Source: an optimization exercise on an open RTL-to-GDS flow (aim: small area). Production flows keep margins and buffers that such runs may drop.
At most, simulation tests tie the RTL to the original design; equivalence was not proved.
Some runs may be left out. An edit can pass the tests and still lose a function that they never use.
No functional check of the RTL was part of runs 6 to 8.

==> design/flow/design.v <==
module cordic_step ( clock, ce, sin_in, cos_in, angle_in, t_angle, atan,
sin_out, cos_out, angle_out, t_angle_out );
parameter integer step = 0;  
parameter integer W = 12;  
input clock, ce;
input signed [W-1:0] sin_in, cos_in, angle_in, t_angle, atan;
output reg signed [W-1:0] sin_out, cos_out, angle_out, t_angle_out;
always @ (posedge clock)
begin
    if( ce == 1'b1 )
    begin
    if(t_angle > angle_in)
    begin
        cos_out <= cos_in - (sin_in >>> step);  
        sin_out <= (cos_in >>> step) + sin_in;
        angle_out <= angle_in + atan;
    end
    else
    begin
        cos_out <= cos_in + (sin_in >>> step);
        sin_out <= -(cos_in >>> step) + sin_in;
        angle_out <= angle_in - atan;
    end
    t_angle_out <= t_angle;
    end  
end
endmodule
`timescale 1ns / 1ps
module mul_Kn(clock, ce, value_in, value_out);
    parameter integer W = 12;  
    parameter FXP_SHIFT = 10;  
    input clock, ce;
    input signed[W-1:0] value_in;
    output reg signed[W-1:0] value_out;
    reg signed [2*W-1:0] val, val_0, val_2, val_4, val_5, val_7, val_7_9_d, val_9;  
    reg signed [2*W-1:0] val_0_2, val_4_5, val_7_9, val_0_2_4_5, val_0_2_4_5_7_9;  
    always @ (posedge clock)
    begin
        if( ce == 1'b1 )
        begin
            val = value_in; val_0 <= val; val_2 <= val << 2; val_4 <= val << 4;
            val_5 <= val << 5; val_7 <= val << 7; val_9 <= val << 9;
            val_0_2 <= val_0 - val_2; val_4_5 <= val_4 - val_5; val_7_9 <= val_7 + val_9;
            val_0_2_4_5 <= val_0_2 + val_4_5;
            val_7_9_d <= val_7_9;  
            val_0_2_4_5_7_9 = val_0_2_4_5 + val_7_9_d;
            value_out <= val_0_2_4_5_7_9 >>> FXP_SHIFT;
        end
    end
endmodule
module cordic_pipe_rtl( clock, reset, ce, angle_in, sin_out, cos_out, valid_out );
parameter integer W = 12;  
parameter FXP_MUL = 1024;  
parameter PIPE_LATENCY = 15;  
input clock, reset, ce;
input [W-1:0] angle_in;  
output [W-1:0] sin_out, cos_out;
output valid_out;  
  wire signed [11:0] atan[0:10];
  assign atan[0] = 12'b001100100100;
  assign atan[1] = 12'b000111011011;
  assign atan[2] = 12'b000011111011;
  assign atan[3] = 12'b000001111111;
  assign atan[4] = 12'b000001000000;
  assign atan[5] = 12'b000000100000;
  assign atan[6] = 12'b000000010000;
  assign atan[7] = 12'b000000001000;
  assign atan[8] = 12'b000000000100;
  assign atan[9] = 12'b000000000010;
  assign atan[10] = 12'b000000000001;
wire signed [W-1:0] sin_tab [0:11];
wire signed [W-1:0] cos_tab [0:11];
wire signed [W-1:0] t_angle_tab [0:11];  
wire signed [W-1:0] angle_tab [0:11];
reg [4:0] valid_cnt;  
always@(posedge clock)
begin
    if ( reset == 1'b1 )
    valid_cnt <= PIPE_LATENCY;  
    else
    if( ( valid_cnt != 0 ) && ( ce == 1'b1 ) )
    valid_cnt <= valid_cnt - 1;  
end
assign valid_out = ( valid_cnt == 0 )? 1'b1 : 1'b0;  
assign cos_tab[0] = 1.0 * FXP_MUL;
assign sin_tab[0] = 0;
assign angle_tab[0] = 0;
assign t_angle_tab[0] = angle_in;
genvar j;
generate for (j=0; j<11; j=j+1)
begin: cordic_step_loop
    cordic_step #(j) cordic_step_0 ( clock, ce, sin_tab[j], cos_tab[j], angle_tab[j], t_angle_tab[j], atan[j],
                                 sin_tab[j+1], cos_tab[j+1], angle_tab[j+1], t_angle_tab[j+1] );
end  
endgenerate  
mul_Kn mul_Kn_sin ( clock, ce, sin_tab[11], sin_out );
mul_Kn mul_Kn_cos ( clock, ce, cos_tab[11], cos_out );
endmodule
==> design/flow/run.sh <==
#!/bin/bash
# synth_recipe.tcl (not shown) runs the flow's synth.tcl, then flattens the netlist and writes it again
# the make line also repeats each setting of config.mk as NAME=value (left out here)
make -C /OpenROAD-flow-scripts/flow DESIGN_CONFIG=/design/flow/config.mk WORK_HOME=/design/flow/orfs CLKGATE_MAP_FILE= SYNTH_SCRIPT=/design/flow/synth_recipe.tcl finish
==> design/flow/config.mk <==
export PLATFORM = sky130hd
export DESIGN_NAME = cordic_pipe_rtl
export DESIGN_NICKNAME = cordic_pipe_rtl
export VERILOG_FILES = /design/flow/design.v
export SDC_FILE = /design/flow/constraint.sdc
export NUM_CORES = 4
export LEC_CHECK = 0
export CAP_MARGIN = 20
export CORE_MARGIN = 2
export CORE_UTILIZATION = 40
export SLEW_MARGIN = 20
==> design/flow/constraint.sdc <==
create_clock -name core_clock -period 5.0 [get_ports {clock}]
set_input_delay 1.0000 -clock core_clock [delete_from_list [all_inputs] [get_ports {clock}]]
set_output_delay 1.0000 -clock core_clock [all_outputs]
set_load 0.01 [all_outputs]
### M1 wires, run 1

Scale bar: 100 um.
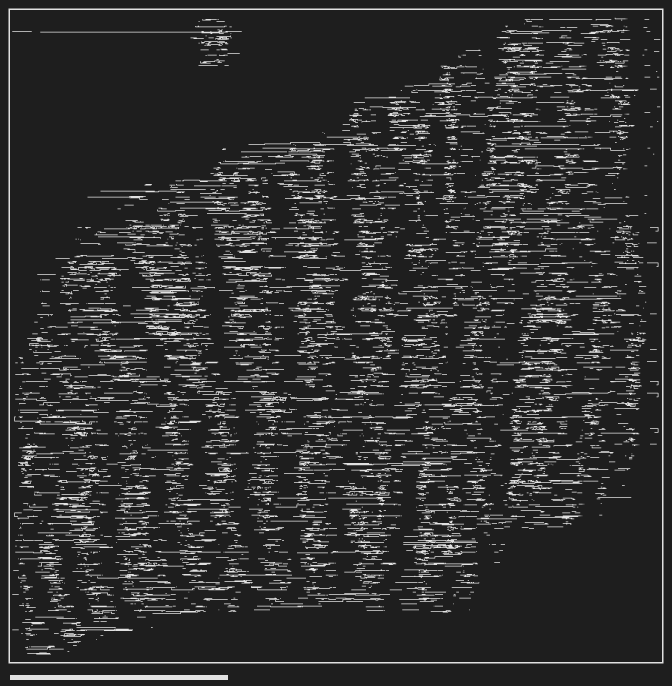
nets with wire on the layer: 3365
share of all routed wire: 41%
wire length on this layer: 23.2 mm
main direction: horizontal
vias: 20500
met1 usage: 0.139

### Metal 3, run 1

Scale bar: 100 um.
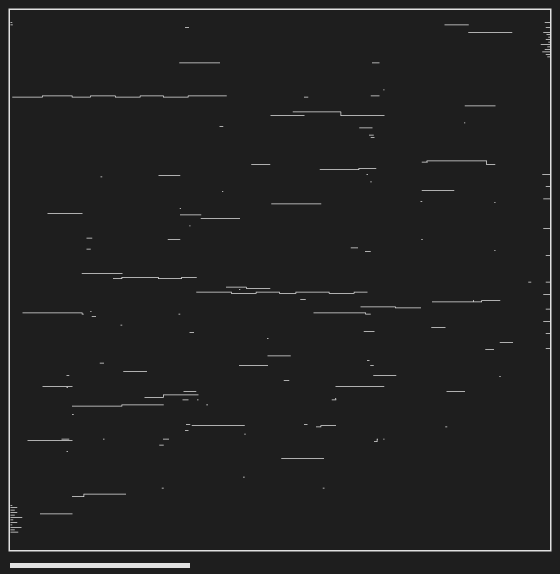
main direction: horizontal
share of all routed wire: 2.4%
wire length on this layer: 1350 um
nets with wire on the layer: 69
longest straight run: 33.1 um
Total Wirelength: 56700 um
met3 GRT Util: 0.0208

==> impl_metrics.toml, run 1 <==
[sta]
worstMarginPinSlew_ns = 0.726
fin_tns_setup_ns = 0
timing.final.crit_share = 0.916
hold_viol = 0
slew-limit-headroom = 0.503
slew_violations = 0
fin_crit_ns = 4.58
finalWorstSetupSlack_ns = 0.420
max_freq_mhz = 218
skew_ns = 0.0306

[synth]
ys_seq_area_frac = 0.510
synth_top_area_cell = "edfxtp_1"
ys.warnings.count = 15
syn_nets = 3418
synth_area_leaders = "edfxtp_1, ha_1, xnor2_1, inv_1, a21oi_1"
synth-seq-cells = 595

[hold_path]
hold_class = "reg -> reg"
min_from = "mul_Kn_sin.val_0_2[1]"
whs_endpoint = "mul_Kn_sin.val_0_2_4_5[1]"
worstHoldPathCells = 0

[worst_setup_path]
critical-path-top-delay-family = "compound AO/OA/AOI/OAI gates"
critPathArrivalTime_ns = 4.92
crit_chain = "ha_1 -> a21o_1 -> a21o_1 -> a21o_1 -> a21o_1 -> a21oi_1 -> o211ai_1 -> a31oi_2 -> buf_6 -> mux2i_2 -> inv_1 -> ha_1 -> o21a_1 -> o21a_1 -> o21ai_0 -> a21boi_0 -> o21ai_0 -> nand2b_1 -> a21o_1 -> a21oi_2 -> o21ai_0 -> xnor2_1"
crit_type = "reg -> reg"
critPathBufInv = 2
slowest_delay_ns = 0.39
critical_path_required_ns = 5.34
slowest_stage = "edfxtp_1"
crit_top_cell = "a21o_1"
reg2reg_to = "cordic_step_loop[5].cordic_step_0.sin_out[11]"
reg2reg_depth = 22
path_max_fanout = 10

[placement]
dpl.hpwl_um = 42400
place_area_mm2 = 0.0369
io_buffers = 39

[layout]
layout_commonest_cell = "edfxtp_1"
layoutNonFillerInstCount = 4237
drive_gt1_frac = 0.0513
area_delta_synth_final_pct = 12.1
antenna-diode-count = 0
final_cell_area_mm2 = 0.0392

[global_route]
grt_start_max_net_pins = 123
grt_usage = 0.130

[clocking]
clkTransAtPathRegs_ns = 0.06
cts_tree = "yes"
htreeDepth = 3
clk_latency_ns = 0.61

[route]
final_antenna_net_count = 0
dr.pass1.iters = 4

[outcome]
status = "timing/DRC/antenna clean"

[die]
rows = 108
coreArea_mm2 = 0.0868
die_h_um = 300

[job]
cap_violations = 0
### Metal 2, run 1

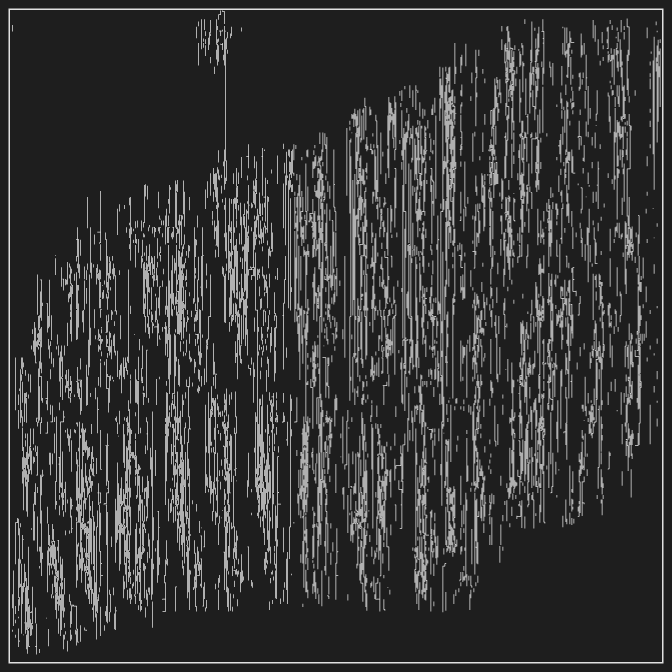
nets with wire on the layer: 2884
longest straight run: 84.7 um
share of all routed wire: 53%
main direction: vertical
wire length on this layer: 30.3 mm
met2 Resource Use GR: 0.253

run 1: state kept, by name, summed over array words and instances, names as in the netlist, 13 cells and up:
signal and cells:
mul_Kn_cos.val_0_2 13, mul_Kn_cos.val_4_5 13, mul_Kn_sin.val_7_9 13, mul_Kn_cos.val_7_9 13, mul_Kn_sin.val_4_5 13, mul_Kn_sin.val_7_9_d 13
cordic_step_loop.cordic_step_0.cos_out 95, cordic_step_loop.cordic_step_0.angle_out 100, cordic_step_loop.cordic_step_0.t_angle_out 120, mul_Kn_cos.val_7_9_d 13, cordic_step_loop.cordic_step_0.sin_out 95, mul_Kn_sin.val_0_2 13
mul_Kn_cos.val_0_2_4_5 14, mul_Kn_sin.val_0_2_4_5 14
run 1: worst max path at each step:
stage / start / to / slack [ns] / cells after the start
after floorplan: cordic_step_loop[4].cordic_step_0.t_angle_out[2] / cordic_step_loop[5].cordic_step_0.cos_out[11] / 0.37 / 21
after global placement: cordic_step_loop[4].cordic_step_0.angle_out[2] / cordic_step_loop[5].cordic_step_0.sin_out[11] / 0.39 / 23
after detailed placement: cordic_step_loop[4].cordic_step_0.t_angle_out[2] / cordic_step_loop[5].cordic_step_0.cos_out[11] / 0.35 / 21
after CTS: cordic_step_loop[4].cordic_step_0.t_angle_out[2] / cordic_step_loop[5].cordic_step_0.cos_out[11] / 0.34 / 21
after global routing: cordic_step_loop[4].cordic_step_0.t_angle_out[2] / cordic_step_loop[5].cordic_step_0.sin_out[11] / 0.03 / 22
final: cordic_step_loop[4].cordic_step_0.t_angle_out[2] / cordic_step_loop[5].cordic_step_0.sin_out[11] / 0.42 / 22
run 1: cells in the mapped netlist, drive strengths merged (43+ instances only):
library cell,instances
xor2,94
nand2,96
nor3,64
inv,300
xnor2,233
ha,451
a21o,85
nor2,216
o21ai,117
o21a,47
edfxtp,590
a21oi,197
o21bai,43
run 1: stage by stage:
stage,hold WS [ns],utilization
after floorplan,0.400,-
final,0.412,0.452
after global placement,0.401,0.425
after detailed placement,0.405,0.425
after CTS,0.414,0.451
after global routing,0.419,0.452
run 1: cell type report:
class / count / area [um^2]
fillers: 7945 / 47600
flip-flops and latches: 595 / 17800
multi-input cells: 1998 / 15900
clock buffers: 91 / 1850
well taps: 1155 / 1450
inverters: 301 / 1130
repair buffers: 62 / 622
clock inverters: 35 / 410
run 1: cell families (layout without fill, tap and decap cells):
family / after synthesis / after routing / synth area share
compound gates: 600 / 600 / 0.109
flops: 595 / 595 / 0.510
simple gates: 553 / 553 / 0.0740
fa+ha+maj: 483 / 483 / 0.179
buf+inv: 331 / 489 / 0.0357
xor+xnor: 329 / 329 / 0.0832
mux: 33 / 33 / 0.00984
run 1: routing by layer:
layer  global-route usage  wire length [um]  vias up
met4               0.0492              1880        0
met5                    0                 0        -
met3               0.0208              1350      114
met2                0.253             30300      170
met1                0.139             23200     9426
li1                     -                 -    10800
run 1: timing repair:
| item | 4_1_cts | 5_1_grt |
|---|---|---|
| hold buffers | 0 | 0 |
| setup endpoints to repair | 0 | 2 |
| buffers inserted | 0 | 3 |
| hold endpoints to repair | 0 | 0 |
| gates resized for setup | 0 | 4 |
--- run 2 (changed files replaced; the others as in run 1) ---
==> design/flow/design.v <==
module rca12 #(parameter J = 0) (input [11:0] a, input [11:0] b, input neg, output [11:0] y);
wire signed [11:0] bs = b;
wire [11:0] x = (bs >>> J) ^ {12{neg}};
wire [12:0] c;
assign c[0] = neg;
genvar i;
generate for (i = 0; i < 12; i = i + 1) begin : g
  assign y[i] = a[i] ^ x[i] ^ c[i];
  assign c[i+1] = (a[i] & x[i]) | (a[i] & c[i]) | (x[i] & c[i]);
end endgenerate
endmodule
module hyb12 #(parameter J = 1) (input [11:0] a, input [11:0] b, input neg, output [11:0] y);
localparam N = 12 - J;
wire signed [11:0] bs = b;
wire [11:0] x = (bs >>> J) ^ {12{neg}};
wire [N:0] c;
assign c[0] = neg;
genvar i;
generate for (i = 0; i < N; i = i + 1) begin : g
  assign y[i] = a[i] ^ x[i] ^ c[i];
  assign c[i+1] = (a[i] & x[i]) | (a[i] & c[i]) | (x[i] & c[i]);
end endgenerate
wire k = b[11] ^ neg;
wire chg = k ^ c[N];
wire up = c[N];
wire [J:0] run;
assign run[0] = chg;
generate for (i = 0; i < J; i = i + 1) begin : h
  assign y[N+i] = a[N+i] ^ run[i];
  assign run[i+1] = run[i] & ~(a[N+i] ^ up);
end endgenerate
endmodule
module mul621_fast (input [11:0] x, output [11:0] y);
wire signed [11:0] xx = x;
wire signed [21:0] xs = xx;
wire signed [21:0] a = (xs <<< 3) + xs;
wire signed [21:0] p = (a <<< 6) + (a <<< 2) + a;
assign y = p[21:10];
endmodule
module rcaN #(parameter N = 8) (input [N-1:0] a, input [N-1:0] b, input ci, output [N-1:0] s);
wire [N:0] c; assign c[0] = ci;
genvar i;
generate for (i = 0; i < N; i = i + 1) begin : g
  assign s[i] = a[i] ^ b[i] ^ c[i];
  assign c[i+1] = (a[i] & b[i]) | (a[i] & c[i]) | (b[i] & c[i]);
end endgenerate
endmodule
module mul621_rca (input [11:0] x, output [11:0] y);
wire signed [11:0] xx = x;
wire signed [21:0] xs = xx;
wire [21:0] a, b, p;
rcaN #(22) u1 (xs <<< 3, xs, 1'b0, a);
rcaN #(22) u2 (a << 4, a, 1'b0, b);
rcaN #(22) u3 (b << 2, a, 1'b0, p);
assign y = p[21:10];
endmodule
module cordic_pipe_rtl( clock, reset, ce, angle_in, sin_out, cos_out, valid_out );
input clock, reset, ce;
input [11:0] angle_in;
output [11:0] sin_out, cos_out;
output valid_out;
reg [3:0] vcnt;
always @(posedge clock) if (reset) vcnt <= 4'd0; else if (ce && vcnt != 4'd15) vcnt <= vcnt + 4'd1;
assign valid_out = (vcnt == 4'd15);
wire signed [11:0] a = angle_in;
wire d0 = (a > 12'sd0);
wire signed [12:0] z1 = d0 ? a - 13'sd804 : a + 13'sd804;
wire signed [10:0] z1c = (z1 > 13'sd1023) ? 11'sd1023 : (z1 < -13'sd1024) ? -11'sd1024 : z1[10:0];
reg [11:0] r0; always @(posedge clock) if (ce) r0 <= {d0, z1c};
wire signed [10:0] q1 = r0[10:0];
wire d1 = (q1 > 11'sd0);
wire signed [11:0] z2 = d1 ? q1 - 12'sd475 : q1 + 12'sd475;
wire signed [9:0] z2c = (z2 > 12'sd511) ? 10'sd511 : (z2 < -12'sd512) ? -10'sd512 : z2[9:0];
reg [11:0] r1; always @(posedge clock) if (ce) r1 <= {r0[11], d1, z2c};
wire signed [9:0] q2 = r1[9:0];
wire d2 = (q2 > 10'sd0);
wire signed [10:0] z3 = d2 ? q2 - 11'sd251 : q2 + 11'sd251;
wire signed [8:0] z3c = (z3 > 11'sd255) ? 9'sd255 : (z3 < -11'sd256) ? -9'sd256 : z3[8:0];
reg [11:0] r2; always @(posedge clock) if (ce) r2 <= {r1[11:10], d2, z3c};
wire signed [8:0] q3 = r2[8:0];
wire d3 = (q3 > 9'sd0);
wire signed [9:0] y = d3 ? q3 : q3 + 10'sd254;
wire [6:0] v = y[9] ? 7'd0 : y[8] ? 7'd127 : y[7:1];
reg [10:0] r3; always @(posedge clock) if (ce) r3 <= {r2[11:9], d3, v};
reg [10:0] r4; always @(posedge clock) if (ce) r4 <= r3;
reg [10:0] r5; always @(posedge clock) if (ce) r5 <= r4;
reg [10:0] r6; always @(posedge clock) if (ce) r6 <= r5;
reg [10:0] r7; always @(posedge clock) if (ce) r7 <= r6;
reg [10:0] r8; always @(posedge clock) if (ce) r8 <= r7;
reg [11:0] sl1, cl2;
always @* case (r8[10:6])
  5'd0: begin sl1 = 12'd2421; cl2 = 12'd3911; end
  5'd1: begin sl1 = 12'd2411; cl2 = 12'd25; end
  5'd2: begin sl1 = 12'd2427; cl2 = 12'd233; end
  5'd3: begin sl1 = 12'd2469; cl2 = 12'd439; end
  5'd4: begin sl1 = 12'd2531; cl2 = 12'd625; end
  5'd5: begin sl1 = 12'd2621; cl2 = 12'd815; end
  5'd6: begin sl1 = 12'd2733; cl2 = 12'd991; end
  5'd7: begin sl1 = 12'd2867; cl2 = 12'd1153; end
  5'd8: begin sl1 = 12'd2943; cl2 = 12'd1229; end
  5'd9: begin sl1 = 12'd3105; cl2 = 12'd1363; end
  5'd10: begin sl1 = 12'd3281; cl2 = 12'd1475; end
  5'd11: begin sl1 = 12'd3471; cl2 = 12'd1565; end
  5'd12: begin sl1 = 12'd3657; cl2 = 12'd1627; end
  5'd13: begin sl1 = 12'd3863; cl2 = 12'd1669; end
  5'd14: begin sl1 = 12'd4071; cl2 = 12'd1685; end
  5'd15: begin sl1 = 12'd185; cl2 = 12'd1675; end
  5'd16: begin sl1 = 12'd3911; cl2 = 12'd1675; end
  5'd17: begin sl1 = 12'd25; cl2 = 12'd1685; end
  5'd18: begin sl1 = 12'd233; cl2 = 12'd1669; end
  5'd19: begin sl1 = 12'd439; cl2 = 12'd1627; end
  5'd20: begin sl1 = 12'd625; cl2 = 12'd1565; end
  5'd21: begin sl1 = 12'd815; cl2 = 12'd1475; end
  5'd22: begin sl1 = 12'd991; cl2 = 12'd1363; end
  5'd23: begin sl1 = 12'd1153; cl2 = 12'd1229; end
  5'd24: begin sl1 = 12'd1229; cl2 = 12'd1153; end
  5'd25: begin sl1 = 12'd1363; cl2 = 12'd991; end
  5'd26: begin sl1 = 12'd1475; cl2 = 12'd815; end
  5'd27: begin sl1 = 12'd1565; cl2 = 12'd625; end
  5'd28: begin sl1 = 12'd1627; cl2 = 12'd439; end
  5'd29: begin sl1 = 12'd1669; cl2 = 12'd233; end
  5'd30: begin sl1 = 12'd1685; cl2 = 12'd25; end
  5'd31: begin sl1 = 12'd1675; cl2 = 12'd3911; end
endcase
wire [11:0] s3, c4;
hyb12 #(5) us3 (.a(sl1), .b(cl2), .neg(~r8[5]), .y(s3));
hyb12 #(5) uc4 (.a(cl2), .b(sl1), .neg(r8[5]), .y(c4));
reg [11:0] rs9, rc9;
reg [4:0] rd9;
always @(posedge clock) if (ce) begin rs9 <= s3; rc9 <= c4; rd9 <= r8[4:0]; end
wire [11:0] s5, c6;
hyb12 #(6) us5 (.a(rs9), .b(rc9), .neg(~rd9[4]), .y(s5));
hyb12 #(6) uc6 (.a(rc9), .b(rs9), .neg(rd9[4]), .y(c6));
reg [11:0] rs10, rc10;
reg [3:0] rd10;
always @(posedge clock) if (ce) begin rs10 <= s5; rc10 <= c6; rd10 <= rd9[3:0]; end
wire [11:0] s7, c8;
hyb12 #(7) us7 (.a(rs10), .b(rc10), .neg(~rd10[3]), .y(s7));
hyb12 #(7) uc8 (.a(rc10), .b(rs10), .neg(rd10[3]), .y(c8));
reg [11:0] rs11, rc11;
reg [2:0] rd11;
always @(posedge clock) if (ce) begin rs11 <= s7; rc11 <= c8; rd11 <= rd10[2:0]; end
wire [11:0] s9, c10;
hyb12 #(8) us9 (.a(rs11), .b(rc11), .neg(~rd11[2]), .y(s9));
hyb12 #(8) uc10 (.a(rc11), .b(rs11), .neg(rd11[2]), .y(c10));
reg [11:0] rs12, rc12;
reg [1:0] rd12;
always @(posedge clock) if (ce) begin rs12 <= s9; rc12 <= c10; rd12 <= rd11[1:0]; end
wire [11:0] s11, c12;
hyb12 #(9) us11 (.a(rs12), .b(rc12), .neg(~rd12[1]), .y(s11));
hyb12 #(9) uc12 (.a(rc12), .b(rs12), .neg(rd12[1]), .y(c12));
wire [11:0] s13, c14;
hyb12 #(10) us13 (.a(s11), .b(c12), .neg(~rd12[0]), .y(s13));
hyb12 #(10) uc14 (.a(c12), .b(s11), .neg(rd12[0]), .y(c14));
reg [11:0] rs13, rc13;
always @(posedge clock) if (ce) begin rs13 <= s13; rc13 <= c14; end
wire [11:0] ms15, mc16;
mul621_fast ums15 (.x(rs13), .y(ms15));
mul621_fast umc16 (.x(rc13), .y(mc16));
reg [11:0] rs14, rc14;
always @(posedge clock) if (ce) begin rs14 <= ms15; rc14 <= mc16; end
assign sin_out = rs14; assign cos_out = rc14;
endmodule
==> design/flow/config.mk <==
export PLATFORM = sky130hd
export DESIGN_NAME = cordic_pipe_rtl
export DESIGN_NICKNAME = cordic_pipe_rtl
export VERILOG_FILES = /design/flow/design.v
export SDC_FILE = /design/flow/constraint.sdc
export NUM_CORES = 4
export LEC_CHECK = 0
export CAP_MARGIN = 20
export CORE_MARGIN = 2
export CORE_UTILIZATION = 60
export SLEW_MARGIN = 20
### M1 wires, run 2

Scale bar: 50 um.
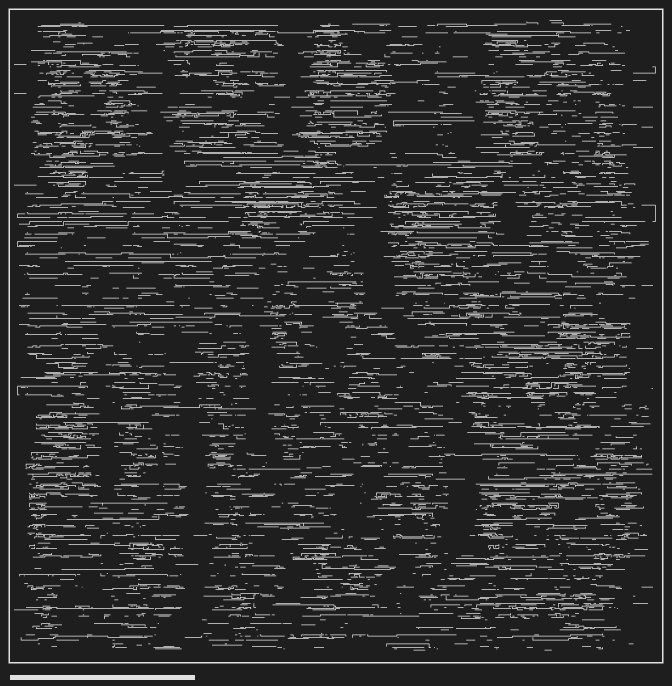
nets with wire on the layer: 1753
wire length on this layer: 13600 um
main direction: horizontal
share of all routed wire: 45%
met1 usage: 0.253
vias: 11100
Total Wirelength: 30200 um

### Metal 3, run 2

Scale bar: 50 um.
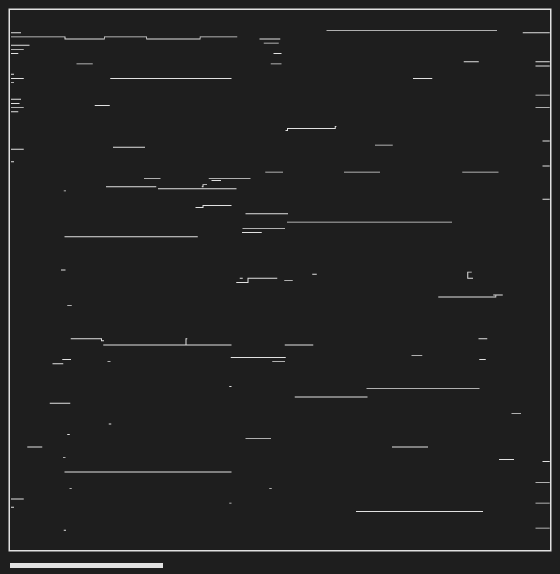
share of all routed wire: 3.0%
longest straight run: 55.4 um
wire length on this layer: 907 um
main direction: horizontal
nets with wire on the layer: 61
met3 GRT Util: 0.0243

==> run 2 against run 1 <==
Effect of this change: first-iteration DRC count is 25% lower; synthesized cell count is 46% lower; sequential share of layout area is 4.1 points lower; clock-buffer cell count shrank 56; non-clock buffer count is 31 higher; flip-flop and latch count down 309; critical path depth decreased by 3; core utilization up 23 points; global-route usage up 6.7 points; worst hold slack better by 0.0049 ns; critical endpoint is now rc13[9].
==> impl_metrics.toml, run 2 <==
[synth]
synth_area_leaders = "edfxtp_1, xnor2_1, fa_1, ha_1, xor2_1"
ys.warnings.count = 1
ys_top_cells_by_count = "edfxtp_1, inv_1, xnor2_1, nor2_1, nand2_1"
ys_seq_area_frac = 0.467
syn_nets = 1761
synth_top_area_cell = "edfxtp_1"
synth.most_common_cell = "edfxtp_1"
synth_flop_cell = "edfxtp_1"
syn_area_mm2 = 0.0178

[layout]
fill_cells = 2218
layout_commonest_cell = "edfxtp_1"
drive_gt1_frac = 0.0963
antenna-diode-count = 0
layoutNonFillerInstCount = 2073

[worst_setup_path]
critPathLaunch = "rd12[1]"
path_max_fanout = 5
reg2reg_to = "rc13[9]"
crit_type = "reg -> reg"
critPathArrivalTime_ns = 5.07
reg2reg_depth = 19

[die]
coreArea_mm2 = 0.0295
die_h_um = 176
rows = 63

[clocking]
cts_tree = "yes"
htreeDepth = 1
clkTransAtPathRegs_ns = 0.06
clk_latency_ns = 0.55
cts_buffers = 31

[outcome]
status = "timing/DRC/antenna clean"

[placement]
place_area_mm2 = 0.0188
io_buffers = 39
dpl.hpwl_um = 22100

[sta]
slew-limit-headroom = 0.313
finalWorstSetupSlack_ns = 0.234
fin_crit_ns = 4.77
skew_ns = 0.00788
timing.final.crit_share = 0.953
slew_violations = 0

[job]
cap_violations = 0

[hold_path]
worstHoldPathCells = 0
hold_class = "reg -> reg"
whs_endpoint = "r4[9]"
min_from = "r3[9]"

[route]
final_antenna_net_count = 0
dr.pass1.iters = 5

[global_route]
grt_usage = 0.197
run 2: cell types whose count changed after synthesis, sizes merged, moves of 50 or more:
cell    delta
inv      -139
edfxtp   -330
ha       -356
a21oi    -119
xnor2     -72
o21ai     -50
a21o      -63
nor2     -115
run 2: critical path, stage by stage (launching register included):
cell and delay, ns:
edfxtp_1 0.48, nor2_1 0.18, a21oi_2 0.05, fa_1 0.37, inv_1 0.08, fa_2 0.24, nand2_1 0.09, nor4_2 0.24
or2_2 0.16, nand2_1 0.09, a21oi_2 0.17, xnor2_1 0.16, mux2_2 0.37, fa_2 0.36, or3_1 0.40, mux2i_2 0.26
o21ai_4 0.13, a211oi_4 0.34, mux2i_1 0.25, xor2_1 0.08
run 2: repair_timing:
item                       CTS  global route
hold buffers                 0             0
gates resized for setup      2            31
pin swaps                    0            12
setup endpoints to repair    2            23
buffers inserted             1            13
run 2: how the worst max path moves through the flow:
stage	to	slack (ns)	depth (start not counted)
floorplan	rc13[9]	0.03	19
global route	rc14[11]	-0.06	21
detailed placement	rc14[11]	-0.02	21
global placement	rc14[11]	0.07	21
CTS	rs14[11]	0.02	20
finish	rc13[9]	0.23	19
run 2: logic make-up (layout without fill, tap and decap cells):
| kind of cell | Yosys count | after routing | synth area share |
|---|---|---|---|
| AOI/OAI and AO/OA | 273 | 273 | 0.0989 |
| buffers and inverters | 209 | 310 | 0.0446 |
| and+or+nand+nor | 362 | 362 | 0.0994 |
| xor gates and xnor gates | 253 | 253 | 0.125 |
| adders and majority gates | 167 | 167 | 0.146 |
| DFF | 286 | 286 | 0.467 |
| muxes | 32 | 32 | 0.0188 |
run 2: area by class of cell:
type / count / area, um^2 / share of cell area
flip-flops and latches: 286 / 8330 / 0.414
well taps: 390 / 488 / 0.0242
inverters: 161 / 604 / 0.0300
repair buffers: 93 / 813 / 0.0404
multi-input cells: 1087 / 8860 / 0.440
clock buffers: 35 / 791 / 0.0393
clock inverters: 21 / 246 / 0.0122
run 2: stage by stage:
stage | TNS (ns) | util | hold slack [ns]
global route | -0.149 | 0.683 | 0.422
CTS | 0 | 0.675 | 0.419
finish | 0 | 0.683 | 0.417
detailed placement | -0.0204 | 0.639 | 0.405
global placement | 0 | 0.639 | 0.403
floorplan | 0 | - | 0.400
run 2: routing by layer:
metal,part of all wire,track usage,vias up
met3,0.030,0.0243,41
li1,-,-,5683
met5,0,0,-
met2,0.50,0.355,135
met4,0.018,0.0465,0
met1,0.45,0.253,5233
### Metal 2, run 2

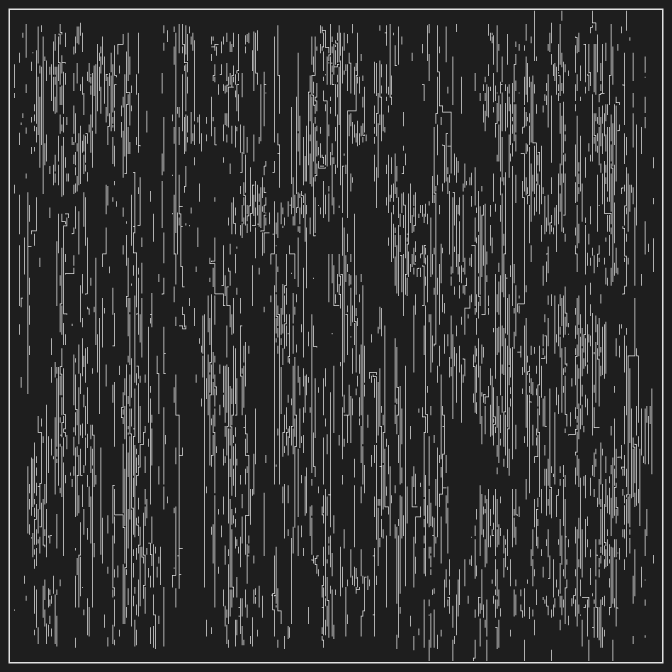

--- run 3 (changed files replaced; the others as in run 2) ---
==> design/flow/design.v <==
module add_sh_rca #(parameter J = 0) (input [11:0] a, input [11:0] b, input neg, output [11:0] y);
wire signed [11:0] bs = b;
wire [11:0] x = (bs >>> J) ^ {12{neg}};
wire [12:0] c;
assign c[0] = neg;
genvar i;
generate for (i = 0; i < 12; i = i + 1) begin : g
  assign y[i] = a[i] ^ x[i] ^ c[i];
  assign c[i+1] = (a[i] & x[i]) | (a[i] & c[i]) | (x[i] & c[i]);
end endgenerate
endmodule
module add_sh_hyb #(parameter J = 1) (input [11:0] a, input [11:0] b, input neg, output [11:0] y);
localparam N = 12 - J;
wire signed [11:0] bs = b;
wire [11:0] x = (bs >>> J) ^ {12{neg}};
wire [N:0] c;
assign c[0] = neg;
genvar i;
generate for (i = 0; i < N; i = i + 1) begin : g
  assign y[i] = a[i] ^ x[i] ^ c[i];
  assign c[i+1] = (a[i] & x[i]) | (a[i] & c[i]) | (x[i] & c[i]);
end endgenerate
wire k = b[11] ^ neg;      
wire chg = k ^ c[N];       
wire [J:0] run;
assign run[0] = chg;
generate for (i = 0; i < J; i = i + 1) begin : h
  assign y[N+i] = a[N+i] ^ run[i];
  assign run[i+1] = run[i] & (a[N+i] ^ ~c[N]);
end endgenerate
endmodule
module add_sh_fast #(parameter J = 0) (input [11:0] a, input [11:0] b, input neg, output [11:0] y);
wire signed [11:0] bs = b;
wire [11:0] x = (bs >>> J) ^ {12{neg}};
wire [12:0] t = {a, 1'b1} + {x, neg};
assign y = t[12:1];
endmodule
module rcaN #(parameter N = 8) (input [N-1:0] a, input [N-1:0] b, input ci, output [N-1:0] s);
wire [N:0] c;
assign c[0] = ci;
genvar i;
generate for (i = 0; i < N; i = i + 1) begin : g
  assign s[i] = a[i] ^ b[i] ^ c[i];
  assign c[i+1] = (a[i] & b[i]) | (a[i] & c[i]) | (b[i] & c[i]);
end endgenerate
endmodule
module mul621_fast (input [11:0] x, output [11:0] y);
wire signed [11:0] xx = x;
wire signed [21:0] xs = xx;
wire signed [21:0] a = (xs <<< 3) + xs;
wire signed [21:0] p = (a <<< 6) + (a <<< 2) + a;
assign y = p[21:10];
endmodule
module mul621_rca (input [11:0] x, output [11:0] y);
wire signed [11:0] xx = x;
wire signed [21:0] xs = xx;
wire [21:0] a, b, p;
rcaN #(22) u1 (xs <<< 3, xs, 1'b0, a);
rcaN #(22) u2 (a << 4, a, 1'b0, b);
rcaN #(22) u3 (b << 2, a, 1'b0, p);
assign y = p[21:10];
endmodule
module mul9_rca (input [11:0] x, output [15:0] y);
wire signed [11:0] xx = x;
wire signed [15:0] xs = xx;
rcaN #(16) u1 (xs <<< 3, xs, 1'b0, y);
endmodule
module mul9_fast (input [11:0] x, output [15:0] y);
wire signed [11:0] xx = x;
wire signed [15:0] xs = xx;
assign y = (xs <<< 3) + xs;
endmodule
module mul69_rca (input [15:0] x, output [11:0] y);
wire signed [15:0] xx = x;
wire signed [21:0] a = xx;
wire [21:0] b, p;
rcaN #(22) u2 (a << 4, a, 1'b0, b);
rcaN #(22) u3 (b << 2, a, 1'b0, p);
assign y = p[21:10];
endmodule
module mul69_fast (input [15:0] x, output [11:0] y);
wire signed [15:0] xx = x;
wire signed [21:0] a = xx;
wire signed [21:0] p = (a <<< 6) + (a <<< 2) + a;
assign y = p[21:10];
endmodule
module csa3 #(parameter N = 8) (input [N-1:0] a, input [N-1:0] b, input [N-1:0] c, output [N-1:0] s, output [N-1:0] k);
assign s = a ^ b ^ c;
assign k = {(a[N-2:0] & b[N-2:0]) | (a[N-2:0] & c[N-2:0]) | (b[N-2:0] & c[N-2:0]), 1'b0};
endmodule
module mul621_csa (input [11:0] x, output [11:0] y);
wire signed [11:0] xx = x;
wire signed [21:0] xs = xx;
wire signed [21:0] a = (xs <<< 3) + xs;
wire [21:0] s, k;
csa3 #(22) u (a << 6, a << 2, a, s, k);
wire [21:0] p = s + k;
assign y = p[21:10];
endmodule
module mul621_csa2 (input [11:0] x, output [11:0] y);
wire signed [11:0] xx = x;
wire signed [21:0] xs = xx;
wire [21:0] s1, k1, s2, k2, s3, k3, s4, k4;
csa3 #(22) u1 (xs << 9, xs << 6, xs << 5, s1, k1);
csa3 #(22) u2 (xs << 3, xs << 2, xs, s2, k2);
csa3 #(22) u3 (s1, k1, s2, s3, k3);
csa3 #(22) u4 (s3, k3, k2, s4, k4);
wire [21:0] p = s4 + k4;
assign y = p[21:10];
endmodule
module cordic_pipe_rtl( clock, reset, ce, angle_in, sin_out, cos_out, valid_out );
input clock, reset, ce;
input [11:0] angle_in;
output [11:0] sin_out, cos_out;
output valid_out;
reg [3:0] vcnt;
always @(posedge clock) if (reset) vcnt <= 4'd0; else if (ce && vcnt != 4'd15) vcnt <= vcnt + 4'd1;
assign valid_out = (vcnt == 4'd15);
reg signed [11:0] r0;
always @(posedge clock) if (ce) r0 <= angle_in;
wire d0 = r0 > 12'sd0;
wire d1 = d0 ? (r0 > 12'sd804) : (r0 > -12'sd804);
reg d2, d3;
always @* case ({d0,d1})
  2'b11: d2 = r0 > 12'sd1279; 2'b10: d2 = r0 > 12'sd329; 2'b01: d2 = r0 > -12'sd329; default: d2 = r0 > -12'sd1279;
endcase
always @* case ({d0,d1,d2})
  3'b111: d3 = r0 > 12'sd1530; 3'b110: d3 = r0 > 12'sd1028; 3'b101: d3 = r0 > 12'sd580;  3'b100: d3 = r0 > 12'sd78;
  3'b011: d3 = r0 > -12'sd78;  3'b010: d3 = r0 > -12'sd580; 3'b001: d3 = r0 > -12'sd1028; default: d3 = r0 > -12'sd1530;
endcase
reg [15:0] r1;
always @(posedge clock) if (ce) r1 <= {d0, d1, d2, d3, r0};
wire signed [12:0] t4;    
wire [15:0] t4_b0 = 16'h0000;
assign t4[0] = t4_b0[r1[15:12]];
wire [15:0] t4_b1 = 16'h9696;
assign t4[1] = t4_b1[r1[15:12]];
wire [15:0] t4_b2 = 16'he8e8;
assign t4[2] = t4_b2[r1[15:12]];
wire [15:0] t4_b3 = 16'h3cc3;
assign t4[3] = t4_b3[r1[15:12]];
wire [15:0] t4_b4 = 16'h3f03;
assign t4[4] = t4_b4[r1[15:12]];
wire [15:0] t4_b5 = 16'h3f03;
assign t4[5] = t4_b5[r1[15:12]];
wire [15:0] t4_b6 = 16'h30f3;
assign t4[6] = t4_b6[r1[15:12]];
wire [15:0] t4_b7 = 16'h3f03;
assign t4[7] = t4_b7[r1[15:12]];
wire [15:0] t4_b8 = 16'h6a56;
assign t4[8] = t4_b8[r1[15:12]];
wire [15:0] t4_b9 = 16'he631;
assign t4[9] = t4_b9[r1[15:12]];
wire [15:0] t4_b10 = 16'h1e0f;
assign t4[10] = t4_b10[r1[15:12]];
wire [15:0] t4_b11 = 16'hfe00;
assign t4[11] = t4_b11[r1[15:12]];
wire [15:0] t4_b12 = 16'hfe00;
assign t4[12] = t4_b12[r1[15:12]];
wire signed [11:0] q1 = r1[11:0];
wire signed [12:0] y4 = q1 + t4;
wire [6:0] v = y4[12] ? 7'd0 : (y4[11:8] != 4'd0) ? 7'd127 : y4[7:1];
reg [10:0] r2;
always @(posedge clock) if (ce) r2 <= {r1[15:12], v};
reg [10:0] r3;
always @(posedge clock) if (ce) r3 <= r2;
reg [10:0] r4;
always @(posedge clock) if (ce) r4 <= r3;
reg [10:0] r5;
always @(posedge clock) if (ce) r5 <= r4;
reg [10:0] r6;
always @(posedge clock) if (ce) r6 <= r5;
reg [10:0] r7;
always @(posedge clock) if (ce) r7 <= r6;
reg [10:0] r8;
always @(posedge clock) if (ce) r8 <= r7;
wire [11:0] sl1, cl2;   
wire [31:0] sl1_b0 = 32'hffffffff;
assign sl1[0] = sl1_b0[r8[10:6]];
wire [31:0] sl1_b1 = 32'h96696996;
assign sl1[1] = sl1_b1[r8[10:6]];
wire [31:0] sl1_b2 = 32'h69696969;
assign sl1[2] = sl1_b2[r8[10:6]];
wire [31:0] sl1_b3 = 32'h99669966;
assign sl1[3] = sl1_b3[r8[10:6]];
wire [31:0] sl1_b4 = 32'h5a5aa5a5;
assign sl1[4] = sl1_b4[r8[10:6]];
wire [31:0] sl1_b5 = 32'h003cc3ff;
assign sl1[5] = sl1_b5[r8[10:6]];
wire [31:0] sl1_b6 = 32'h17555517;
assign sl1[6] = sl1_b6[r8[10:6]];
wire [31:0] sl1_b7 = 32'he5cccc58;
assign sl1[7] = sl1_b7[r8[10:6]];
wire [31:0] sl1_b8 = 32'h0669699f;
assign sl1[8] = sl1_b8[r8[10:6]];
wire [31:0] sl1_b9 = 32'hf87171e0;
assign sl1[9] = sl1_b9[r8[10:6]];
wire [31:0] sl1_b10 = 32'hff817e00;
assign sl1[10] = sl1_b10[r8[10:6]];
wire [31:0] sl1_b11 = 32'h00017fff;
assign sl1[11] = sl1_b11[r8[10:6]];
wire [31:0] cl2_b0 = 32'hffffffff;
assign cl2[0] = cl2_b0[r8[10:6]];
wire [31:0] cl2_b1 = 32'h96699669;
assign cl2[1] = cl2_b1[r8[10:6]];
wire [31:0] cl2_b2 = 32'h96966969;
assign cl2[2] = cl2_b2[r8[10:6]];
wire [31:0] cl2_b3 = 32'h66999966;
assign cl2[3] = cl2_b3[r8[10:6]];
wire [31:0] cl2_b4 = 32'h5a5a5a5a;
assign cl2[4] = cl2_b4[r8[10:6]];
wire [31:0] cl2_b5 = 32'h3c00003c;
assign cl2[5] = cl2_b5[r8[10:6]];
wire [31:0] cl2_b6 = 32'haae81755;
assign cl2[6] = cl2_b6[r8[10:6]];
wire [31:0] cl2_b7 = 32'h33a7e5cc;
assign cl2[7] = cl2_b7[r8[10:6]];
wire [31:0] cl2_b8 = 32'h96600669;
assign cl2[8] = cl2_b8[r8[10:6]];
wire [31:0] cl2_b9 = 32'h8e1ff871;
assign cl2[9] = cl2_b9[r8[10:6]];
wire [31:0] cl2_b10 = 32'h81ffff81;
assign cl2[10] = cl2_b10[r8[10:6]];
wire [31:0] cl2_b11 = 32'h80000001;
assign cl2[11] = cl2_b11[r8[10:6]];
wire [11:0] s3, c4;   
add_sh_hyb #(5) u_s3 (.a(sl1), .b(cl2), .neg(~r8[5]), .y(s3));
add_sh_hyb #(5) u_c4 (.a(cl2), .b(sl1), .neg(r8[5]), .y(c4));
reg [11:0] rs9, rc9;
reg [4:0] rd9;
always @(posedge clock) if (ce) begin rs9 <= s3; rc9 <= c4; rd9 <= r8[4:0]; end
wire [11:0] s5, c6;   
add_sh_hyb #(6) u_s5 (.a(rs9), .b(rc9), .neg(~rd9[4]), .y(s5));
add_sh_hyb #(6) u_c6 (.a(rc9), .b(rs9), .neg(rd9[4]), .y(c6));
reg [11:0] rs10, rc10;
reg [3:0] rd10;
always @(posedge clock) if (ce) begin rs10 <= s5; rc10 <= c6; rd10 <= rd9[3:0]; end
wire [11:0] s7, c8;   
add_sh_hyb #(7) u_s7 (.a(rs10), .b(rc10), .neg(~rd10[3]), .y(s7));
add_sh_hyb #(7) u_c8 (.a(rc10), .b(rs10), .neg(rd10[3]), .y(c8));
reg [11:0] rs11, rc11;
reg [2:0] rd11;
always @(posedge clock) if (ce) begin rs11 <= s7; rc11 <= c8; rd11 <= rd10[2:0]; end
wire [11:0] s9, c10;   
add_sh_hyb #(8) u_s9 (.a(rs11), .b(rc11), .neg(~rd11[2]), .y(s9));
add_sh_hyb #(8) u_c10 (.a(rc11), .b(rs11), .neg(rd11[2]), .y(c10));
reg [11:0] rs12, rc12;
reg [1:0] rd12;
always @(posedge clock) if (ce) begin rs12 <= s9; rc12 <= c10; rd12 <= rd11[1:0]; end
wire [11:0] s11, c12;   
add_sh_hyb #(9) u_s11 (.a(rs12), .b(rc12), .neg(~rd12[1]), .y(s11));
add_sh_hyb #(9) u_c12 (.a(rc12), .b(rs12), .neg(rd12[1]), .y(c12));
wire [11:0] s13, c14;   
add_sh_hyb #(10) u_s13 (.a(s11), .b(c12), .neg(~rd12[0]), .y(s13));
add_sh_hyb #(10) u_c14 (.a(c12), .b(s11), .neg(rd12[0]), .y(c14));
reg [11:0] rs13, rc13;
always @(posedge clock) if (ce) begin rs13 <= s13; rc13 <= c14; end
wire [11:0] ms15, mc16;
mul621_fast u_ms15 (.x(rs13), .y(ms15));
mul621_fast u_mc16 (.x(rc13), .y(mc16));
reg [11:0] rs14, rc14;
always @(posedge clock) if (ce) begin rs14 <= ms15; rc14 <= mc16; end
assign sin_out = rs14;
assign cos_out = rc14;
endmodule
==> design/flow/config.mk <==
export PLATFORM = sky130hd
export DESIGN_NAME = cordic_pipe_rtl
export DESIGN_NICKNAME = cordic_pipe_rtl
export VERILOG_FILES = /design/flow/design.v
export SDC_FILE = /design/flow/constraint.sdc
export NUM_CORES = 4
export LEC_CHECK = 0
export ABC_CLOCK_PERIOD_IN_PS = 4400
export CAP_MARGIN = 20
export CORE_MARGIN = 2
export CORE_UTILIZATION = 60
export SLEW_MARGIN = 20
### Metal 2, run 3

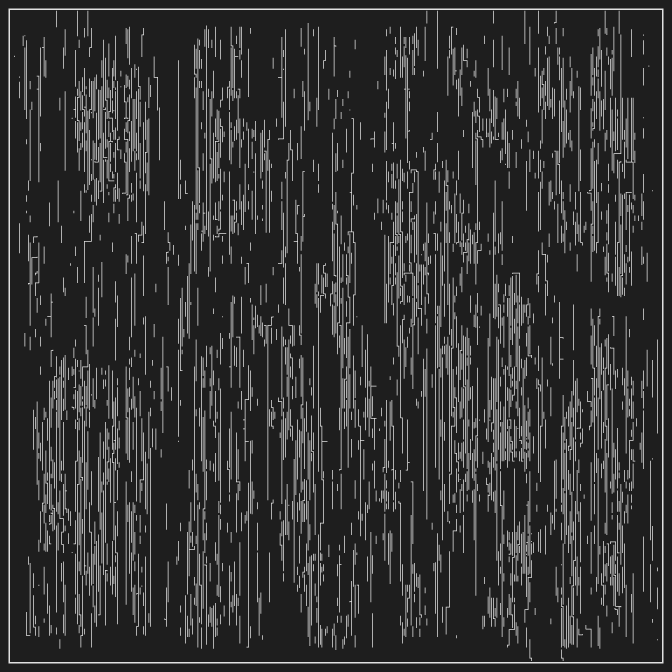
nets with wire on the layer: 1417
main direction: vertical
longest straight run: 53.7 um
vias: 10400
Total Wirelength: 28600 um
met2 Resource Use GR: 0.362

### M1 wires, run 3

Scale bar: 50 um.
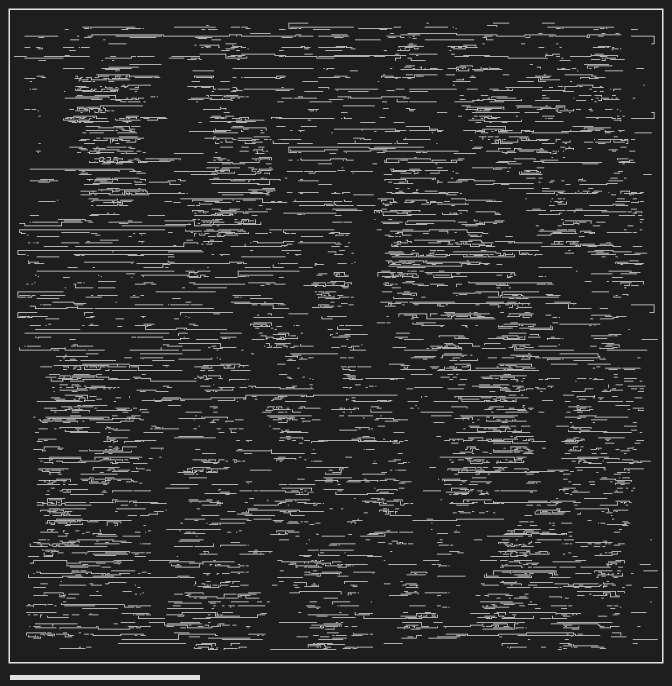
met1 usage: 0.237

==> run 3 against run 2 <==
Effect of this change: critical endpoint is now rs14[10]; fmax increased by 0.27%; cell count decreased by 7.3%; sequential share of layout area increased by 0.38 points; die area decreased by 5.4%; critical path depth unchanged; synthesized cell count decreased by 7.6%; flip-flop and latch count decreased by 20.
==> impl_metrics.toml, run 3 <==
[sta]
whs_ns = 0.414
fin_crit_ns = 4.75
fin_tns_setup_ns = 0
slew-limit-headroom = 0.399
slew_violations = 0
skew_ns = 0.0123
rsz0062_at_grt = "true"
finalWorstSetupSlack_ns = 0.247

[global_route]
grt_usage = 0.196

[route]
final_antenna_net_count = 0
dr.pass1.iters = 5
viasPerCell = 5.42

[worst_setup_path]
slowest_delay_ns = 0.54
critPathArrivalTime_ns = 5.05
crit_chain = "ha_1 -> fa_1 -> a21o_1 -> a21oi_2 -> o21bai_1 -> a21oi_2 -> xnor2_2 -> inv_1 -> fa_1 -> inv_1 -> ha_1 -> a21o_1 -> a2111oi_1 -> o31ai_1 -> a31oi_1 -> a21oi_2 -> and2_1 -> a21oi_1 -> xnor2_1"
path_max_fanout = 3
critical-path-top-delay-family = "compound AO/OA/AOI/OAI gates"
crit_type = "reg -> reg"
slowest_stage = "fa_1"
critPathBufInv = 2
crit_top_cell = "a21oi_2"

[die]
rows = 61
coreArea_mm2 = 0.0277
die_h_um = 172

[layout]
antenna-diode-count = 0
layout_commonest_cell = "edfxtp_1"
drive_gt1_frac = 0.111

[job]
cap_violations = 0

[clocking]
htreeDepth = 1
cts_tree = "yes"
clk_latency_ns = 0.54
ctsHoldBuffers = 0
cts_buffers = 29
clkTransAtPathRegs_ns = 0.06

[synth]
ys_seq_area_frac = 0.472
synth_top_area_cell = "edfxtp_1"
syn_area_mm2 = 0.0169
ys.warnings.count = 1
syn_nets = 1638
synth.most_common_cell = "edfxtp_1"
synth-seq-cells = 266
synth_area_leaders = "edfxtp_1, fa_1, xnor2_1, ha_1, xor2_1"
synth_flop_cell = "edfxtp_1"
ys_top_cells_by_count = "edfxtp_1, xnor2_1, inv_1, ha_1, nor2_1"

[placement]
dpl.hpwl_um = 20700
place_area_mm2 = 0.0178
io_buffers = 39

[outcome]
status = "timing/DRC/antenna clean"

[hold_path]
hold_class = "reg -> reg"
-- run 3: routing by layer --
layer  up-vias  wire length (um)  global-route usage
met4         0               908              0.0656
met2       146             14700               0.362
met3        58               755              0.0255
li1       5257                 -                   -
met5         -                 0                   0
met1      4956             12200               0.237
-- run 3: cells by family after synthesis --
family                   Yosys count  synth area share
AO/OA/AOI/OAI                    246            0.0958
adder cells (fa/ha/maj)          164             0.151
flip-flops                       266             0.472
buffers and inverters            191            0.0431
multiplexers                      29            0.0192
XOR/XNOR                         230             0.120
AND/OR/NAND/NOR                  335            0.0991
-- run 3: metrics by stage --
stage,std cells,util
after global routing,1922,0.687
after detailed placement,1858,0.642
after global placement,1858,0.642
final,1922,0.687
after floorplan,1461,-
after CTS,1913,0.678
-- run 3: cell type report --
| type | count | area [um^2] |
|---|---|---|
| Multi-Input combinational cell | 1004 | 8370 |
| Fill cell | 2085 | 8670 |
| Inverter | 134 | 503 |
| Clock inverter | 13 | 164 |
| Tap cell | 378 | 473 |
| Timing Repair Buffer | 86 | 772 |
| Clock buffer | 41 | 811 |
| Sequential cell | 266 | 7950 |
-- run 3: what timing repair did --
item                       4_1_cts  5_1_grt
pin swaps                        1       10
setup buffers                    1        9
gates resized for setup          2       43
setup endpoints to repair        4       23
-- run 3: worst paths after layout --
path	from	endpoint	slack, ns	depth (start not counted)
max reg2reg	rs13[3]	rs14[10]	0.25	19
min reg2reg	r2[5]	r3[5]	0.41	0
min	r2[5]	r3[5]	0.41	0
max	rs13[3]	rs14[10]	0.25	19
-- run 3: worst register-to-register path, delay by kind of cell (launching register included) --
family,cells,cell delay [ns]
buffers and inverters,2,0.16
adder cells (fa/ha/maj),4,1.49
AO/OA/AOI/OAI,10,2.00
AND/OR/NAND/NOR,1,0.21
XOR/XNOR,2,0.24
flip-flops,1,0.41
### The metal 4 layer, run 3

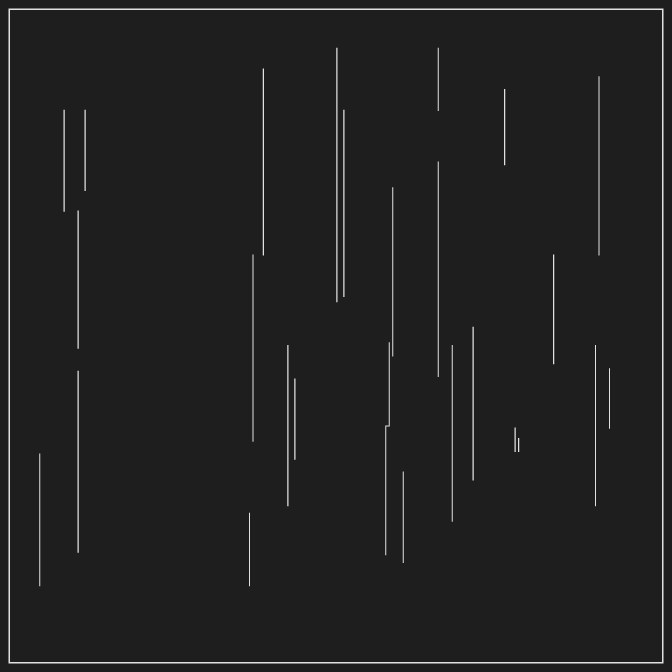

==> run 4, diff against run 3 <==
--- a/design/flow/config.mk
+++ b/design/flow/config.mk
@@ -6,7 +6,9 @@
 export NUM_CORES = 4
 export LEC_CHECK = 0
-export ABC_CLOCK_PERIOD_IN_PS = 4400
 export CAP_MARGIN = 20
 export CORE_MARGIN = 2
 export CORE_UTILIZATION = 60
+export CTS_BUF_LIST = sky130_fd_sc_hd__clkbuf_8 sky130_fd_sc_hd__clkbuf_16
+export CTS_CLUSTER_DIAMETER = 60
+export CTS_CLUSTER_SIZE = 20
 export SLEW_MARGIN = 20
### The metal 4 layer, run 4

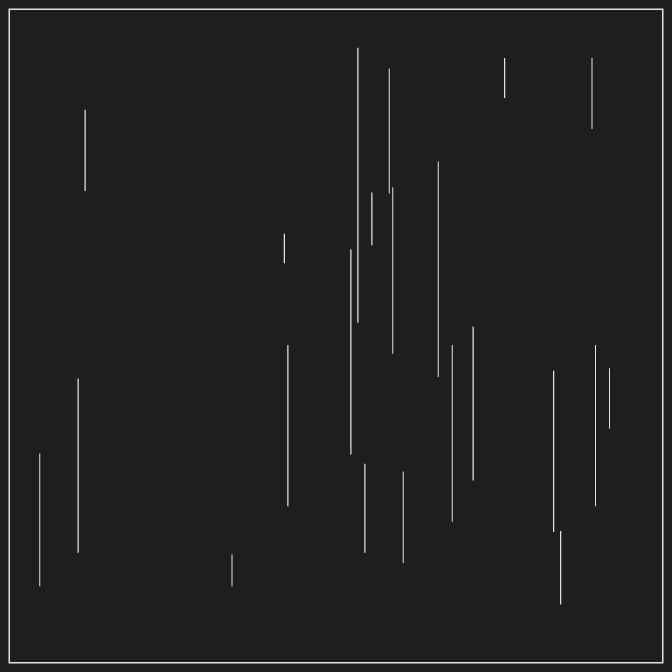
share of all routed wire: 2.5%
wire length on this layer: 712 um
nets with wire on the layer: 16
longest straight run: 72.1 um
main direction: vertical
Total Wirelength: 28600 um
vias: 10400

### M1 wires, run 4

Scale bar: 50 um.
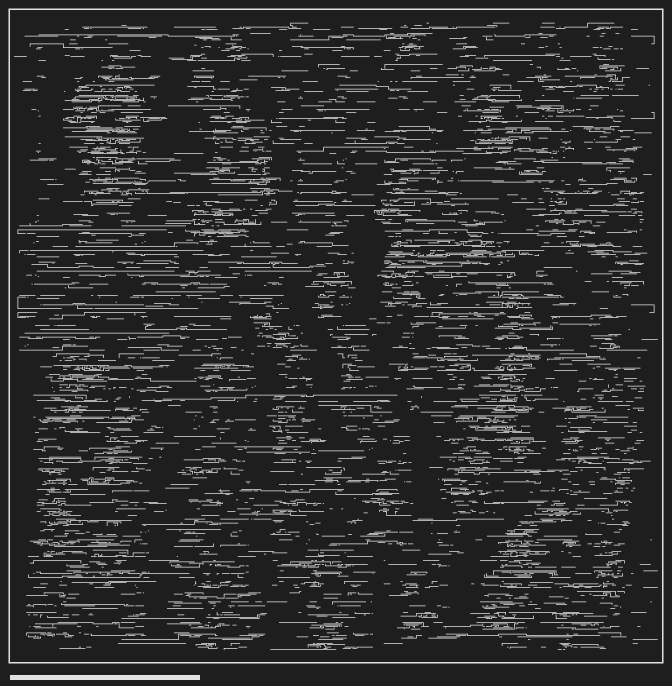
met1 usage: 0.236

==> run 4 against run 3 <==
Effect of this change: critical path depth increased by 1; synthesized cell count unchanged; critical endpoint unchanged; highest routed layer unchanged.
==> impl_metrics.toml, run 4 <==
[die]
rows = 61
die_h_um = 172

[worst_setup_path]
critPathLaunch = "rs13[3]"
crit_type = "reg -> reg"
reg2reg_from = "rs13[3]"
endpoint = "rs14[10]"
critPathArrivalTime_ns = 5.08
reg2reg_depth = 20
reg2reg_to = "rs14[10]"
path_max_fanout = 4
rrSetupSlack_ns = 0.23

[layout]
finish.utilization = 0.687
layoutNonFillerInstCount = 1914
fill_cells = 2091
layout_commonest_cell = "edfxtp_1"
antenna-diode-count = 0
seq_area_mm2 = 0.00795
multi_input_area_mm2 = 0.00838

[placement]
dp_cells = 1858
dpl.hpwl_um = 20700

[clocking]
clk_latency_ns = 0.56
clkTransAtPathRegs_ns = 0.08
cts_tree = "yes"
cts_buffers = 27
htreeDepth = 1

[sta]
slew_violations = 0
slew-limit-headroom = 0.402
skew_ns = 0.0184

[route]
dr.pass1.iters = 5
final_antenna_net_count = 0

[outcome]
status = "timing/DRC/antenna clean"

[synth]
ys_seq_area_frac = 0.472
syn_nets = 1638
synth.most_common_cell = "edfxtp_1"
synth-seq-cells = 266
synth_area_leaders = "edfxtp_1, fa_1, xnor2_1, ha_1, xor2_1"

[hold_path]
hold_class = "reg -> reg"
-- run 4: cell counts after synthesis --
Identical to the previous run, type by type.
-- run 4: how the worst min path moves through the flow --
stage                        to  slack [ns]  cells after the start
after floorplan           r3[0]        0.40                      0
after global placement    r3[5]        0.40                      0
after detailed placement  r5[7]        0.40                      0
after CTS                 r7[0]        0.42                      0
after global routing      r7[0]        0.42                      0
final                     r7[0]        0.41                      0
-- run 4: per-stage QoR --
stage	hold WS [ns]	setup slack, ns	area (um^2)
2_1_floorplan	0.400	0.0141	16900
3_3_place_gp	0.401	0.0755	17800
3_5_place_dp	0.405	-0.0564	17800
4_1_cts	0.415	0.0000968	18800
5_1_grt	0.420	-0.0180	19000
6_report	0.415	0.228	19000
-- run 4: cell families after synthesis --
logic type | after synthesis | synth area share
multiplexers | 29 | 0.0192
AND/OR/NAND/NOR | 335 | 0.0991
flip-flops | 266 | 0.472
AO/OA/AOI/OAI | 246 | 0.0958
adder cells (fa/ha/maj) | 164 | 0.151
XOR/XNOR | 230 | 0.120
buffers and inverters | 191 | 0.0431
-- run 4: area by class of cell --
cell class,count,share of cell area
Sequential cell,266,0.418
Inverter,134,0.0264
Clock inverter,22,0.0162
Tap cell,378,0.0249
Multi-Input combinational cell,1004,0.441
Clock buffer,27,0.0355
Timing Repair Buffer,83,0.0388
-- run 4: what timing repair did --
| item | 4_1_cts | 5_1_grt |
|---|---|---|
| pin swaps | 1 | 9 |
| setup buffers | 2 | 5 |
| hold buffers | 0 | 0 |
| resized for setup | 2 | 39 |
| setup endpoints to repair | 5 | 22 |
-- run 4: routing by layer --
layer / part of all wire / GRT usage
met2: 0.52 / 0.362
met4: 0.025 / 0.0663
met5: 0 / 0
met3: 0.029 / 0.0262
met1: 0.43 / 0.236
-- run 4: critical path, cell delays in order, from the launching register on --
cell       delay (ns)
edfxtp_1         0.42
ha_1             0.23
fa_1             0.40
a21o_1           0.20
a21oi_2          0.17
o21bai_1         0.10
a21oi_2          0.20
o21bai_1         0.09
a21o_1           0.24
xor2_2           0.18
inv_1            0.10
fa_1             0.53
inv_1            0.04
ha_1             0.21
a2111oi_1        0.35
o31ai_1          0.17
a31oi_1          0.29
a21oi_2          0.13
and2_1           0.21
a21oi_1          0.18
xnor2_1          0.07
### Metal 3, run 4

Scale bar: 50 um.
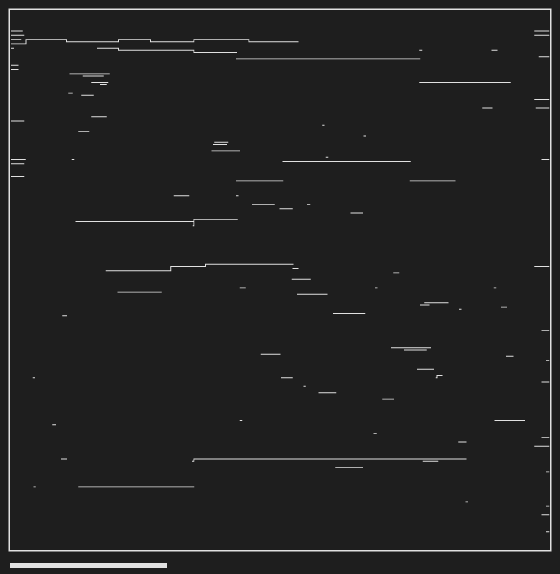

==> run 5, diff against run 4 <==
--- a/design/flow/config.mk
+++ b/design/flow/config.mk
@@ -9,6 +9,6 @@
 export CORE_MARGIN = 2
 export CORE_UTILIZATION = 60
-export CTS_BUF_LIST = sky130_fd_sc_hd__clkbuf_8 sky130_fd_sc_hd__clkbuf_16
+export CTS_BUF_LIST = sky130_fd_sc_hd__clkbuf_8
 export CTS_CLUSTER_DIAMETER = 60
-export CTS_CLUSTER_SIZE = 20
+export CTS_CLUSTER_SIZE = 16
 export SLEW_MARGIN = 20
### Metal 3, run 5

Scale bar: 50 um.
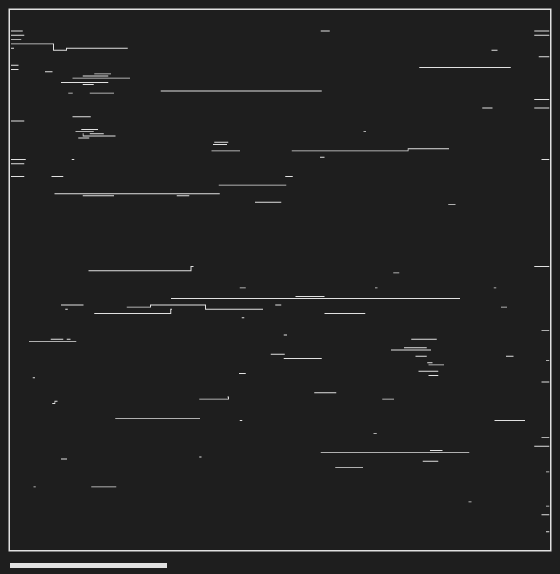
main direction: horizontal
wire length on this layer: 917 um
nets with wire on the layer: 73
longest straight run: 91.5 um
Total Wirelength: 28600 um
met3 GRT Util: 0.0267
vias: 10500

### The metal 4 layer, run 5

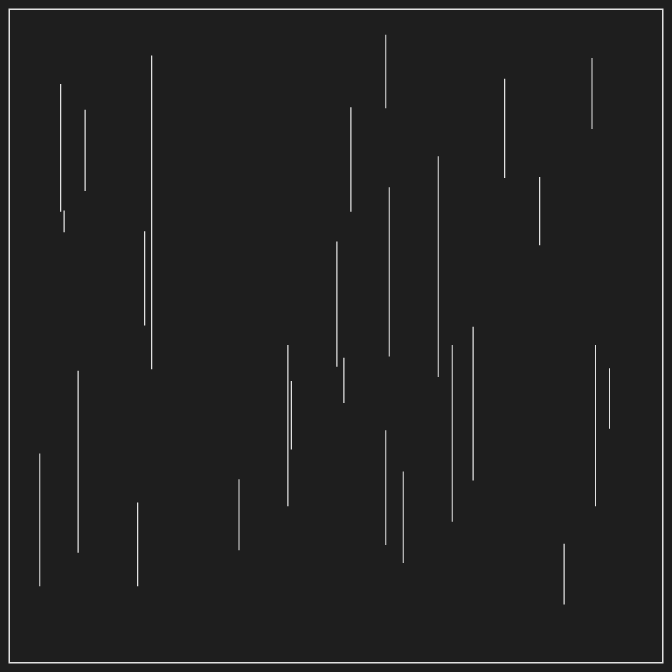

==> run 5 against run 4 <==
Effect of this change: critical endpoint is now rc14[10]; clock-buffer cell count grew 4; largest cell class unchanged; global-route usage shrank 0.063 points; still clean; first-iteration DRC count shrank 10%.
==> impl_metrics.toml, run 5 <==
[synth]
yosys.area_share.simple = 0.0991
synth-seq-cells = 266
synth_compound_area_frac = 0.0958
synth_top_family_by_area = "adder cells"
syn_nets = 1638

[layout]
layout_commonest_cell = "edfxtp_1"
finish.utilization = 0.675
layoutNonFillerInstCount = 1918
antenna-diode-count = 0

[worst_setup_path]
crit_chain = "ha_2 -> fa_1 -> a21o_1 -> a21oi_2 -> o21bai_1 -> a21oi_2 -> o21bai_1 -> a21oi_2 -> xnor2_2 -> inv_1 -> fa_1 -> inv_1 -> ha_1 -> and2_1 -> o21ai_2 -> a31oi_2 -> o41ai_2 -> buf_4 -> nor2b_1 -> a21oi_2 -> xnor2_1"
slowest_stage = "fa_1"
crit_top_cell = "a21oi_2"
critical-path-top-delay-family = "compound AO/OA/AOI/OAI gates"
critPathBufInv = 3
crit_type = "reg -> reg"
slowest_delay_ns = 0.54
path_max_fanout = 4

[clocking]
clk_latency_ns = 0.60
ctsHoldBuffers = 0
cts_buffers = 29
htreeDepth = 1

[global_route]
gr-max-usage-layer = "met2"
use_met1 = 0.236
use_met2 = 0.358

[hold_path]
hold_class = "reg -> reg"

[placement]
dp_cells = 1858
dpl.hpwl_um = 20700
place_area_mm2 = 0.0178

[route]
final_antenna_net_count = 0

[sta]
slew_violations = 0

[outcome]
status = "timing/DRC/antenna clean"

[die]
die_h_um = 172
-- run 5: cell counts after synthesis --
No cell type changed its count.
-- run 5: final timing paths --
kind | start | end | slack, ns | cells after the start
setup / recovery | rc13[0] | rc14[10] | 0.27 | 21
hold / removal | rd9[2] | rd10[2] | 0.41 | 0
setup reg to reg | rc13[0] | rc14[10] | 0.27 | 21
hold reg to reg | rd9[2] | rd10[2] | 0.41 | 0
-- run 5: metrics by stage --
step	setup WS, ns	hold slack (ns)
floorplan	0.0141	0.400
global placement	0.0755	0.401
detailed placement	-0.0564	0.405
CTS	0.0324	0.411
global route	-0.0383	0.417
finish	0.267	0.411
-- run 5: what timing repair did --
item,CTS,global route
endpoints found under the setup margin,5,24
hold endpoints to repair,0,0
setup buffers,2,5
pin swaps,1,8
resized for setup,3,39
-- run 5: cell families after synthesis --
| logic type | Yosys count |
|---|---|
| flops | 266 |
| xor+xnor | 230 |
| buf+inv | 191 |
| mux | 29 |
| compound gates | 246 |
| simple gates | 335 |
| fa+ha+maj | 164 |
-- run 5: layer usage --
metal,up-vias,wire [um]
li1,5246,-
met1,4988,12200
met2,163,14600
met3,56,917
met4,0,816
met5,-,0
-- run 5: area by class of cell --
| cell class | count | area [um^2] |
|---|---|---|
| inverters | 134 | 503 |
| repair buffers | 83 | 738 |
| clock inverters | 22 | 234 |
| clock buffers | 31 | 427 |
| well taps | 378 | 473 |
| fillers | 2148 | 9000 |
| multi-input cells | 1004 | 8380 |
| flip-flops and latches | 266 | 7950 |
### M1 wires, run 5

Scale bar: 50 um.
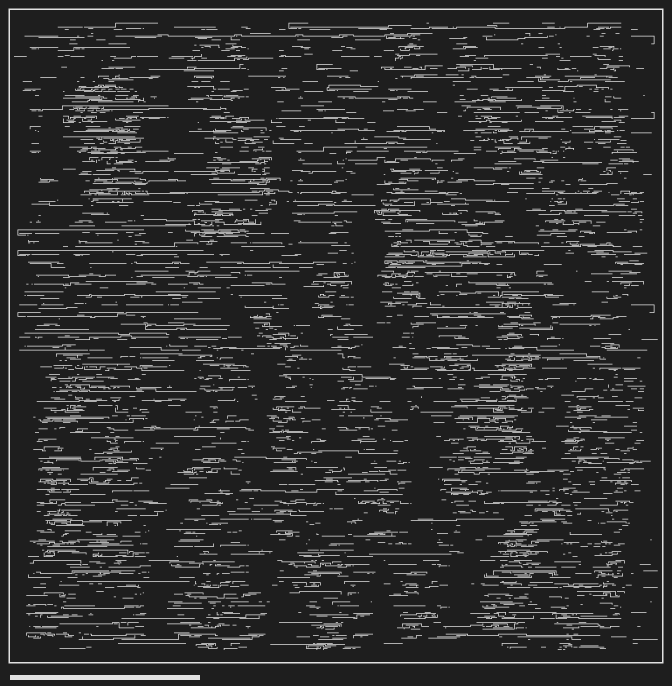

--- run 6 (changed files replaced; the others as in run 5) ---
==> design/flow/design.v <==
module add_sh_rca #(parameter J = 0) (input [11:0] a, input [11:0] b, input neg, output [11:0] y);
wire signed [11:0] bs = b;
wire signed [11:0] sh = bs >>> J;
wire [11:0] x = sh ^ {12{neg}};
wire [12:0] c;
assign c[0] = neg;
genvar i;
generate for (i = 0; i < 12; i = i + 1) begin : g
  assign y[i] = a[i] ^ x[i] ^ c[i];
  assign c[i+1] = (a[i] & x[i]) | (a[i] & c[i]) | (x[i] & c[i]);
end endgenerate
endmodule
module add_sh_hyb #(parameter J = 1) (input [11:0] a, input [11:0] b, input neg, output [11:0] y);
localparam N = 12 - J;
wire [11:0] x = (b >> J) ^ {12{neg}};    
wire [N:0] c;
assign c[0] = neg;
genvar i;
generate for (i = 0; i < N; i = i + 1) begin : g
  assign y[i] = a[i] ^ x[i] ^ c[i];
  assign c[i+1] = (a[i] & x[i]) | (a[i] & c[i]) | (x[i] & c[i]);
end endgenerate
wire k = b[11] ^ neg;      
wire chg = k ^ c[N];       
wire [J:0] run;
assign run[0] = chg;
generate for (i = 0; i < J; i = i + 1) begin : h
  assign y[N+i] = a[N+i] ^ run[i];
  assign run[i+1] = run[i] & (a[N+i] ^ ~c[N]);
end endgenerate
endmodule
module add_sh_fast #(parameter J = 0) (input [11:0] a, input [11:0] b, input neg, output [11:0] y);
wire signed [11:0] bs = b;
wire signed [11:0] sh = bs >>> J;
wire [11:0] x = sh ^ {12{neg}};
wire [12:0] t = {a, 1'b1} + {x, neg};
assign y = t[12:1];
endmodule
module rcaN #(parameter N = 8) (input [N-1:0] a, input [N-1:0] b, input ci, output [N-1:0] s);
wire [N:0] c;
assign c[0] = ci;
genvar i;
generate for (i = 0; i < N; i = i + 1) begin : g
  assign s[i] = a[i] ^ b[i] ^ c[i];
  assign c[i+1] = (a[i] & b[i]) | (a[i] & c[i]) | (b[i] & c[i]);
end endgenerate
endmodule
module mul621_fast (input [11:0] x, output [11:0] y);
wire signed [11:0] xx = x;
wire signed [21:0] xs = xx;
wire signed [21:0] a = (xs <<< 3) + xs;
wire signed [21:0] p = (a <<< 6) + (a <<< 2) + a;
assign y = p[21:10];
endmodule
module mul621_rca (input [11:0] x, output [11:0] y);
wire signed [11:0] xx = x;
wire signed [21:0] xs = xx;
wire [21:0] a, b, p;
rcaN #(22) u1 (xs <<< 3, xs, 1'b0, a);
rcaN #(22) u2 (a << 4, a, 1'b0, b);
rcaN #(22) u3 (b << 2, a, 1'b0, p);
assign y = p[21:10];
endmodule
module mul9_rca (input [11:0] x, output [15:0] y);
wire signed [11:0] xx = x;
wire signed [15:0] xs = xx;
rcaN #(16) u1 (xs <<< 3, xs, 1'b0, y);
endmodule
module mul9_fast (input [11:0] x, output [15:0] y);
wire signed [11:0] xx = x;
wire signed [15:0] xs = xx;
assign y = (xs <<< 3) + xs;
endmodule
module mul69_rca (input [15:0] x, output [11:0] y);
wire signed [15:0] xx = x;
wire signed [21:0] a = xx;
wire [21:0] b, p;
rcaN #(22) u2 (a << 4, a, 1'b0, b);
rcaN #(22) u3 (b << 2, a, 1'b0, p);
assign y = p[21:10];
endmodule
module mul69_fast (input [15:0] x, output [11:0] y);
wire signed [15:0] xx = x;
wire signed [21:0] a = xx;
wire signed [21:0] p = (a <<< 6) + (a <<< 2) + a;
assign y = p[21:10];
endmodule
module csa3 #(parameter N = 8) (input [N-1:0] a, input [N-1:0] b, input [N-1:0] c, output [N-1:0] s, output [N-1:0] k);
assign s = a ^ b ^ c;
assign k = {(a[N-2:0] & b[N-2:0]) | (a[N-2:0] & c[N-2:0]) | (b[N-2:0] & c[N-2:0]), 1'b0};
endmodule
module mul621_csa (input [11:0] x, output [11:0] y);
wire signed [11:0] xx = x;
wire signed [21:0] xs = xx;
wire signed [21:0] a = (xs <<< 3) + xs;
wire [21:0] s, k;
csa3 #(22) u (a << 6, a << 2, a, s, k);
wire [21:0] p = s + k;
assign y = p[21:10];
endmodule
module mul621_csa2 (input [11:0] x, output [11:0] y);
wire signed [11:0] xx = x;
wire signed [21:0] xs = xx;
wire [21:0] s1, k1, s2, k2, s3, k3, s4, k4;
csa3 #(22) u1 (xs << 9, xs << 6, xs << 5, s1, k1);
csa3 #(22) u2 (xs << 3, xs << 2, xs, s2, k2);
csa3 #(22) u3 (s1, k1, s2, s3, k3);
csa3 #(22) u4 (s3, k3, k2, s4, k4);
wire [21:0] p = s4 + k4;
assign y = p[21:10];
endmodule
module add_sh_hyb2 #(parameter J = 1) (input [11:0] a, input [11:0] b, input neg, output [11:0] y);
localparam N = 12 - J;
wire [11:0] x = (b >> J) ^ {12{neg}};    
wire [N:0] c;
assign c[0] = neg;
genvar i;
generate for (i = 0; i < N; i = i + 1) begin : g
  assign y[i] = a[i] ^ x[i] ^ c[i];
  assign c[i+1] = (a[i] & x[i]) | (a[i] & c[i]) | (x[i] & c[i]);
end endgenerate
wire k = b[11] ^ neg;      
wire [J:0] pinc, pdec;
assign pinc[0] = 1'b1;
assign pdec[0] = 1'b1;
generate for (i = 0; i < J; i = i + 1) begin : h
  assign pinc[i+1] = pinc[i] & a[N+i];
  assign pdec[i+1] = pdec[i] & ~a[N+i];
  assign y[N+i] = c[N] ? (a[N+i] ^ (~k & pinc[i])) : (a[N+i] ^ (k & pdec[i]));
end endgenerate
endmodule
module add_sh_hyb3 #(parameter J = 1) (input [11:0] a, input [11:0] b, input neg, output [11:0] y);
localparam N = 12 - J;
wire [11:0] x = (b >> J) ^ {12{neg}};    
wire [N:0] c;
assign c[0] = neg;
genvar i;
generate for (i = 0; i < N; i = i + 1) begin : g
  assign {c[i+1], y[i]} = a[i] + x[i] + c[i];
end endgenerate
wire k = b[11] ^ neg;      
wire chg = k ^ c[N];       
wire [J:0] run;
assign run[0] = chg;
generate for (i = 0; i < J; i = i + 1) begin : h
  assign y[N+i] = a[N+i] ^ run[i];
  assign run[i+1] = run[i] & (a[N+i] ^ ~c[N]);
end endgenerate
endmodule
module cordic_pipe_rtl( clock, reset, ce, angle_in, sin_out, cos_out, valid_out );
input clock, reset, ce;
input [11:0] angle_in;
output [11:0] sin_out, cos_out;
output valid_out;
reg [3:0] vcnt;
always @(posedge clock) if (reset) vcnt <= 4'd0; else if (ce && vcnt != 4'd15) vcnt <= vcnt + 4'd1;
assign valid_out = (vcnt == 4'd15);
reg signed [11:0] r0;
always @(posedge clock) if (ce) r0 <= angle_in;
wire d0 = r0 > 12'sd0;
wire d1 = d0 ? (r0 > 12'sd804) : (r0 > -12'sd804);
reg d2, d3;
always @* case ({d0,d1})
  2'b11: d2 = r0 > 12'sd1279; 2'b10: d2 = r0 > 12'sd329; 2'b01: d2 = r0 > -12'sd329; default: d2 = r0 > -12'sd1279;
endcase
always @* case ({d0,d1,d2})
  3'b111: d3 = r0 > 12'sd1530; 3'b110: d3 = r0 > 12'sd1028; 3'b101: d3 = r0 > 12'sd580;  3'b100: d3 = r0 > 12'sd78;
  3'b011: d3 = r0 > -12'sd78;  3'b010: d3 = r0 > -12'sd580; 3'b001: d3 = r0 > -12'sd1028; default: d3 = r0 > -12'sd1530;
endcase
reg [15:0] r1;
always @(posedge clock) if (ce) r1 <= {d0, d1, d2, d3, r0};
wire signed [12:0] t4;    
wire [15:0] t4_b0 = 16'h0000;
assign t4[0] = t4_b0[r1[15:12]];
wire [15:0] t4_b1 = 16'h9696;
assign t4[1] = t4_b1[r1[15:12]];
wire [15:0] t4_b2 = 16'he8e8;
assign t4[2] = t4_b2[r1[15:12]];
wire [15:0] t4_b3 = 16'h3cc3;
assign t4[3] = t4_b3[r1[15:12]];
wire [15:0] t4_b4 = 16'h3f03;
assign t4[4] = t4_b4[r1[15:12]];
wire [15:0] t4_b5 = 16'h3f03;
assign t4[5] = t4_b5[r1[15:12]];
wire [15:0] t4_b6 = 16'h30f3;
assign t4[6] = t4_b6[r1[15:12]];
wire [15:0] t4_b7 = 16'h3f03;
assign t4[7] = t4_b7[r1[15:12]];
wire [15:0] t4_b8 = 16'h6a56;
assign t4[8] = t4_b8[r1[15:12]];
wire [15:0] t4_b9 = 16'he631;
assign t4[9] = t4_b9[r1[15:12]];
wire [15:0] t4_b10 = 16'h1e0f;
assign t4[10] = t4_b10[r1[15:12]];
wire [15:0] t4_b11 = 16'hfe00;
assign t4[11] = t4_b11[r1[15:12]];
wire [15:0] t4_b12 = 16'hfe00;
assign t4[12] = t4_b12[r1[15:12]];
wire signed [11:0] q1 = r1[11:0];
wire signed [12:0] y4 = q1 + t4;
wire [6:0] v = y4[12] ? 7'd0 : (y4[11:8] != 4'd0) ? 7'd127 : y4[7:1];
reg [10:0] r2;
always @(posedge clock) if (ce) r2 <= {r1[15:12], v};
reg [10:0] r3;
always @(posedge clock) if (ce) r3 <= r2;
reg [10:0] r4;
always @(posedge clock) if (ce) r4 <= r3;
reg [10:0] r5;
always @(posedge clock) if (ce) r5 <= r4;
reg [10:0] r6;
always @(posedge clock) if (ce) r6 <= r5;
reg [10:0] r7;
always @(posedge clock) if (ce) r7 <= r6;
reg [10:0] r8;
always @(posedge clock) if (ce) r8 <= r7;
reg [10:0] r9;
always @(posedge clock) if (ce) r9 <= r8;
wire [11:0] sl1, cl2;   
wire [31:0] sl1_b0 = 32'hffffffff;
assign sl1[0] = sl1_b0[r9[10:6]];
wire [31:0] sl1_b1 = 32'h96696996;
assign sl1[1] = sl1_b1[r9[10:6]];
wire [31:0] sl1_b2 = 32'h69696969;
assign sl1[2] = sl1_b2[r9[10:6]];
wire [31:0] sl1_b3 = 32'h99669966;
assign sl1[3] = sl1_b3[r9[10:6]];
wire [31:0] sl1_b4 = 32'h5a5aa5a5;
assign sl1[4] = sl1_b4[r9[10:6]];
wire [31:0] sl1_b5 = 32'h003cc3ff;
assign sl1[5] = sl1_b5[r9[10:6]];
wire [31:0] sl1_b6 = 32'h17555517;
assign sl1[6] = sl1_b6[r9[10:6]];
wire [31:0] sl1_b7 = 32'he5cccc58;
assign sl1[7] = sl1_b7[r9[10:6]];
wire [31:0] sl1_b8 = 32'h0669699f;
assign sl1[8] = sl1_b8[r9[10:6]];
wire [31:0] sl1_b9 = 32'hf87171e0;
assign sl1[9] = sl1_b9[r9[10:6]];
wire [31:0] sl1_b10 = 32'hff817e00;
assign sl1[10] = sl1_b10[r9[10:6]];
wire [31:0] sl1_b11 = 32'h00017fff;
assign sl1[11] = sl1_b11[r9[10:6]];
wire [31:0] cl2_b0 = 32'hffffffff;
assign cl2[0] = cl2_b0[r9[10:6]];
wire [31:0] cl2_b1 = 32'h96699669;
assign cl2[1] = cl2_b1[r9[10:6]];
wire [31:0] cl2_b2 = 32'h96966969;
assign cl2[2] = cl2_b2[r9[10:6]];
wire [31:0] cl2_b3 = 32'h66999966;
assign cl2[3] = cl2_b3[r9[10:6]];
wire [31:0] cl2_b4 = 32'h5a5a5a5a;
assign cl2[4] = cl2_b4[r9[10:6]];
wire [31:0] cl2_b5 = 32'h3c00003c;
assign cl2[5] = cl2_b5[r9[10:6]];
wire [31:0] cl2_b6 = 32'haae81755;
assign cl2[6] = cl2_b6[r9[10:6]];
wire [31:0] cl2_b7 = 32'h33a7e5cc;
assign cl2[7] = cl2_b7[r9[10:6]];
wire [31:0] cl2_b8 = 32'h96600669;
assign cl2[8] = cl2_b8[r9[10:6]];
wire [31:0] cl2_b9 = 32'h8e1ff871;
assign cl2[9] = cl2_b9[r9[10:6]];
wire [31:0] cl2_b10 = 32'h81ffff81;
assign cl2[10] = cl2_b10[r9[10:6]];
wire [31:0] cl2_b11 = 32'h80000001;
assign cl2[11] = cl2_b11[r9[10:6]];
wire [11:0] s3, c4;   
add_sh_hyb #(5) u_s3 (.a(sl1), .b(cl2), .neg(~r9[5]), .y(s3));
add_sh_hyb #(5) u_c4 (.a(cl2), .b(sl1), .neg(r9[5]), .y(c4));
reg [11:0] rs10, rc10;
reg [4:0] rd10;
always @(posedge clock) if (ce) begin rs10 <= s3; rc10 <= c4; rd10 <= r9[4:0]; end
wire [11:0] s5, c6;   
add_sh_hyb #(6) u_s5 (.a(rs10), .b(rc10), .neg(~rd10[4]), .y(s5));
add_sh_hyb #(6) u_c6 (.a(rc10), .b(rs10), .neg(rd10[4]), .y(c6));
reg [11:0] rs11, rc11;
reg [3:0] rd11;
always @(posedge clock) if (ce) begin rs11 <= s5; rc11 <= c6; rd11 <= rd10[3:0]; end
wire [11:0] s7, c8;   
add_sh_hyb #(7) u_s7 (.a(rs11), .b(rc11), .neg(~rd11[3]), .y(s7));
add_sh_hyb #(7) u_c8 (.a(rc11), .b(rs11), .neg(rd11[3]), .y(c8));
wire [11:0] s9, c10;   
add_sh_hyb #(8) u_s9 (.a(s7), .b(c8), .neg(~rd11[2]), .y(s9));
add_sh_hyb #(8) u_c10 (.a(c8), .b(s7), .neg(rd11[2]), .y(c10));
reg [11:0] rs12, rc12;
reg [1:0] rd12;
always @(posedge clock) if (ce) begin rs12 <= s9; rc12 <= c10; rd12 <= rd11[1:0]; end
wire [11:0] s11, c12;   
add_sh_hyb #(9) u_s11 (.a(rs12), .b(rc12), .neg(~rd12[1]), .y(s11));
add_sh_hyb #(9) u_c12 (.a(rc12), .b(rs12), .neg(rd12[1]), .y(c12));
wire [11:0] s13, c14;   
add_sh_hyb #(10) u_s13 (.a(s11), .b(c12), .neg(~rd12[0]), .y(s13));
add_sh_hyb #(10) u_c14 (.a(c12), .b(s11), .neg(rd12[0]), .y(c14));
reg [11:0] rs13, rc13;
always @(posedge clock) if (ce) begin rs13 <= s13; rc13 <= c14; end
wire [11:0] ms15, mc16;
mul621_fast u_ms15 (.x(rs13), .y(ms15));
mul621_fast u_mc16 (.x(rc13), .y(mc16));
reg [11:0] rs14, rc14;
always @(posedge clock) if (ce) begin rs14 <= ms15; rc14 <= mc16; end
assign sin_out = rs14;
assign cos_out = rc14;
endmodule
==> design/flow/config.mk <==
export PLATFORM = sky130hd
export DESIGN_NAME = cordic_pipe_rtl
export DESIGN_NICKNAME = cordic_pipe_rtl
export VERILOG_FILES = /design/flow/design.v
export SDC_FILE = /design/flow/constraint.sdc
export NUM_CORES = 4
export LEC_CHECK = 0
export ABC_AREA = 1
export CAP_MARGIN = 20
export CORE_MARGIN = 2
export CORE_UTILIZATION = 60
export CTS_BUF_LIST = sky130_fd_sc_hd__clkbuf_8
export CTS_CLUSTER_DIAMETER = 60
export CTS_CLUSTER_SIZE = 16
export SLEW_MARGIN = 20
### M1 wires, run 6

Scale bar: 50 um.
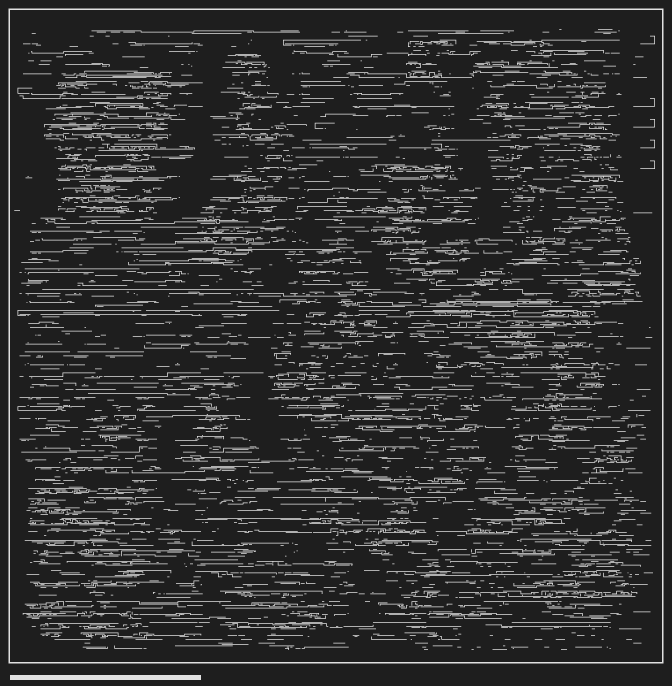
met1 usage: 0.271
vias: 11500
Total Wirelength: 31200 um

==> run 6 against run 5 <==
Effect of this change: now fails the layout checks on setup timing; non-clock buffer count grew 71; register-to-register slack lost 0.53 ns; worst setup slack lost 0.53 ns; flip-flop and latch count shrank 16; via count grew 9.6%; clock skew grew 0.0012 ns; critical path type unchanged; highest routed layer unchanged.
==> impl_metrics.toml, run 6 <==
[synth]
synth-seq-cells = 250
syn_nets = 1822

[worst_setup_path]
slowest_delay_ns = 0.42
path_max_fanout = 5
slowest_stage = "fa_2"
rrSetupSlack_ns = -0.26
critPathBufInv = 7
crit_type = "reg -> reg"
crit_top_cell = "fa_2"
critical-path-top-delay-family = "adder cells"

[global_route]
gr-max-usage-layer = "met2"
antenna_found_initial = 0

[layout]
layout_commonest_cell = "nand2_1"
drive_gt1_frac = 0.173
fill_cells = 2047
finish.utilization = 0.704
antenna-diode-count = 0
layoutNonFillerInstCount = 2204

[clocking]
cts_buffers = 26
cts_tree = "yes"
clk_latency_ns = 0.59
htreeDepth = 1
ctsHoldBuffers = 0

[die]
die_h_um = 171

[route]
final_antenna_net_count = 0

[sta]
slew_violations = 0
finalWorstSetupSlack_ns = -0.261
setup_viol = 14
max_freq_mhz = 190
skew_ns = 0.0311
worstMarginPinSlew_ns = 0.901

[job]
cap_violations = 0

[outcome]
so.violations = "setup timing"
status = "failed layout checks"

[placement]
io_buffers = 39
dpl.hpwl_um = 23300
dp_cells = 2111

[hold_path]
hold_class = "reg -> reg"
### Metal 2, run 6

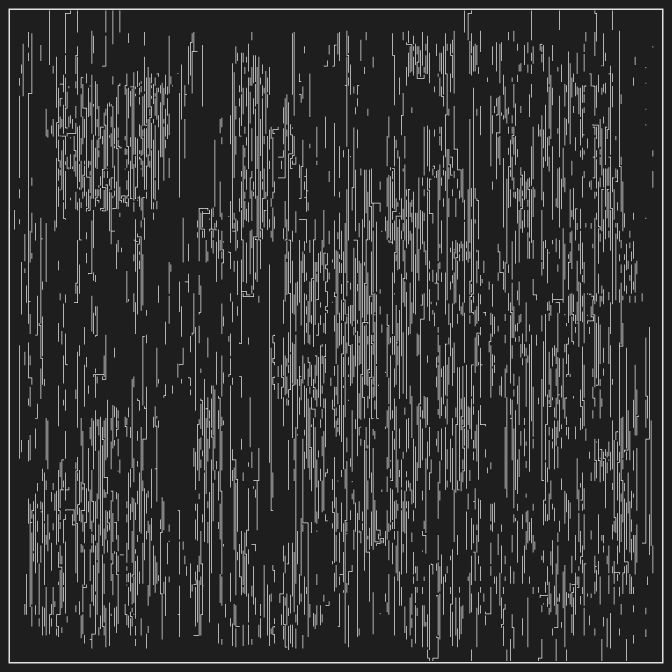
wire length on this layer: 15700 um
longest straight run: 60.2 um
met2 Resource Use GR: 0.401

-- run 6: repair_timing --
item                                    CTS  global route
endpoints found under the hold margin     0             0
setup buffers                            43             8
pin swaps                                18             3
endpoints found under the setup margin   14            32
resized for setup                        18            31
gates cloned                              0             0
-- run 6: cells by family (layout without fill, tap and decap cells) --
group | count (synthesis) | after routing | synth area share
adders and majority gates | 159 | 159 | 0.150
xor gates and xnor gates | 190 | 190 | 0.102
and+or+nand+nor | 582 | 582 | 0.165
muxes | 2 | 2 | 0.00120
AOI/OAI and AO/OA | 207 | 207 | 0.0727
DFF | 250 | 250 | 0.449
buffers and inverters | 258 | 442 | 0.0610
-- run 6: area by class of cell --
cell class | count | area, um^2 | share of cell area
multi-input combinational | 1140 | 8390 | 0.440
clock inverter | 20 | 171 | 0.00899
tap | 372 | 465 | 0.0244
inverter | 241 | 910 | 0.0477
clock buffer | 27 | 372 | 0.0195
timing repair buffer | 154 | 1300 | 0.0682
sequential | 250 | 7470 | 0.391
-- run 6: through the flow --
step                worst slack (ns)  setup TNS [ns]  area (um^2)  hold slack [ns]
CTS                           -0.159           -1.11        19000            0.409
floorplan                     -0.273           -2.03        16700            0.400
detailed placement            -0.294           -2.31        18000            0.405
global route                  -0.485           -5.24        19100            0.414
global placement              -0.185           -1.28        18000            0.402
finish                        -0.261           -1.91        19100            0.411
-- run 6: metal layers --
| layer | vias to the layer above | share of wire |
|---|---|---|
| met4 | 0 | 0.028 |
| met1 | 5327 | 0.43 |
| met3 | 74 | 0.037 |
| li1 | 5838 | - |
| met2 | 214 | 0.50 |
| met5 | - | 0 |
-- run 6: final timing paths --
kind	to	depth (start not counted)	start
worst min-delay path	r6[8]	0	r5[8]
worst min register to register	r6[8]	0	r5[8]
worst max-delay path	rc12[11]	28	rd11[3]
worst max register to register	rc12[11]	28	rd11[3]
### Metal 3, run 6

Scale bar: 50 um.
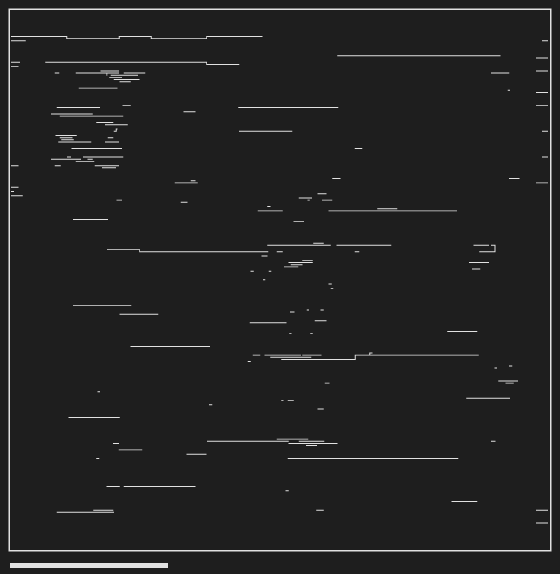

==> run 7: a larger rewrite; changed files in full <==
==> design/flow/design.v <==
module add_sh_rca #(parameter J = 0) (input [11:0] a, input [11:0] b, input neg, output [11:0] y);
wire signed [11:0] bs = b;
wire [11:0] x = (bs >>> J) ^ {12{neg}};
wire [12:0] c;
assign c[0] = neg;
genvar i;
generate for (i = 0; i < 12; i = i + 1) begin : g
  assign y[i] = a[i] ^ x[i] ^ c[i];
  assign c[i+1] = (a[i] & x[i]) | (a[i] & c[i]) | (x[i] & c[i]);
end endgenerate
endmodule
module add_sh_hyb #(parameter J = 1) (input [11:0] a, input [11:0] b, input neg, output [11:0] y);
localparam N = 12 - J;
wire signed [11:0] bs = b;
wire [11:0] x = (bs >>> J) ^ {12{neg}};
wire [N:0] c;
assign c[0] = neg;
genvar i;
generate for (i = 0; i < N; i = i + 1) begin : g
  assign y[i] = a[i] ^ x[i] ^ c[i];
  assign c[i+1] = (a[i] & x[i]) | (a[i] & c[i]) | (x[i] & c[i]);
end endgenerate
wire k = b[11] ^ neg;      
wire chg = k ^ c[N];       
wire [J:0] run;
assign run[0] = chg;
generate for (i = 0; i < J; i = i + 1) begin : h
  assign y[N+i] = a[N+i] ^ run[i];
  assign run[i+1] = run[i] & (a[N+i] ^ ~c[N]);
end endgenerate
endmodule
module add_sh_fast #(parameter J = 0) (input [11:0] a, input [11:0] b, input neg, output [11:0] y);
wire signed [11:0] bs = b;
wire [11:0] x = (bs >>> J) ^ {12{neg}};
wire [12:0] t = {a, 1'b1} + {x, neg};
assign y = t[12:1];
endmodule
module rcaN #(parameter N = 8) (input [N-1:0] a, input [N-1:0] b, input ci, output [N-1:0] s);
wire [N:0] c;
assign c[0] = ci;
genvar i;
generate for (i = 0; i < N; i = i + 1) begin : g
  assign s[i] = a[i] ^ b[i] ^ c[i];
  assign c[i+1] = (a[i] & b[i]) | (a[i] & c[i]) | (b[i] & c[i]);
end endgenerate
endmodule
module mul621_fast (input [11:0] x, output [11:0] y);
wire signed [11:0] xx = x;
wire signed [21:0] xs = xx;
wire signed [21:0] a = (xs <<< 3) + xs;
wire signed [21:0] p = (a <<< 6) + (a <<< 2) + a;
assign y = p[21:10];
endmodule
module mul621_rca (input [11:0] x, output [11:0] y);
wire signed [11:0] xx = x;
wire signed [21:0] xs = xx;
wire [21:0] a, b, p;
rcaN #(22) u1 (xs <<< 3, xs, 1'b0, a);
rcaN #(22) u2 (a << 4, a, 1'b0, b);
rcaN #(22) u3 (b << 2, a, 1'b0, p);
assign y = p[21:10];
endmodule
module mul9_rca (input [11:0] x, output [15:0] y);
wire signed [11:0] xx = x;
wire signed [15:0] xs = xx;
rcaN #(16) u1 (xs <<< 3, xs, 1'b0, y);
endmodule
module mul9_fast (input [11:0] x, output [15:0] y);
wire signed [11:0] xx = x;
wire signed [15:0] xs = xx;
assign y = (xs <<< 3) + xs;
endmodule
module mul69_rca (input [15:0] x, output [11:0] y);
wire signed [15:0] xx = x;
wire signed [21:0] a = xx;
wire [21:0] b, p;
rcaN #(22) u2 (a << 4, a, 1'b0, b);
rcaN #(22) u3 (b << 2, a, 1'b0, p);
assign y = p[21:10];
endmodule
module mul69_fast (input [15:0] x, output [11:0] y);
wire signed [15:0] xx = x;
wire signed [21:0] a = xx;
wire signed [21:0] p = (a <<< 6) + (a <<< 2) + a;
assign y = p[21:10];
endmodule
module csa3 #(parameter N = 8) (input [N-1:0] a, input [N-1:0] b, input [N-1:0] c, output [N-1:0] s, output [N-1:0] k);
assign s = a ^ b ^ c;
assign k = {(a[N-2:0] & b[N-2:0]) | (a[N-2:0] & c[N-2:0]) | (b[N-2:0] & c[N-2:0]), 1'b0};
endmodule
module mul621_csa (input [11:0] x, output [11:0] y);
wire signed [11:0] xx = x;
wire signed [21:0] xs = xx;
wire signed [21:0] a = (xs <<< 3) + xs;
wire [21:0] s, k;
csa3 #(22) u (a << 6, a << 2, a, s, k);
wire [21:0] p = s + k;
assign y = p[21:10];
endmodule
module mul621_csa2 (input [11:0] x, output [11:0] y);
wire signed [11:0] xx = x;
wire signed [21:0] xs = xx;
wire [21:0] s1, k1, s2, k2, s3, k3, s4, k4;
csa3 #(22) u1 (xs << 9, xs << 6, xs << 5, s1, k1);
csa3 #(22) u2 (xs << 3, xs << 2, xs, s2, k2);
csa3 #(22) u3 (s1, k1, s2, s3, k3);
csa3 #(22) u4 (s3, k3, k2, s4, k4);
wire [21:0] p = s4 + k4;
assign y = p[21:10];
endmodule
module cordic_pipe_rtl( clock, reset, ce, angle_in, sin_out, cos_out, valid_out );
input clock, reset, ce;
input [11:0] angle_in;
output [11:0] sin_out, cos_out;
output valid_out;
reg [3:0] vcnt;
always @(posedge clock) if (reset) vcnt <= 4'd0; else if (ce && vcnt != 4'd15) vcnt <= vcnt + 4'd1;
assign valid_out = (vcnt == 4'd15);
reg signed [11:0] r0;
always @(posedge clock) if (ce) r0 <= angle_in;
wire d0 = r0 > 12'sd0;
wire d1 = d0 ? (r0 > 12'sd804) : (r0 > -12'sd804);
reg d2, d3;
always @* case ({d0,d1})
  2'b11: d2 = r0 > 12'sd1279; 2'b10: d2 = r0 > 12'sd329; 2'b01: d2 = r0 > -12'sd329; default: d2 = r0 > -12'sd1279;
endcase
always @* case ({d0,d1,d2})
  3'b111: d3 = r0 > 12'sd1530; 3'b110: d3 = r0 > 12'sd1028; 3'b101: d3 = r0 > 12'sd580;  3'b100: d3 = r0 > 12'sd78;
  3'b011: d3 = r0 > -12'sd78;  3'b010: d3 = r0 > -12'sd580; 3'b001: d3 = r0 > -12'sd1028; default: d3 = r0 > -12'sd1530;
endcase
reg [15:0] r1;
always @(posedge clock) if (ce) r1 <= {d0, d1, d2, d3, r0};
wire signed [12:0] t4;    
wire [15:0] t4_b0 = 16'h0000;
assign t4[0] = t4_b0[r1[15:12]];
wire [15:0] t4_b1 = 16'h9696;
assign t4[1] = t4_b1[r1[15:12]];
wire [15:0] t4_b2 = 16'he8e8;
assign t4[2] = t4_b2[r1[15:12]];
wire [15:0] t4_b3 = 16'h3cc3;
assign t4[3] = t4_b3[r1[15:12]];
wire [15:0] t4_b4 = 16'h3f03;
assign t4[4] = t4_b4[r1[15:12]];
wire [15:0] t4_b5 = 16'h3f03;
assign t4[5] = t4_b5[r1[15:12]];
wire [15:0] t4_b6 = 16'h30f3;
assign t4[6] = t4_b6[r1[15:12]];
wire [15:0] t4_b7 = 16'h3f03;
assign t4[7] = t4_b7[r1[15:12]];
wire [15:0] t4_b8 = 16'h6a56;
assign t4[8] = t4_b8[r1[15:12]];
wire [15:0] t4_b9 = 16'he631;
assign t4[9] = t4_b9[r1[15:12]];
wire [15:0] t4_b10 = 16'h1e0f;
assign t4[10] = t4_b10[r1[15:12]];
wire [15:0] t4_b11 = 16'hfe00;
assign t4[11] = t4_b11[r1[15:12]];
wire [15:0] t4_b12 = 16'hfe00;
assign t4[12] = t4_b12[r1[15:12]];
wire signed [11:0] q1 = r1[11:0];
wire signed [12:0] y4 = q1 + t4;
wire [6:0] v = y4[12] ? 7'd0 : (y4[11:8] != 4'd0) ? 7'd127 : y4[7:1];
reg [10:0] r2;
always @(posedge clock) if (ce) r2 <= {r1[15:12], v};
reg [10:0] r3;
always @(posedge clock) if (ce) r3 <= r2;
reg [10:0] r4;
always @(posedge clock) if (ce) r4 <= r3;
reg [10:0] r5;
always @(posedge clock) if (ce) r5 <= r4;
reg [10:0] r6;
always @(posedge clock) if (ce) r6 <= r5;
reg [10:0] r7;
always @(posedge clock) if (ce) r7 <= r6;
reg [10:0] r8;
always @(posedge clock) if (ce) r8 <= r7;
reg [10:0] r9;
always @(posedge clock) if (ce) r9 <= r8;
reg [10:0] r10;
always @(posedge clock) if (ce) r10 <= r9;
wire [11:0] sl1, cl2;   
wire [63:0] sl1_b0 = 64'hf00ffffffffff00f;
assign sl1[0] = sl1_b0[r10[10:5]];
wire [63:0] sl1_b1 = 64'h0550c0033ffcfaaf;
assign sl1[1] = sl1_b1[r10[10:5]];
wire [63:0] sl1_b2 = 64'hbd24987cc1e6de12;
assign sl1[2] = sl1_b2[r10[10:5]];
wire [63:0] sl1_b3 = 64'h0f7168aaaae9704f;
assign sl1[3] = sl1_b3[r10[10:5]];
wire [63:0] sl1_b4 = 64'h74ae583333e58bd1;
assign sl1[4] = sl1_b4[r10[10:5]];
wire [63:0] sl1_b5 = 64'h069f929696b6069f;
assign sl1[5] = sl1_b5[r10[10:5]];
wire [63:0] sl1_b6 = 64'h072a498e8e6dab1f;
assign sl1[6] = sl1_b6[r10[10:5]];
wire [63:0] sl1_b7 = 64'hf83392d4d4b633e0;
assign sl1[7] = sl1_b7[r10[10:5]];
wire [63:0] sl1_b8 = 64'h003c1ce718c7c3ff;
assign sl1[8] = sl1_b8[r10[10:5]];
wire [63:0] sl1_b9 = 64'hffc01f071f07fc00;
assign sl1[9] = sl1_b9[r10[10:5]];
wire [63:0] sl1_b10 = 64'hffffe0071ff80000;
assign sl1[10] = sl1_b10[r10[10:5]];
wire [63:0] sl1_b11 = 64'h000000071fffffff;
assign sl1[11] = sl1_b11[r10[10:5]];
wire [63:0] cl2_b0 = 64'hfffff00f0ff00000;
assign cl2[0] = cl2_b0[r10[10:5]];
wire [63:0] cl2_b1 = 64'hc0030aa0a00a6aa9;
assign cl2[1] = cl2_b1[r10[10:5]];
wire [63:0] cl2_b2 = 64'h3e1924bdbd24187e;
assign cl2[2] = cl2_b2[r10[10:5]];
wire [63:0] cl2_b3 = 64'h55168ef00f71e8aa;
assign cl2[3] = cl2_b3[r10[10:5]];
wire [63:0] cl2_b4 = 64'hcc1a752e74ae5833;
assign cl2[4] = cl2_b4[r10[10:5]];
wire [63:0] cl2_b5 = 64'h6949f960069f9296;
assign cl2[5] = cl2_b5[r10[10:5]];
wire [63:0] cl2_b6 = 64'h719254e0072a498e;
assign cl2[6] = cl2_b6[r10[10:5]];
wire [63:0] cl2_b7 = 64'h2b49cc1ff83392d4;
assign cl2[7] = cl2_b7[r10[10:5]];
wire [63:0] cl2_b8 = 64'he7383c00003c1ce7;
assign cl2[8] = cl2_b8[r10[10:5]];
wire [63:0] cl2_b9 = 64'he0f803ffffc01f07;
assign cl2[9] = cl2_b9[r10[10:5]];
wire [63:0] cl2_b10 = 64'he007ffffffffe007;
assign cl2[10] = cl2_b10[r10[10:5]];
wire [63:0] cl2_b11 = 64'he000000000000007;
assign cl2[11] = cl2_b11[r10[10:5]];
wire [11:0] s3, c4;   
add_sh_hyb #(6) u_s3 (.a(sl1), .b(cl2), .neg(~r10[4]), .y(s3));
add_sh_hyb #(6) u_c4 (.a(cl2), .b(sl1), .neg(r10[4]), .y(c4));
reg [11:0] rs11, rc11;
reg [3:0] rd11;
always @(posedge clock) if (ce) begin rs11 <= s3; rc11 <= c4; rd11 <= r10[3:0]; end
wire [11:0] s5, c6;   
add_sh_hyb #(7) u_s5 (.a(rs11), .b(rc11), .neg(~rd11[3]), .y(s5));
add_sh_hyb #(7) u_c6 (.a(rc11), .b(rs11), .neg(rd11[3]), .y(c6));
reg [11:0] rs12, rc12;
reg [2:0] rd12;
always @(posedge clock) if (ce) begin rs12 <= s5; rc12 <= c6; rd12 <= rd11[2:0]; end
wire [11:0] s7, c8;   
add_sh_hyb #(8) u_s7 (.a(rs12), .b(rc12), .neg(~rd12[2]), .y(s7));
add_sh_hyb #(8) u_c8 (.a(rc12), .b(rs12), .neg(rd12[2]), .y(c8));
reg [11:0] rs13, rc13;
reg [1:0] rd13;
always @(posedge clock) if (ce) begin rs13 <= s7; rc13 <= c8; rd13 <= rd12[1:0]; end
wire [11:0] s9, c10;   
add_sh_hyb #(9) u_s9 (.a(rs13), .b(rc13), .neg(~rd13[1]), .y(s9));
add_sh_hyb #(9) u_c10 (.a(rc13), .b(rs13), .neg(rd13[1]), .y(c10));
wire [11:0] s11, c12;   
add_sh_hyb #(10) u_s11 (.a(s9), .b(c10), .neg(~rd13[0]), .y(s11));
add_sh_hyb #(10) u_c12 (.a(c10), .b(s9), .neg(rd13[0]), .y(c12));
reg [11:0] rs14, rc14;
always @(posedge clock) if (ce) begin rs14 <= s11; rc14 <= c12; end
wire [11:0] ms13, mc14;
mul621_fast u_ms13 (.x(rs14), .y(ms13));
mul621_fast u_mc14 (.x(rc14), .y(mc14));
assign sin_out = ms13;
assign cos_out = mc14;
endmodule
==> design/flow/config.mk <==
export PLATFORM = sky130hd
export DESIGN_NAME = cordic_pipe_rtl
export DESIGN_NICKNAME = cordic_pipe_rtl
export VERILOG_FILES = /design/flow/design.v
export SDC_FILE = /design/flow/constraint.sdc
export NUM_CORES = 4
export LEC_CHECK = 0
export ABC_CLOCK_PERIOD_IN_PS = 4400
export CAP_MARGIN = 20
export CORE_MARGIN = 2
export CORE_UTILIZATION = 60
export SLEW_MARGIN = 20
### Metal 3, run 7

Scale bar: 50 um.
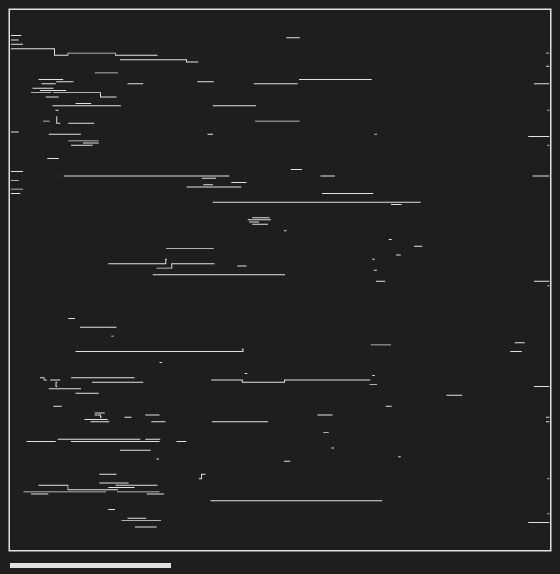
share of all routed wire: 3.6%
longest straight run: 64.2 um
wire length on this layer: 1160 um
main direction: horizontal
vias: 11700
Total Wirelength: 32400 um
met3 GRT Util: 0.0232

==> run 7 against run 6 <==
Effect of this change: worst hold slack got worse by 0.0028 ns; worst setup slack got worse by 0.61 ns; routed wire length rose by 4.0%; the layout still fails its checks (setup timing); cell count fell by 6.9%; die area fell by 3.7%; first-iteration DRC count rose by 1.9%; critical endpoint is now sin_out[11]; clock-buffer cell count did not move.
==> impl_metrics.toml, run 7 <==
[outcome]
status = "failed layout checks"
so.violations = "setup timing"

[job]
cap_violations = 0

[sta]
finalWorstSetupSlack_ns = -0.874
setup_viol = 22
worstMarginPinSlew_ns = 0.938
whs_ns = 0.408
skew_ns = 0.0124
slew_violations = 0
max_freq_mhz = 170

[synth]
synth-seq-cells = 235
syn_nets = 1642

[clocking]
cts_buffers = 24
ctsHoldBuffers = 0
clk_latency_ns = 0.53
cts_tree = "yes"
htreeDepth = 1

[hold_path]
worstHoldPathCells = 0
min_from = "r2[6]"
whs_endpoint = "r3[6]"

[worst_setup_path]
reg2reg_depth = 16
critical-path-top-delay-family = "compound AO/OA/AOI/OAI gates"
slowest_delay_ns = 0.53
critPathBufInv = 3
path_max_fanout = 2
rrSetupSlack_ns = 0.05
reg2reg_from = "r10[7]"
slowest_stage = "or4_4"

[route]
final_antenna_net_count = 0
drt-wirelength-per-cell_um = 15.8

[layout]
layout_commonest_cell = "edfxtp_1"
fill_cells = 1755
finish.utilization = 0.755
antenna-diode-count = 0

[global_route]
antenna_found_initial = 0

[placement]
io_buffers = 39
### M1 wires, run 7

Scale bar: 50 um.
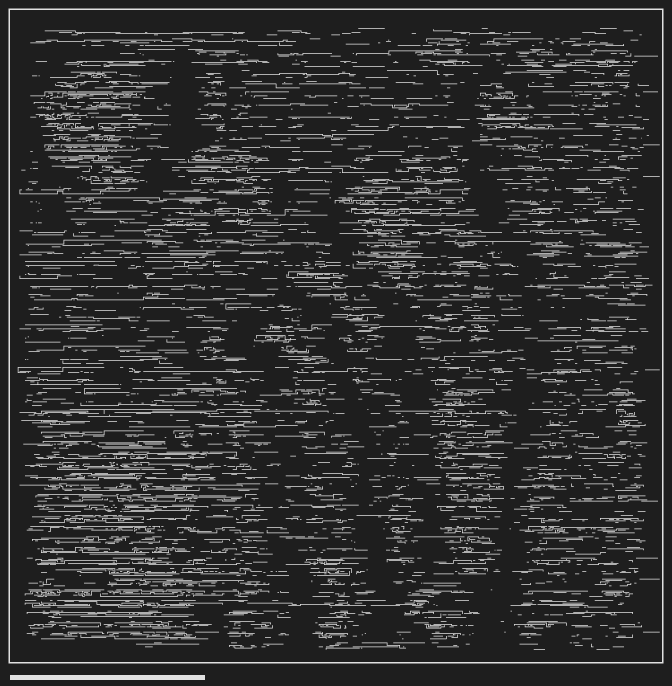
main direction: horizontal
share of all routed wire: 41%
nets with wire on the layer: 1760
met1 usage: 0.282

[run 7: cell types whose count changed in the layout (fill, tap and decap cells not counted), moves of 22 or more]
| cell | previous run | this run |
|---|---|---|
| clkdlybuf4s50_1 | 38 | 14 |
| inv_1 | 221 | 99 |
| buf_4 | 106 | 203 |
| clkbuf_16 | 0 | 24 |
| xnor2_1 | 50 | 117 |
| xor2_1 | 131 | 64 |
| nor2_1 | 71 | 95 |
| buf_2 | 0 | 22 |
| nand3_1 | 83 | 31 |
| nand2_1 | 289 | 86 |
| nand2_2 | 29 | 1 |
| clkbuf_8 | 27 | 0 |
[run 7: repair_timing]
item / 4_1_cts / 5_1_grt
setup buffers: 33 / 23
pin swaps: 50 / 49
gates resized for setup: 137 / 83
endpoints found under the hold margin: 0 / 0
setup endpoints to repair: 31 / 42
[run 7: how the worst max path moves through the flow]
stage,from,depth (start not counted),end
2_1_floorplan,rc14[0],21,cos_out[11]
4_1_cts,rs14[0],21,sin_out[11]
3_5_place_dp,rc14[3],22,cos_out[11]
3_3_place_gp,rc14[1],21,cos_out[11]
5_1_grt,rs14[0],21,sin_out[11]
6_report,rs14[0],21,sin_out[11]
[run 7: per-layer routing]
layer,global-route usage,routed length (um)
met5,0,0
met4,0.0552,638
met3,0.0232,1160
met2,0.436,17400
met1,0.282,13200
[run 7: area by class of cell]
type | count | area, um^2 | area share
Multi-Input combinational cell | 1065 | 9010 | 0.457
Sequential cell | 235 | 7020 | 0.356
Timing Repair Buffer | 264 | 2100 | 0.106
Clock buffer | 27 | 612 | 0.0310
Tap cell | 335 | 419 | 0.0213
Inverter | 108 | 408 | 0.0207
Clock inverter | 17 | 156 | 0.00793
[run 7: kinds of logic after synthesis]
family / after synthesis / share of synthesized area
fa+ha+maj: 149 / 0.142
buf+inv: 178 / 0.0427
compound gates: 284 / 0.114
flops: 235 / 0.438
simple gates: 397 / 0.125
mux: 38 / 0.0285
xor+xnor: 197 / 0.109
[run 7: through the flow]
step / worst slack [ns] / cell area (um^2) / TNS [ns] / cells
floorplan: -0.212 / 16200 / -1.09 / 1478
global placement: -0.785 / 18200 / -10.73 / 1969
detailed placement: -0.921 / 18200 / -13.16 / 1969
CTS: -0.975 / 19200 / -14.70 / 2030
global route: -1.24 / 19700 / -19.93 / 2051
finish: -0.874 / 19700 / -13.44 / 2051
### Metal 2, run 7

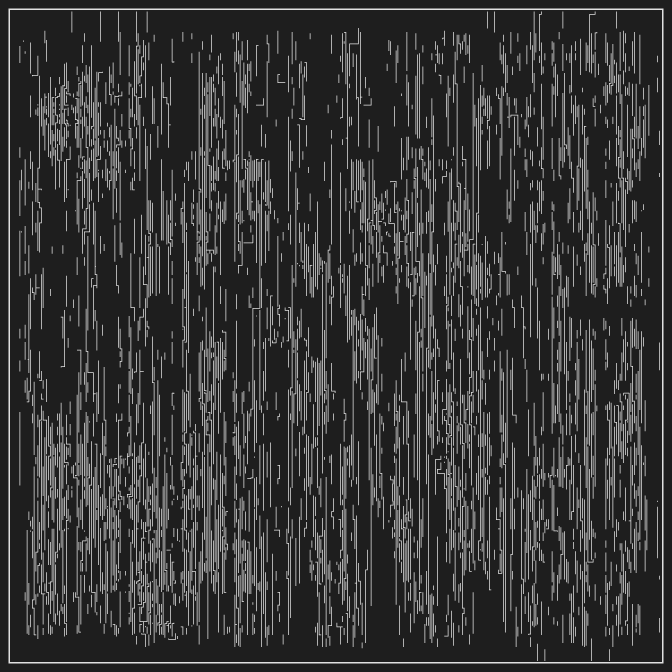

==> run 8: too many edits to list; what changed since run 7 <==
design/flow/design.v: 261 -> 403 lines; modules unchanged: 10
  add_sh_rca: edited, 11 -> 12 lines
  add_sh_hyb: edited, 20 -> 19 lines
  add_sh_fast: edited, 6 -> 7 lines
  add_sh_hyb2: new, 20 lines
  add_sh_hyb3: new, 18 lines
  add_sh_hyb4: new, 25 lines
  add_sh_hyb5: new, 20 lines
  add_sh_hyb6: new, 19 lines
  add_sh_hyb7: new, 19 lines
  add_sh_hyb8: new, 20 lines
  cordic_pipe_rtl: edited, 151 -> 151 lines
==> module add_sh_hyb2 as of run 8 <==
module add_sh_hyb2 #(parameter J = 1) (input [11:0] a, input [11:0] b, input neg, output [11:0] y);
localparam N = 12 - J;
wire [11:0] x = (b >> J) ^ {12{neg}};    
wire [N:0] c;
assign c[0] = neg;
genvar i;
generate for (i = 0; i < N; i = i + 1) begin : g
  assign y[i] = a[i] ^ x[i] ^ c[i];
  assign c[i+1] = (a[i] & x[i]) | (a[i] & c[i]) | (x[i] & c[i]);
end endgenerate
wire k = b[11] ^ neg;      
wire [J:0] pinc, pdec;
assign pinc[0] = 1'b1;
assign pdec[0] = 1'b1;
generate for (i = 0; i < J; i = i + 1) begin : h
  assign pinc[i+1] = pinc[i] & a[N+i];
  assign pdec[i+1] = pdec[i] & ~a[N+i];
  assign y[N+i] = c[N] ? (a[N+i] ^ (~k & pinc[i])) : (a[N+i] ^ (k & pdec[i]));
end endgenerate
endmodule
==> module add_sh_fast as of run 8 <==
module add_sh_fast #(parameter J = 0) (input [11:0] a, input [11:0] b, input neg, output [11:0] y);
wire signed [11:0] bs = b;
wire signed [11:0] sh = bs >>> J;
wire [11:0] x = sh ^ {12{neg}};
wire [12:0] t = {a, 1'b1} + {x, neg};
assign y = t[12:1];
endmodule
==> module add_sh_hyb8 as of run 8 <==
module add_sh_hyb8 #(parameter J = 1) (input [11:0] a, input [11:0] b, input neg, output [11:0] y);
localparam N = 12 - J;
wire [11:0] bj = b >> J;
wire [11:0] x = neg ? ~bj : bj;    
wire [N:0] c;
assign c[0] = neg;
genvar i;
generate for (i = 0; i < N; i = i + 1) begin : g
  assign y[i] = a[i] ^ x[i] ^ c[i];
  assign c[i+1] = (a[i] & x[i]) | (c[i] & (a[i] | x[i]));
end endgenerate
wire k = b[11] ^ neg;      
wire chg = k ^ c[N];       
wire [J:0] run;
assign run[0] = chg;
generate for (i = 0; i < J; i = i + 1) begin : h
  assign y[N+i] = a[N+i] ^ run[i];
  assign run[i+1] = run[i] & (a[N+i] ^ ~c[N]);
end endgenerate
endmodule
==> module add_sh_hyb3 as of run 8 <==
module add_sh_hyb3 #(parameter J = 1) (input [11:0] a, input [11:0] b, input neg, output [11:0] y);
localparam N = 12 - J;
wire [11:0] x = (b >> J) ^ {12{neg}};    
wire [N:0] c;
assign c[0] = neg;
genvar i;
generate for (i = 0; i < N; i = i + 1) begin : g
  assign {c[i+1], y[i]} = a[i] + x[i] + c[i];
end endgenerate
wire k = b[11] ^ neg;      
wire chg = k ^ c[N];       
wire [J:0] run;
assign run[0] = chg;
generate for (i = 0; i < J; i = i + 1) begin : h
  assign y[N+i] = a[N+i] ^ run[i];
  assign run[i+1] = run[i] & (a[N+i] ^ ~c[N]);
end endgenerate
endmodule
==> module add_sh_hyb7 as of run 8 <==
module add_sh_hyb7 #(parameter J = 1) (input [11:0] a, input [11:0] b, input neg, output [11:0] y);
localparam N = 12 - J;
wire [11:0] x = (b >> J) ^ {12{neg}};    
wire [N:0] c;
assign c[0] = neg;
genvar i;
generate for (i = 0; i < N; i = i + 1) begin : g
  assign y[i] = a[i] ^ x[i] ^ c[i];
  assign c[i+1] = ~((~a[i] & ~x[i]) | (~c[i] & (~a[i] | ~x[i])));
end endgenerate
wire k = b[11] ^ neg;      
wire chg = k ^ c[N];       
wire [J:0] run;
assign run[0] = chg;
generate for (i = 0; i < J; i = i + 1) begin : h
  assign y[N+i] = a[N+i] ^ run[i];
  assign run[i+1] = run[i] & (a[N+i] ^ ~c[N]);
end endgenerate
endmodule
==> module add_sh_hyb4 as of run 8 <==
module add_sh_hyb4 #(parameter J = 1) (input [11:0] a, input [11:0] b, input neg, output [11:0] y);
localparam N = 12 - J;
wire [11:0] x = (b >> J) ^ {12{neg}};    
wire [N:0] c;
assign c[0] = neg;
genvar i;
generate for (i = 0; i < N; i = i + 1) begin : g
  assign y[i] = a[i] ^ x[i] ^ c[i];
  assign c[i+1] = (a[i] & x[i]) | (a[i] & c[i]) | (x[i] & c[i]);
end endgenerate
wire [N:0] f;
assign f[0] = neg;
generate for (i = 0; i < N; i = i + 1) begin : q
  assign f[i+1] = (a[i] & x[i]) | ((a[i] | x[i]) & f[i]);
end endgenerate
wire k = b[11] ^ neg;      
wire [J:0] pinc, pdec;
assign pinc[0] = 1'b1;
assign pdec[0] = 1'b1;
generate for (i = 0; i < J; i = i + 1) begin : h
  assign pinc[i+1] = pinc[i] & a[N+i];
  assign pdec[i+1] = pdec[i] & ~a[N+i];
  assign y[N+i] = f[N] ? (a[N+i] ^ (~k & pinc[i])) : (a[N+i] ^ (k & pdec[i]));
end endgenerate
endmodule
==> design/flow/flow/run.sh (new file) <==
#!/bin/bash
# Layout flow: the standard ORFS flow (standard.sh) with
#  - synthesis without the generic ABC pass that yosys's synth runs before full-adder
#    extraction (registers are unchanged; only the combinational mapping differs),
#  - a smaller clock tree: no dummy loads, clkbuf_8 leaf buffers, clusters of at most 16 sinks,
#  - buf_1 cells as the port buffers.
# Each tool's output goes to standard.log in this folder.
set -o pipefail
export SYNTH_ARGS="-noabc"
export CTS_ARGS="-sink_clustering_enable -repair_clock_nets -dont_use_dummy_load -buf_list sky130_fd_sc_hd__clkbuf_8 -sink_clustering_size 16 -sink_clustering_max_diameter 60"
export BUFFER_PORTS_ARGS="-buffer_cell sky130_fd_sc_hd__buf_1"
bash standard.sh > standard.log 2>&1
==> design/flow/standard.sh (new file) <==
#!/bin/bash
# synth_recipe.tcl (not shown) runs the flow's synth.tcl, then flattens the netlist and writes it again
# the make line also repeats each setting of config.mk as NAME=value (left out here)
make -C /OpenROAD-flow-scripts/flow DESIGN_CONFIG=/design/flow/config.mk WORK_HOME=/design/flow/orfs CLKGATE_MAP_FILE= SYNTH_SCRIPT=/design/flow/synth_recipe.tcl "${@:-finish}"
--- a/design/flow/config.mk
+++ b/design/flow/config.mk
@@ -6,5 +6,5 @@
 export NUM_CORES = 4
 export LEC_CHECK = 0
-export ABC_CLOCK_PERIOD_IN_PS = 4400
+export ABC_AREA = 1
 export CAP_MARGIN = 20
 export CORE_MARGIN = 2
removed: design/flow/run.sh
### Metal 2, run 8

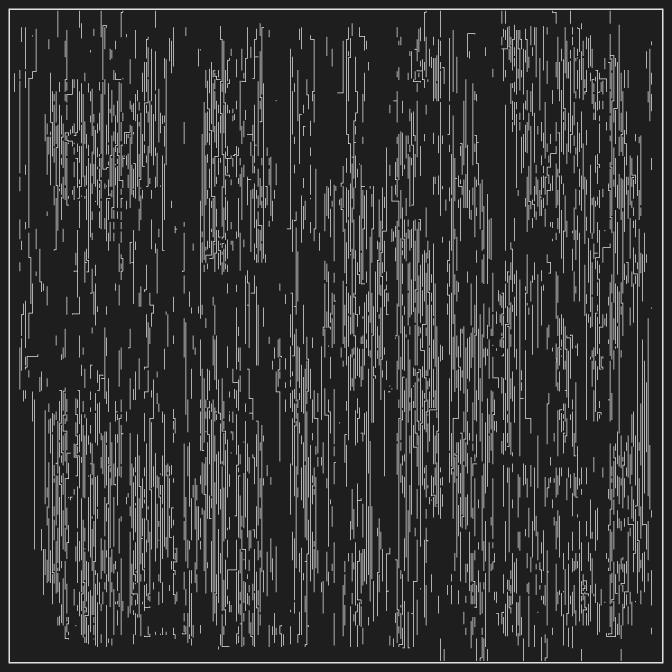
share of all routed wire: 52%
nets with wire on the layer: 1611
longest straight run: 59.2 um
main direction: vertical
vias: 11200
Total Wirelength: 31800 um
met2 Resource Use GR: 0.415

### The metal 4 layer, run 8

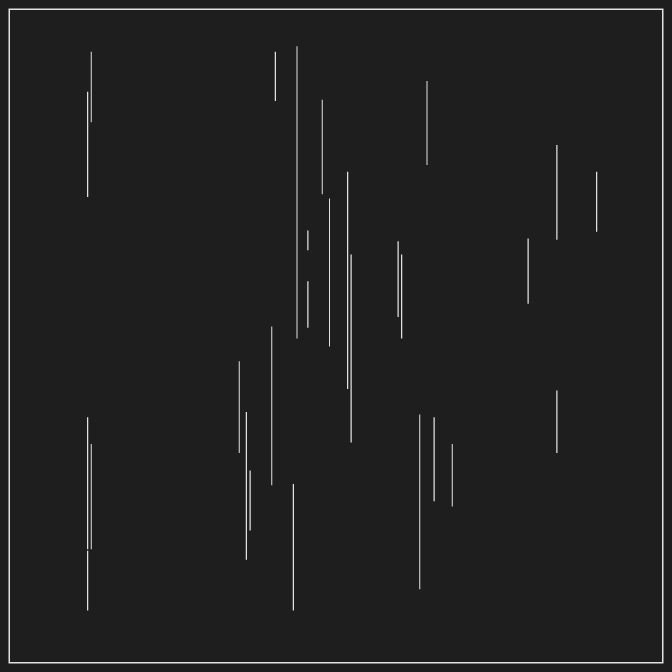
share of all routed wire: 2.4%
main direction: vertical
longest straight run: 74.1 um
wire length on this layer: 746 um
nets with wire on the layer: 20

==> run 8 against run 7 <==
Effect of this change: still fails the layout checks on setup timing; global-route usage shrank 0.45 points; sequential share of layout area rose by 5.4 points; critical path depth rose by 2; non-clock buffer count down 98; first-iteration DRC count rose by 5.8%; via count decreased by 3.8%; critical endpoint is now rs12[11]; largest cell class unchanged.
==> impl_metrics.toml, run 8 <==
[outcome]
status = "failed layout checks"
so.violations = "setup timing"

[placement]
dp_slack_ns = -0.516
place_area_mm2 = 0.0171
dp_cells = 1971
io_buffers = 39

[sta]
setup_viol = 17
fin_tns_setup_ns = -5.95
whs_ns = 0.393
slew_violations = 0
skew_ns = 0.0543
worstMarginPinSlew_ns = 0.741
max_freq_mhz = 184
finalWorstSetupSlack_ns = -0.429

[worst_setup_path]
path_max_fanout = 7

[global_route]
antenna_found_initial = 0

[clocking]
ctsHoldBuffers = 0
clk_latency_ns = 0.56
cts_tree = "yes"
htreeDepth = 1

[layout]
fill_cells = 1910
antenna-diode-count = 0
seq_area_mm2 = 0.00738
layout_commonest_cell = "nand2_1"
layoutNonFillerInstCount = 2027

[synth]
syn_nets = 1692

[job]
cap_violations = 0

[route]
final_antenna_net_count = 0
drt-wirelength-per-cell_um = 15.7
## run 8: changes by cell type after synthesis, moves of 12 or more
cell / previous run / this run
nand3_1: 31 / 95
xnor2_1: 127 / 59
edfxtp_1: 231 / 243
inv_1: 106 / 139
nand2_1: 89 / 278
nor2b_1: 15 / 0
xor2_1: 68 / 123
and3_1: 16 / 1
clkbuf_1: 52 / 11
mux2i_1: 22 / 1
nor3_1: 43 / 7
nand2b_1: 17 / 0
o21a_1: 18 / 0
## run 8: timing repair
item                                    4_1_cts  5_1_grt
setup buffers                                15       17
gates resized for setup                      46       46
gates cloned                                  0        0
endpoints found under the setup margin       28       32
pin swaps                                    22       29
## run 8: cell type report
type,instances,area share
well taps,335,0.0233
clock buffers,24,0.0184
repair buffers,166,0.0657
multi-input cells,1106,0.451
inverters,149,0.0318
flip-flops and latches,247,0.410
## run 8: cells by family after synthesis
| logic type | count (synthesis) | share of synthesized area |
|---|---|---|
| AND/OR/NAND/NOR | 534 | 0.148 |
| flip-flops | 247 | 0.468 |
| AO/OA/AOI/OAI | 241 | 0.0901 |
| XOR/XNOR | 182 | 0.101 |
| buffers and inverters | 176 | 0.0448 |
| adder cells (fa/ha/maj) | 148 | 0.148 |
| multiplexers | 1 | 0.000634 |
## run 8: through the flow
step | util
CTS | 0.682
finish | 0.695
detailed placement | 0.658
global route | 0.695
floorplan | -
global placement | 0.658
## run 8: path summary, 6_finish.rpt
kind         depth (start not counted)     from  endpoint  slack, ns
min reg2reg                          0    r4[8]     r5[8]       0.39
max                                 23  rd11[2]  rs12[11]      -0.43
min                                  0    r4[8]     r5[8]       0.39
max reg2reg                         23  rd11[2]  rs12[11]      -0.43
## run 8: metal layers
metal,vias up,share of wire,global-route usage
met3,58,0.037,0.0260
met1,5377,0.42,0.281
li1,5557,-,-
met5,-,0,0
met2,216,0.52,0.415
met4,0,0.023,0.0628
## run 8: critical path, cell delays in order, from the launching register on
cell	delay [ns]
edfxtp_1	0.43
buf_6	0.15
xor2_1	0.17
fa_2	0.38
fa_2	0.37
fa_2	0.37
fa_2	0.39
or2_4	0.26
o21ai_4	0.15
inv_2	0.06
nor2_4	0.13
xor2_2	0.18
xor2_1	0.22
fa_2	0.22
inv_1	0.05
fa_2	0.36
fa_2	0.42
inv_4	0.12
xor2_2	0.17
nand4_1	0.20
nor2_4	0.25
nand3_2	0.08
nand2_1	0.06
nand2_1	0.05

separate check: timing with driven ports:
Ports are ideal in the flow. The routed layouts listed here were re-timed in OpenROAD. Step 1 (the two cells are an assumption about what drives the block):
set clk [get_ports {clock}]
set_driving_cell -lib_cell sky130_fd_sc_hd__clkbuf_16 $clk
set_driving_cell -lib_cell sky130_fd_sc_hd__buf_2 [delete_from_list [all_inputs] $clk]
Step 2 also shifts input and output timing later by t, the mid clock arrival at the registers, as if the neighbouring blocks saw the same clock. Slacks: no drivers / after step 1 / after step 2; pairs: no drivers / after step 1.
run	t (ns)	setup WS [ns]	hold WS [ns]	slew at the worst register clock pin (ns)	cell pins on the clock port's net
run 1	0.658	0.420 / 0.420 / 0.420	0.412 / 0.412 / 0.412	0.06 / 0.06	1
run 2	0.602	0.234 / 0.234 / 0.037	0.417 / 0.417 / 0.417	0.06 / 0.06	1
run 3	0.589	0.247 / 0.247 / 0.247	0.414 / 0.414 / 0.414	0.06 / 0.06	1
run 4	0.599	0.228 / 0.228 / 0.228	0.415 / 0.415 / 0.415	0.08 / 0.08	1
run 5	0.631	0.267 / 0.267 / 0.267	0.411 / 0.411 / 0.411	0.10 / 0.10	1
run 6	0.611	-0.261 / -0.261 / -0.261	0.411 / 0.411 / 0.411	0.10 / 0.10	1
run 7	0.570	-0.874 / -0.921 / -0.351	0.408 / 0.408 / 0.408	0.06 / 0.06	1
run 8	0.575	-0.429 / -0.429 / -0.429	0.393 / 0.393 / 0.393	0.10 / 0.10	1
For run 2, which loses most, drivers alone change the setup slack by 0.000 ns; drivers and shift together by -0.197 ns.
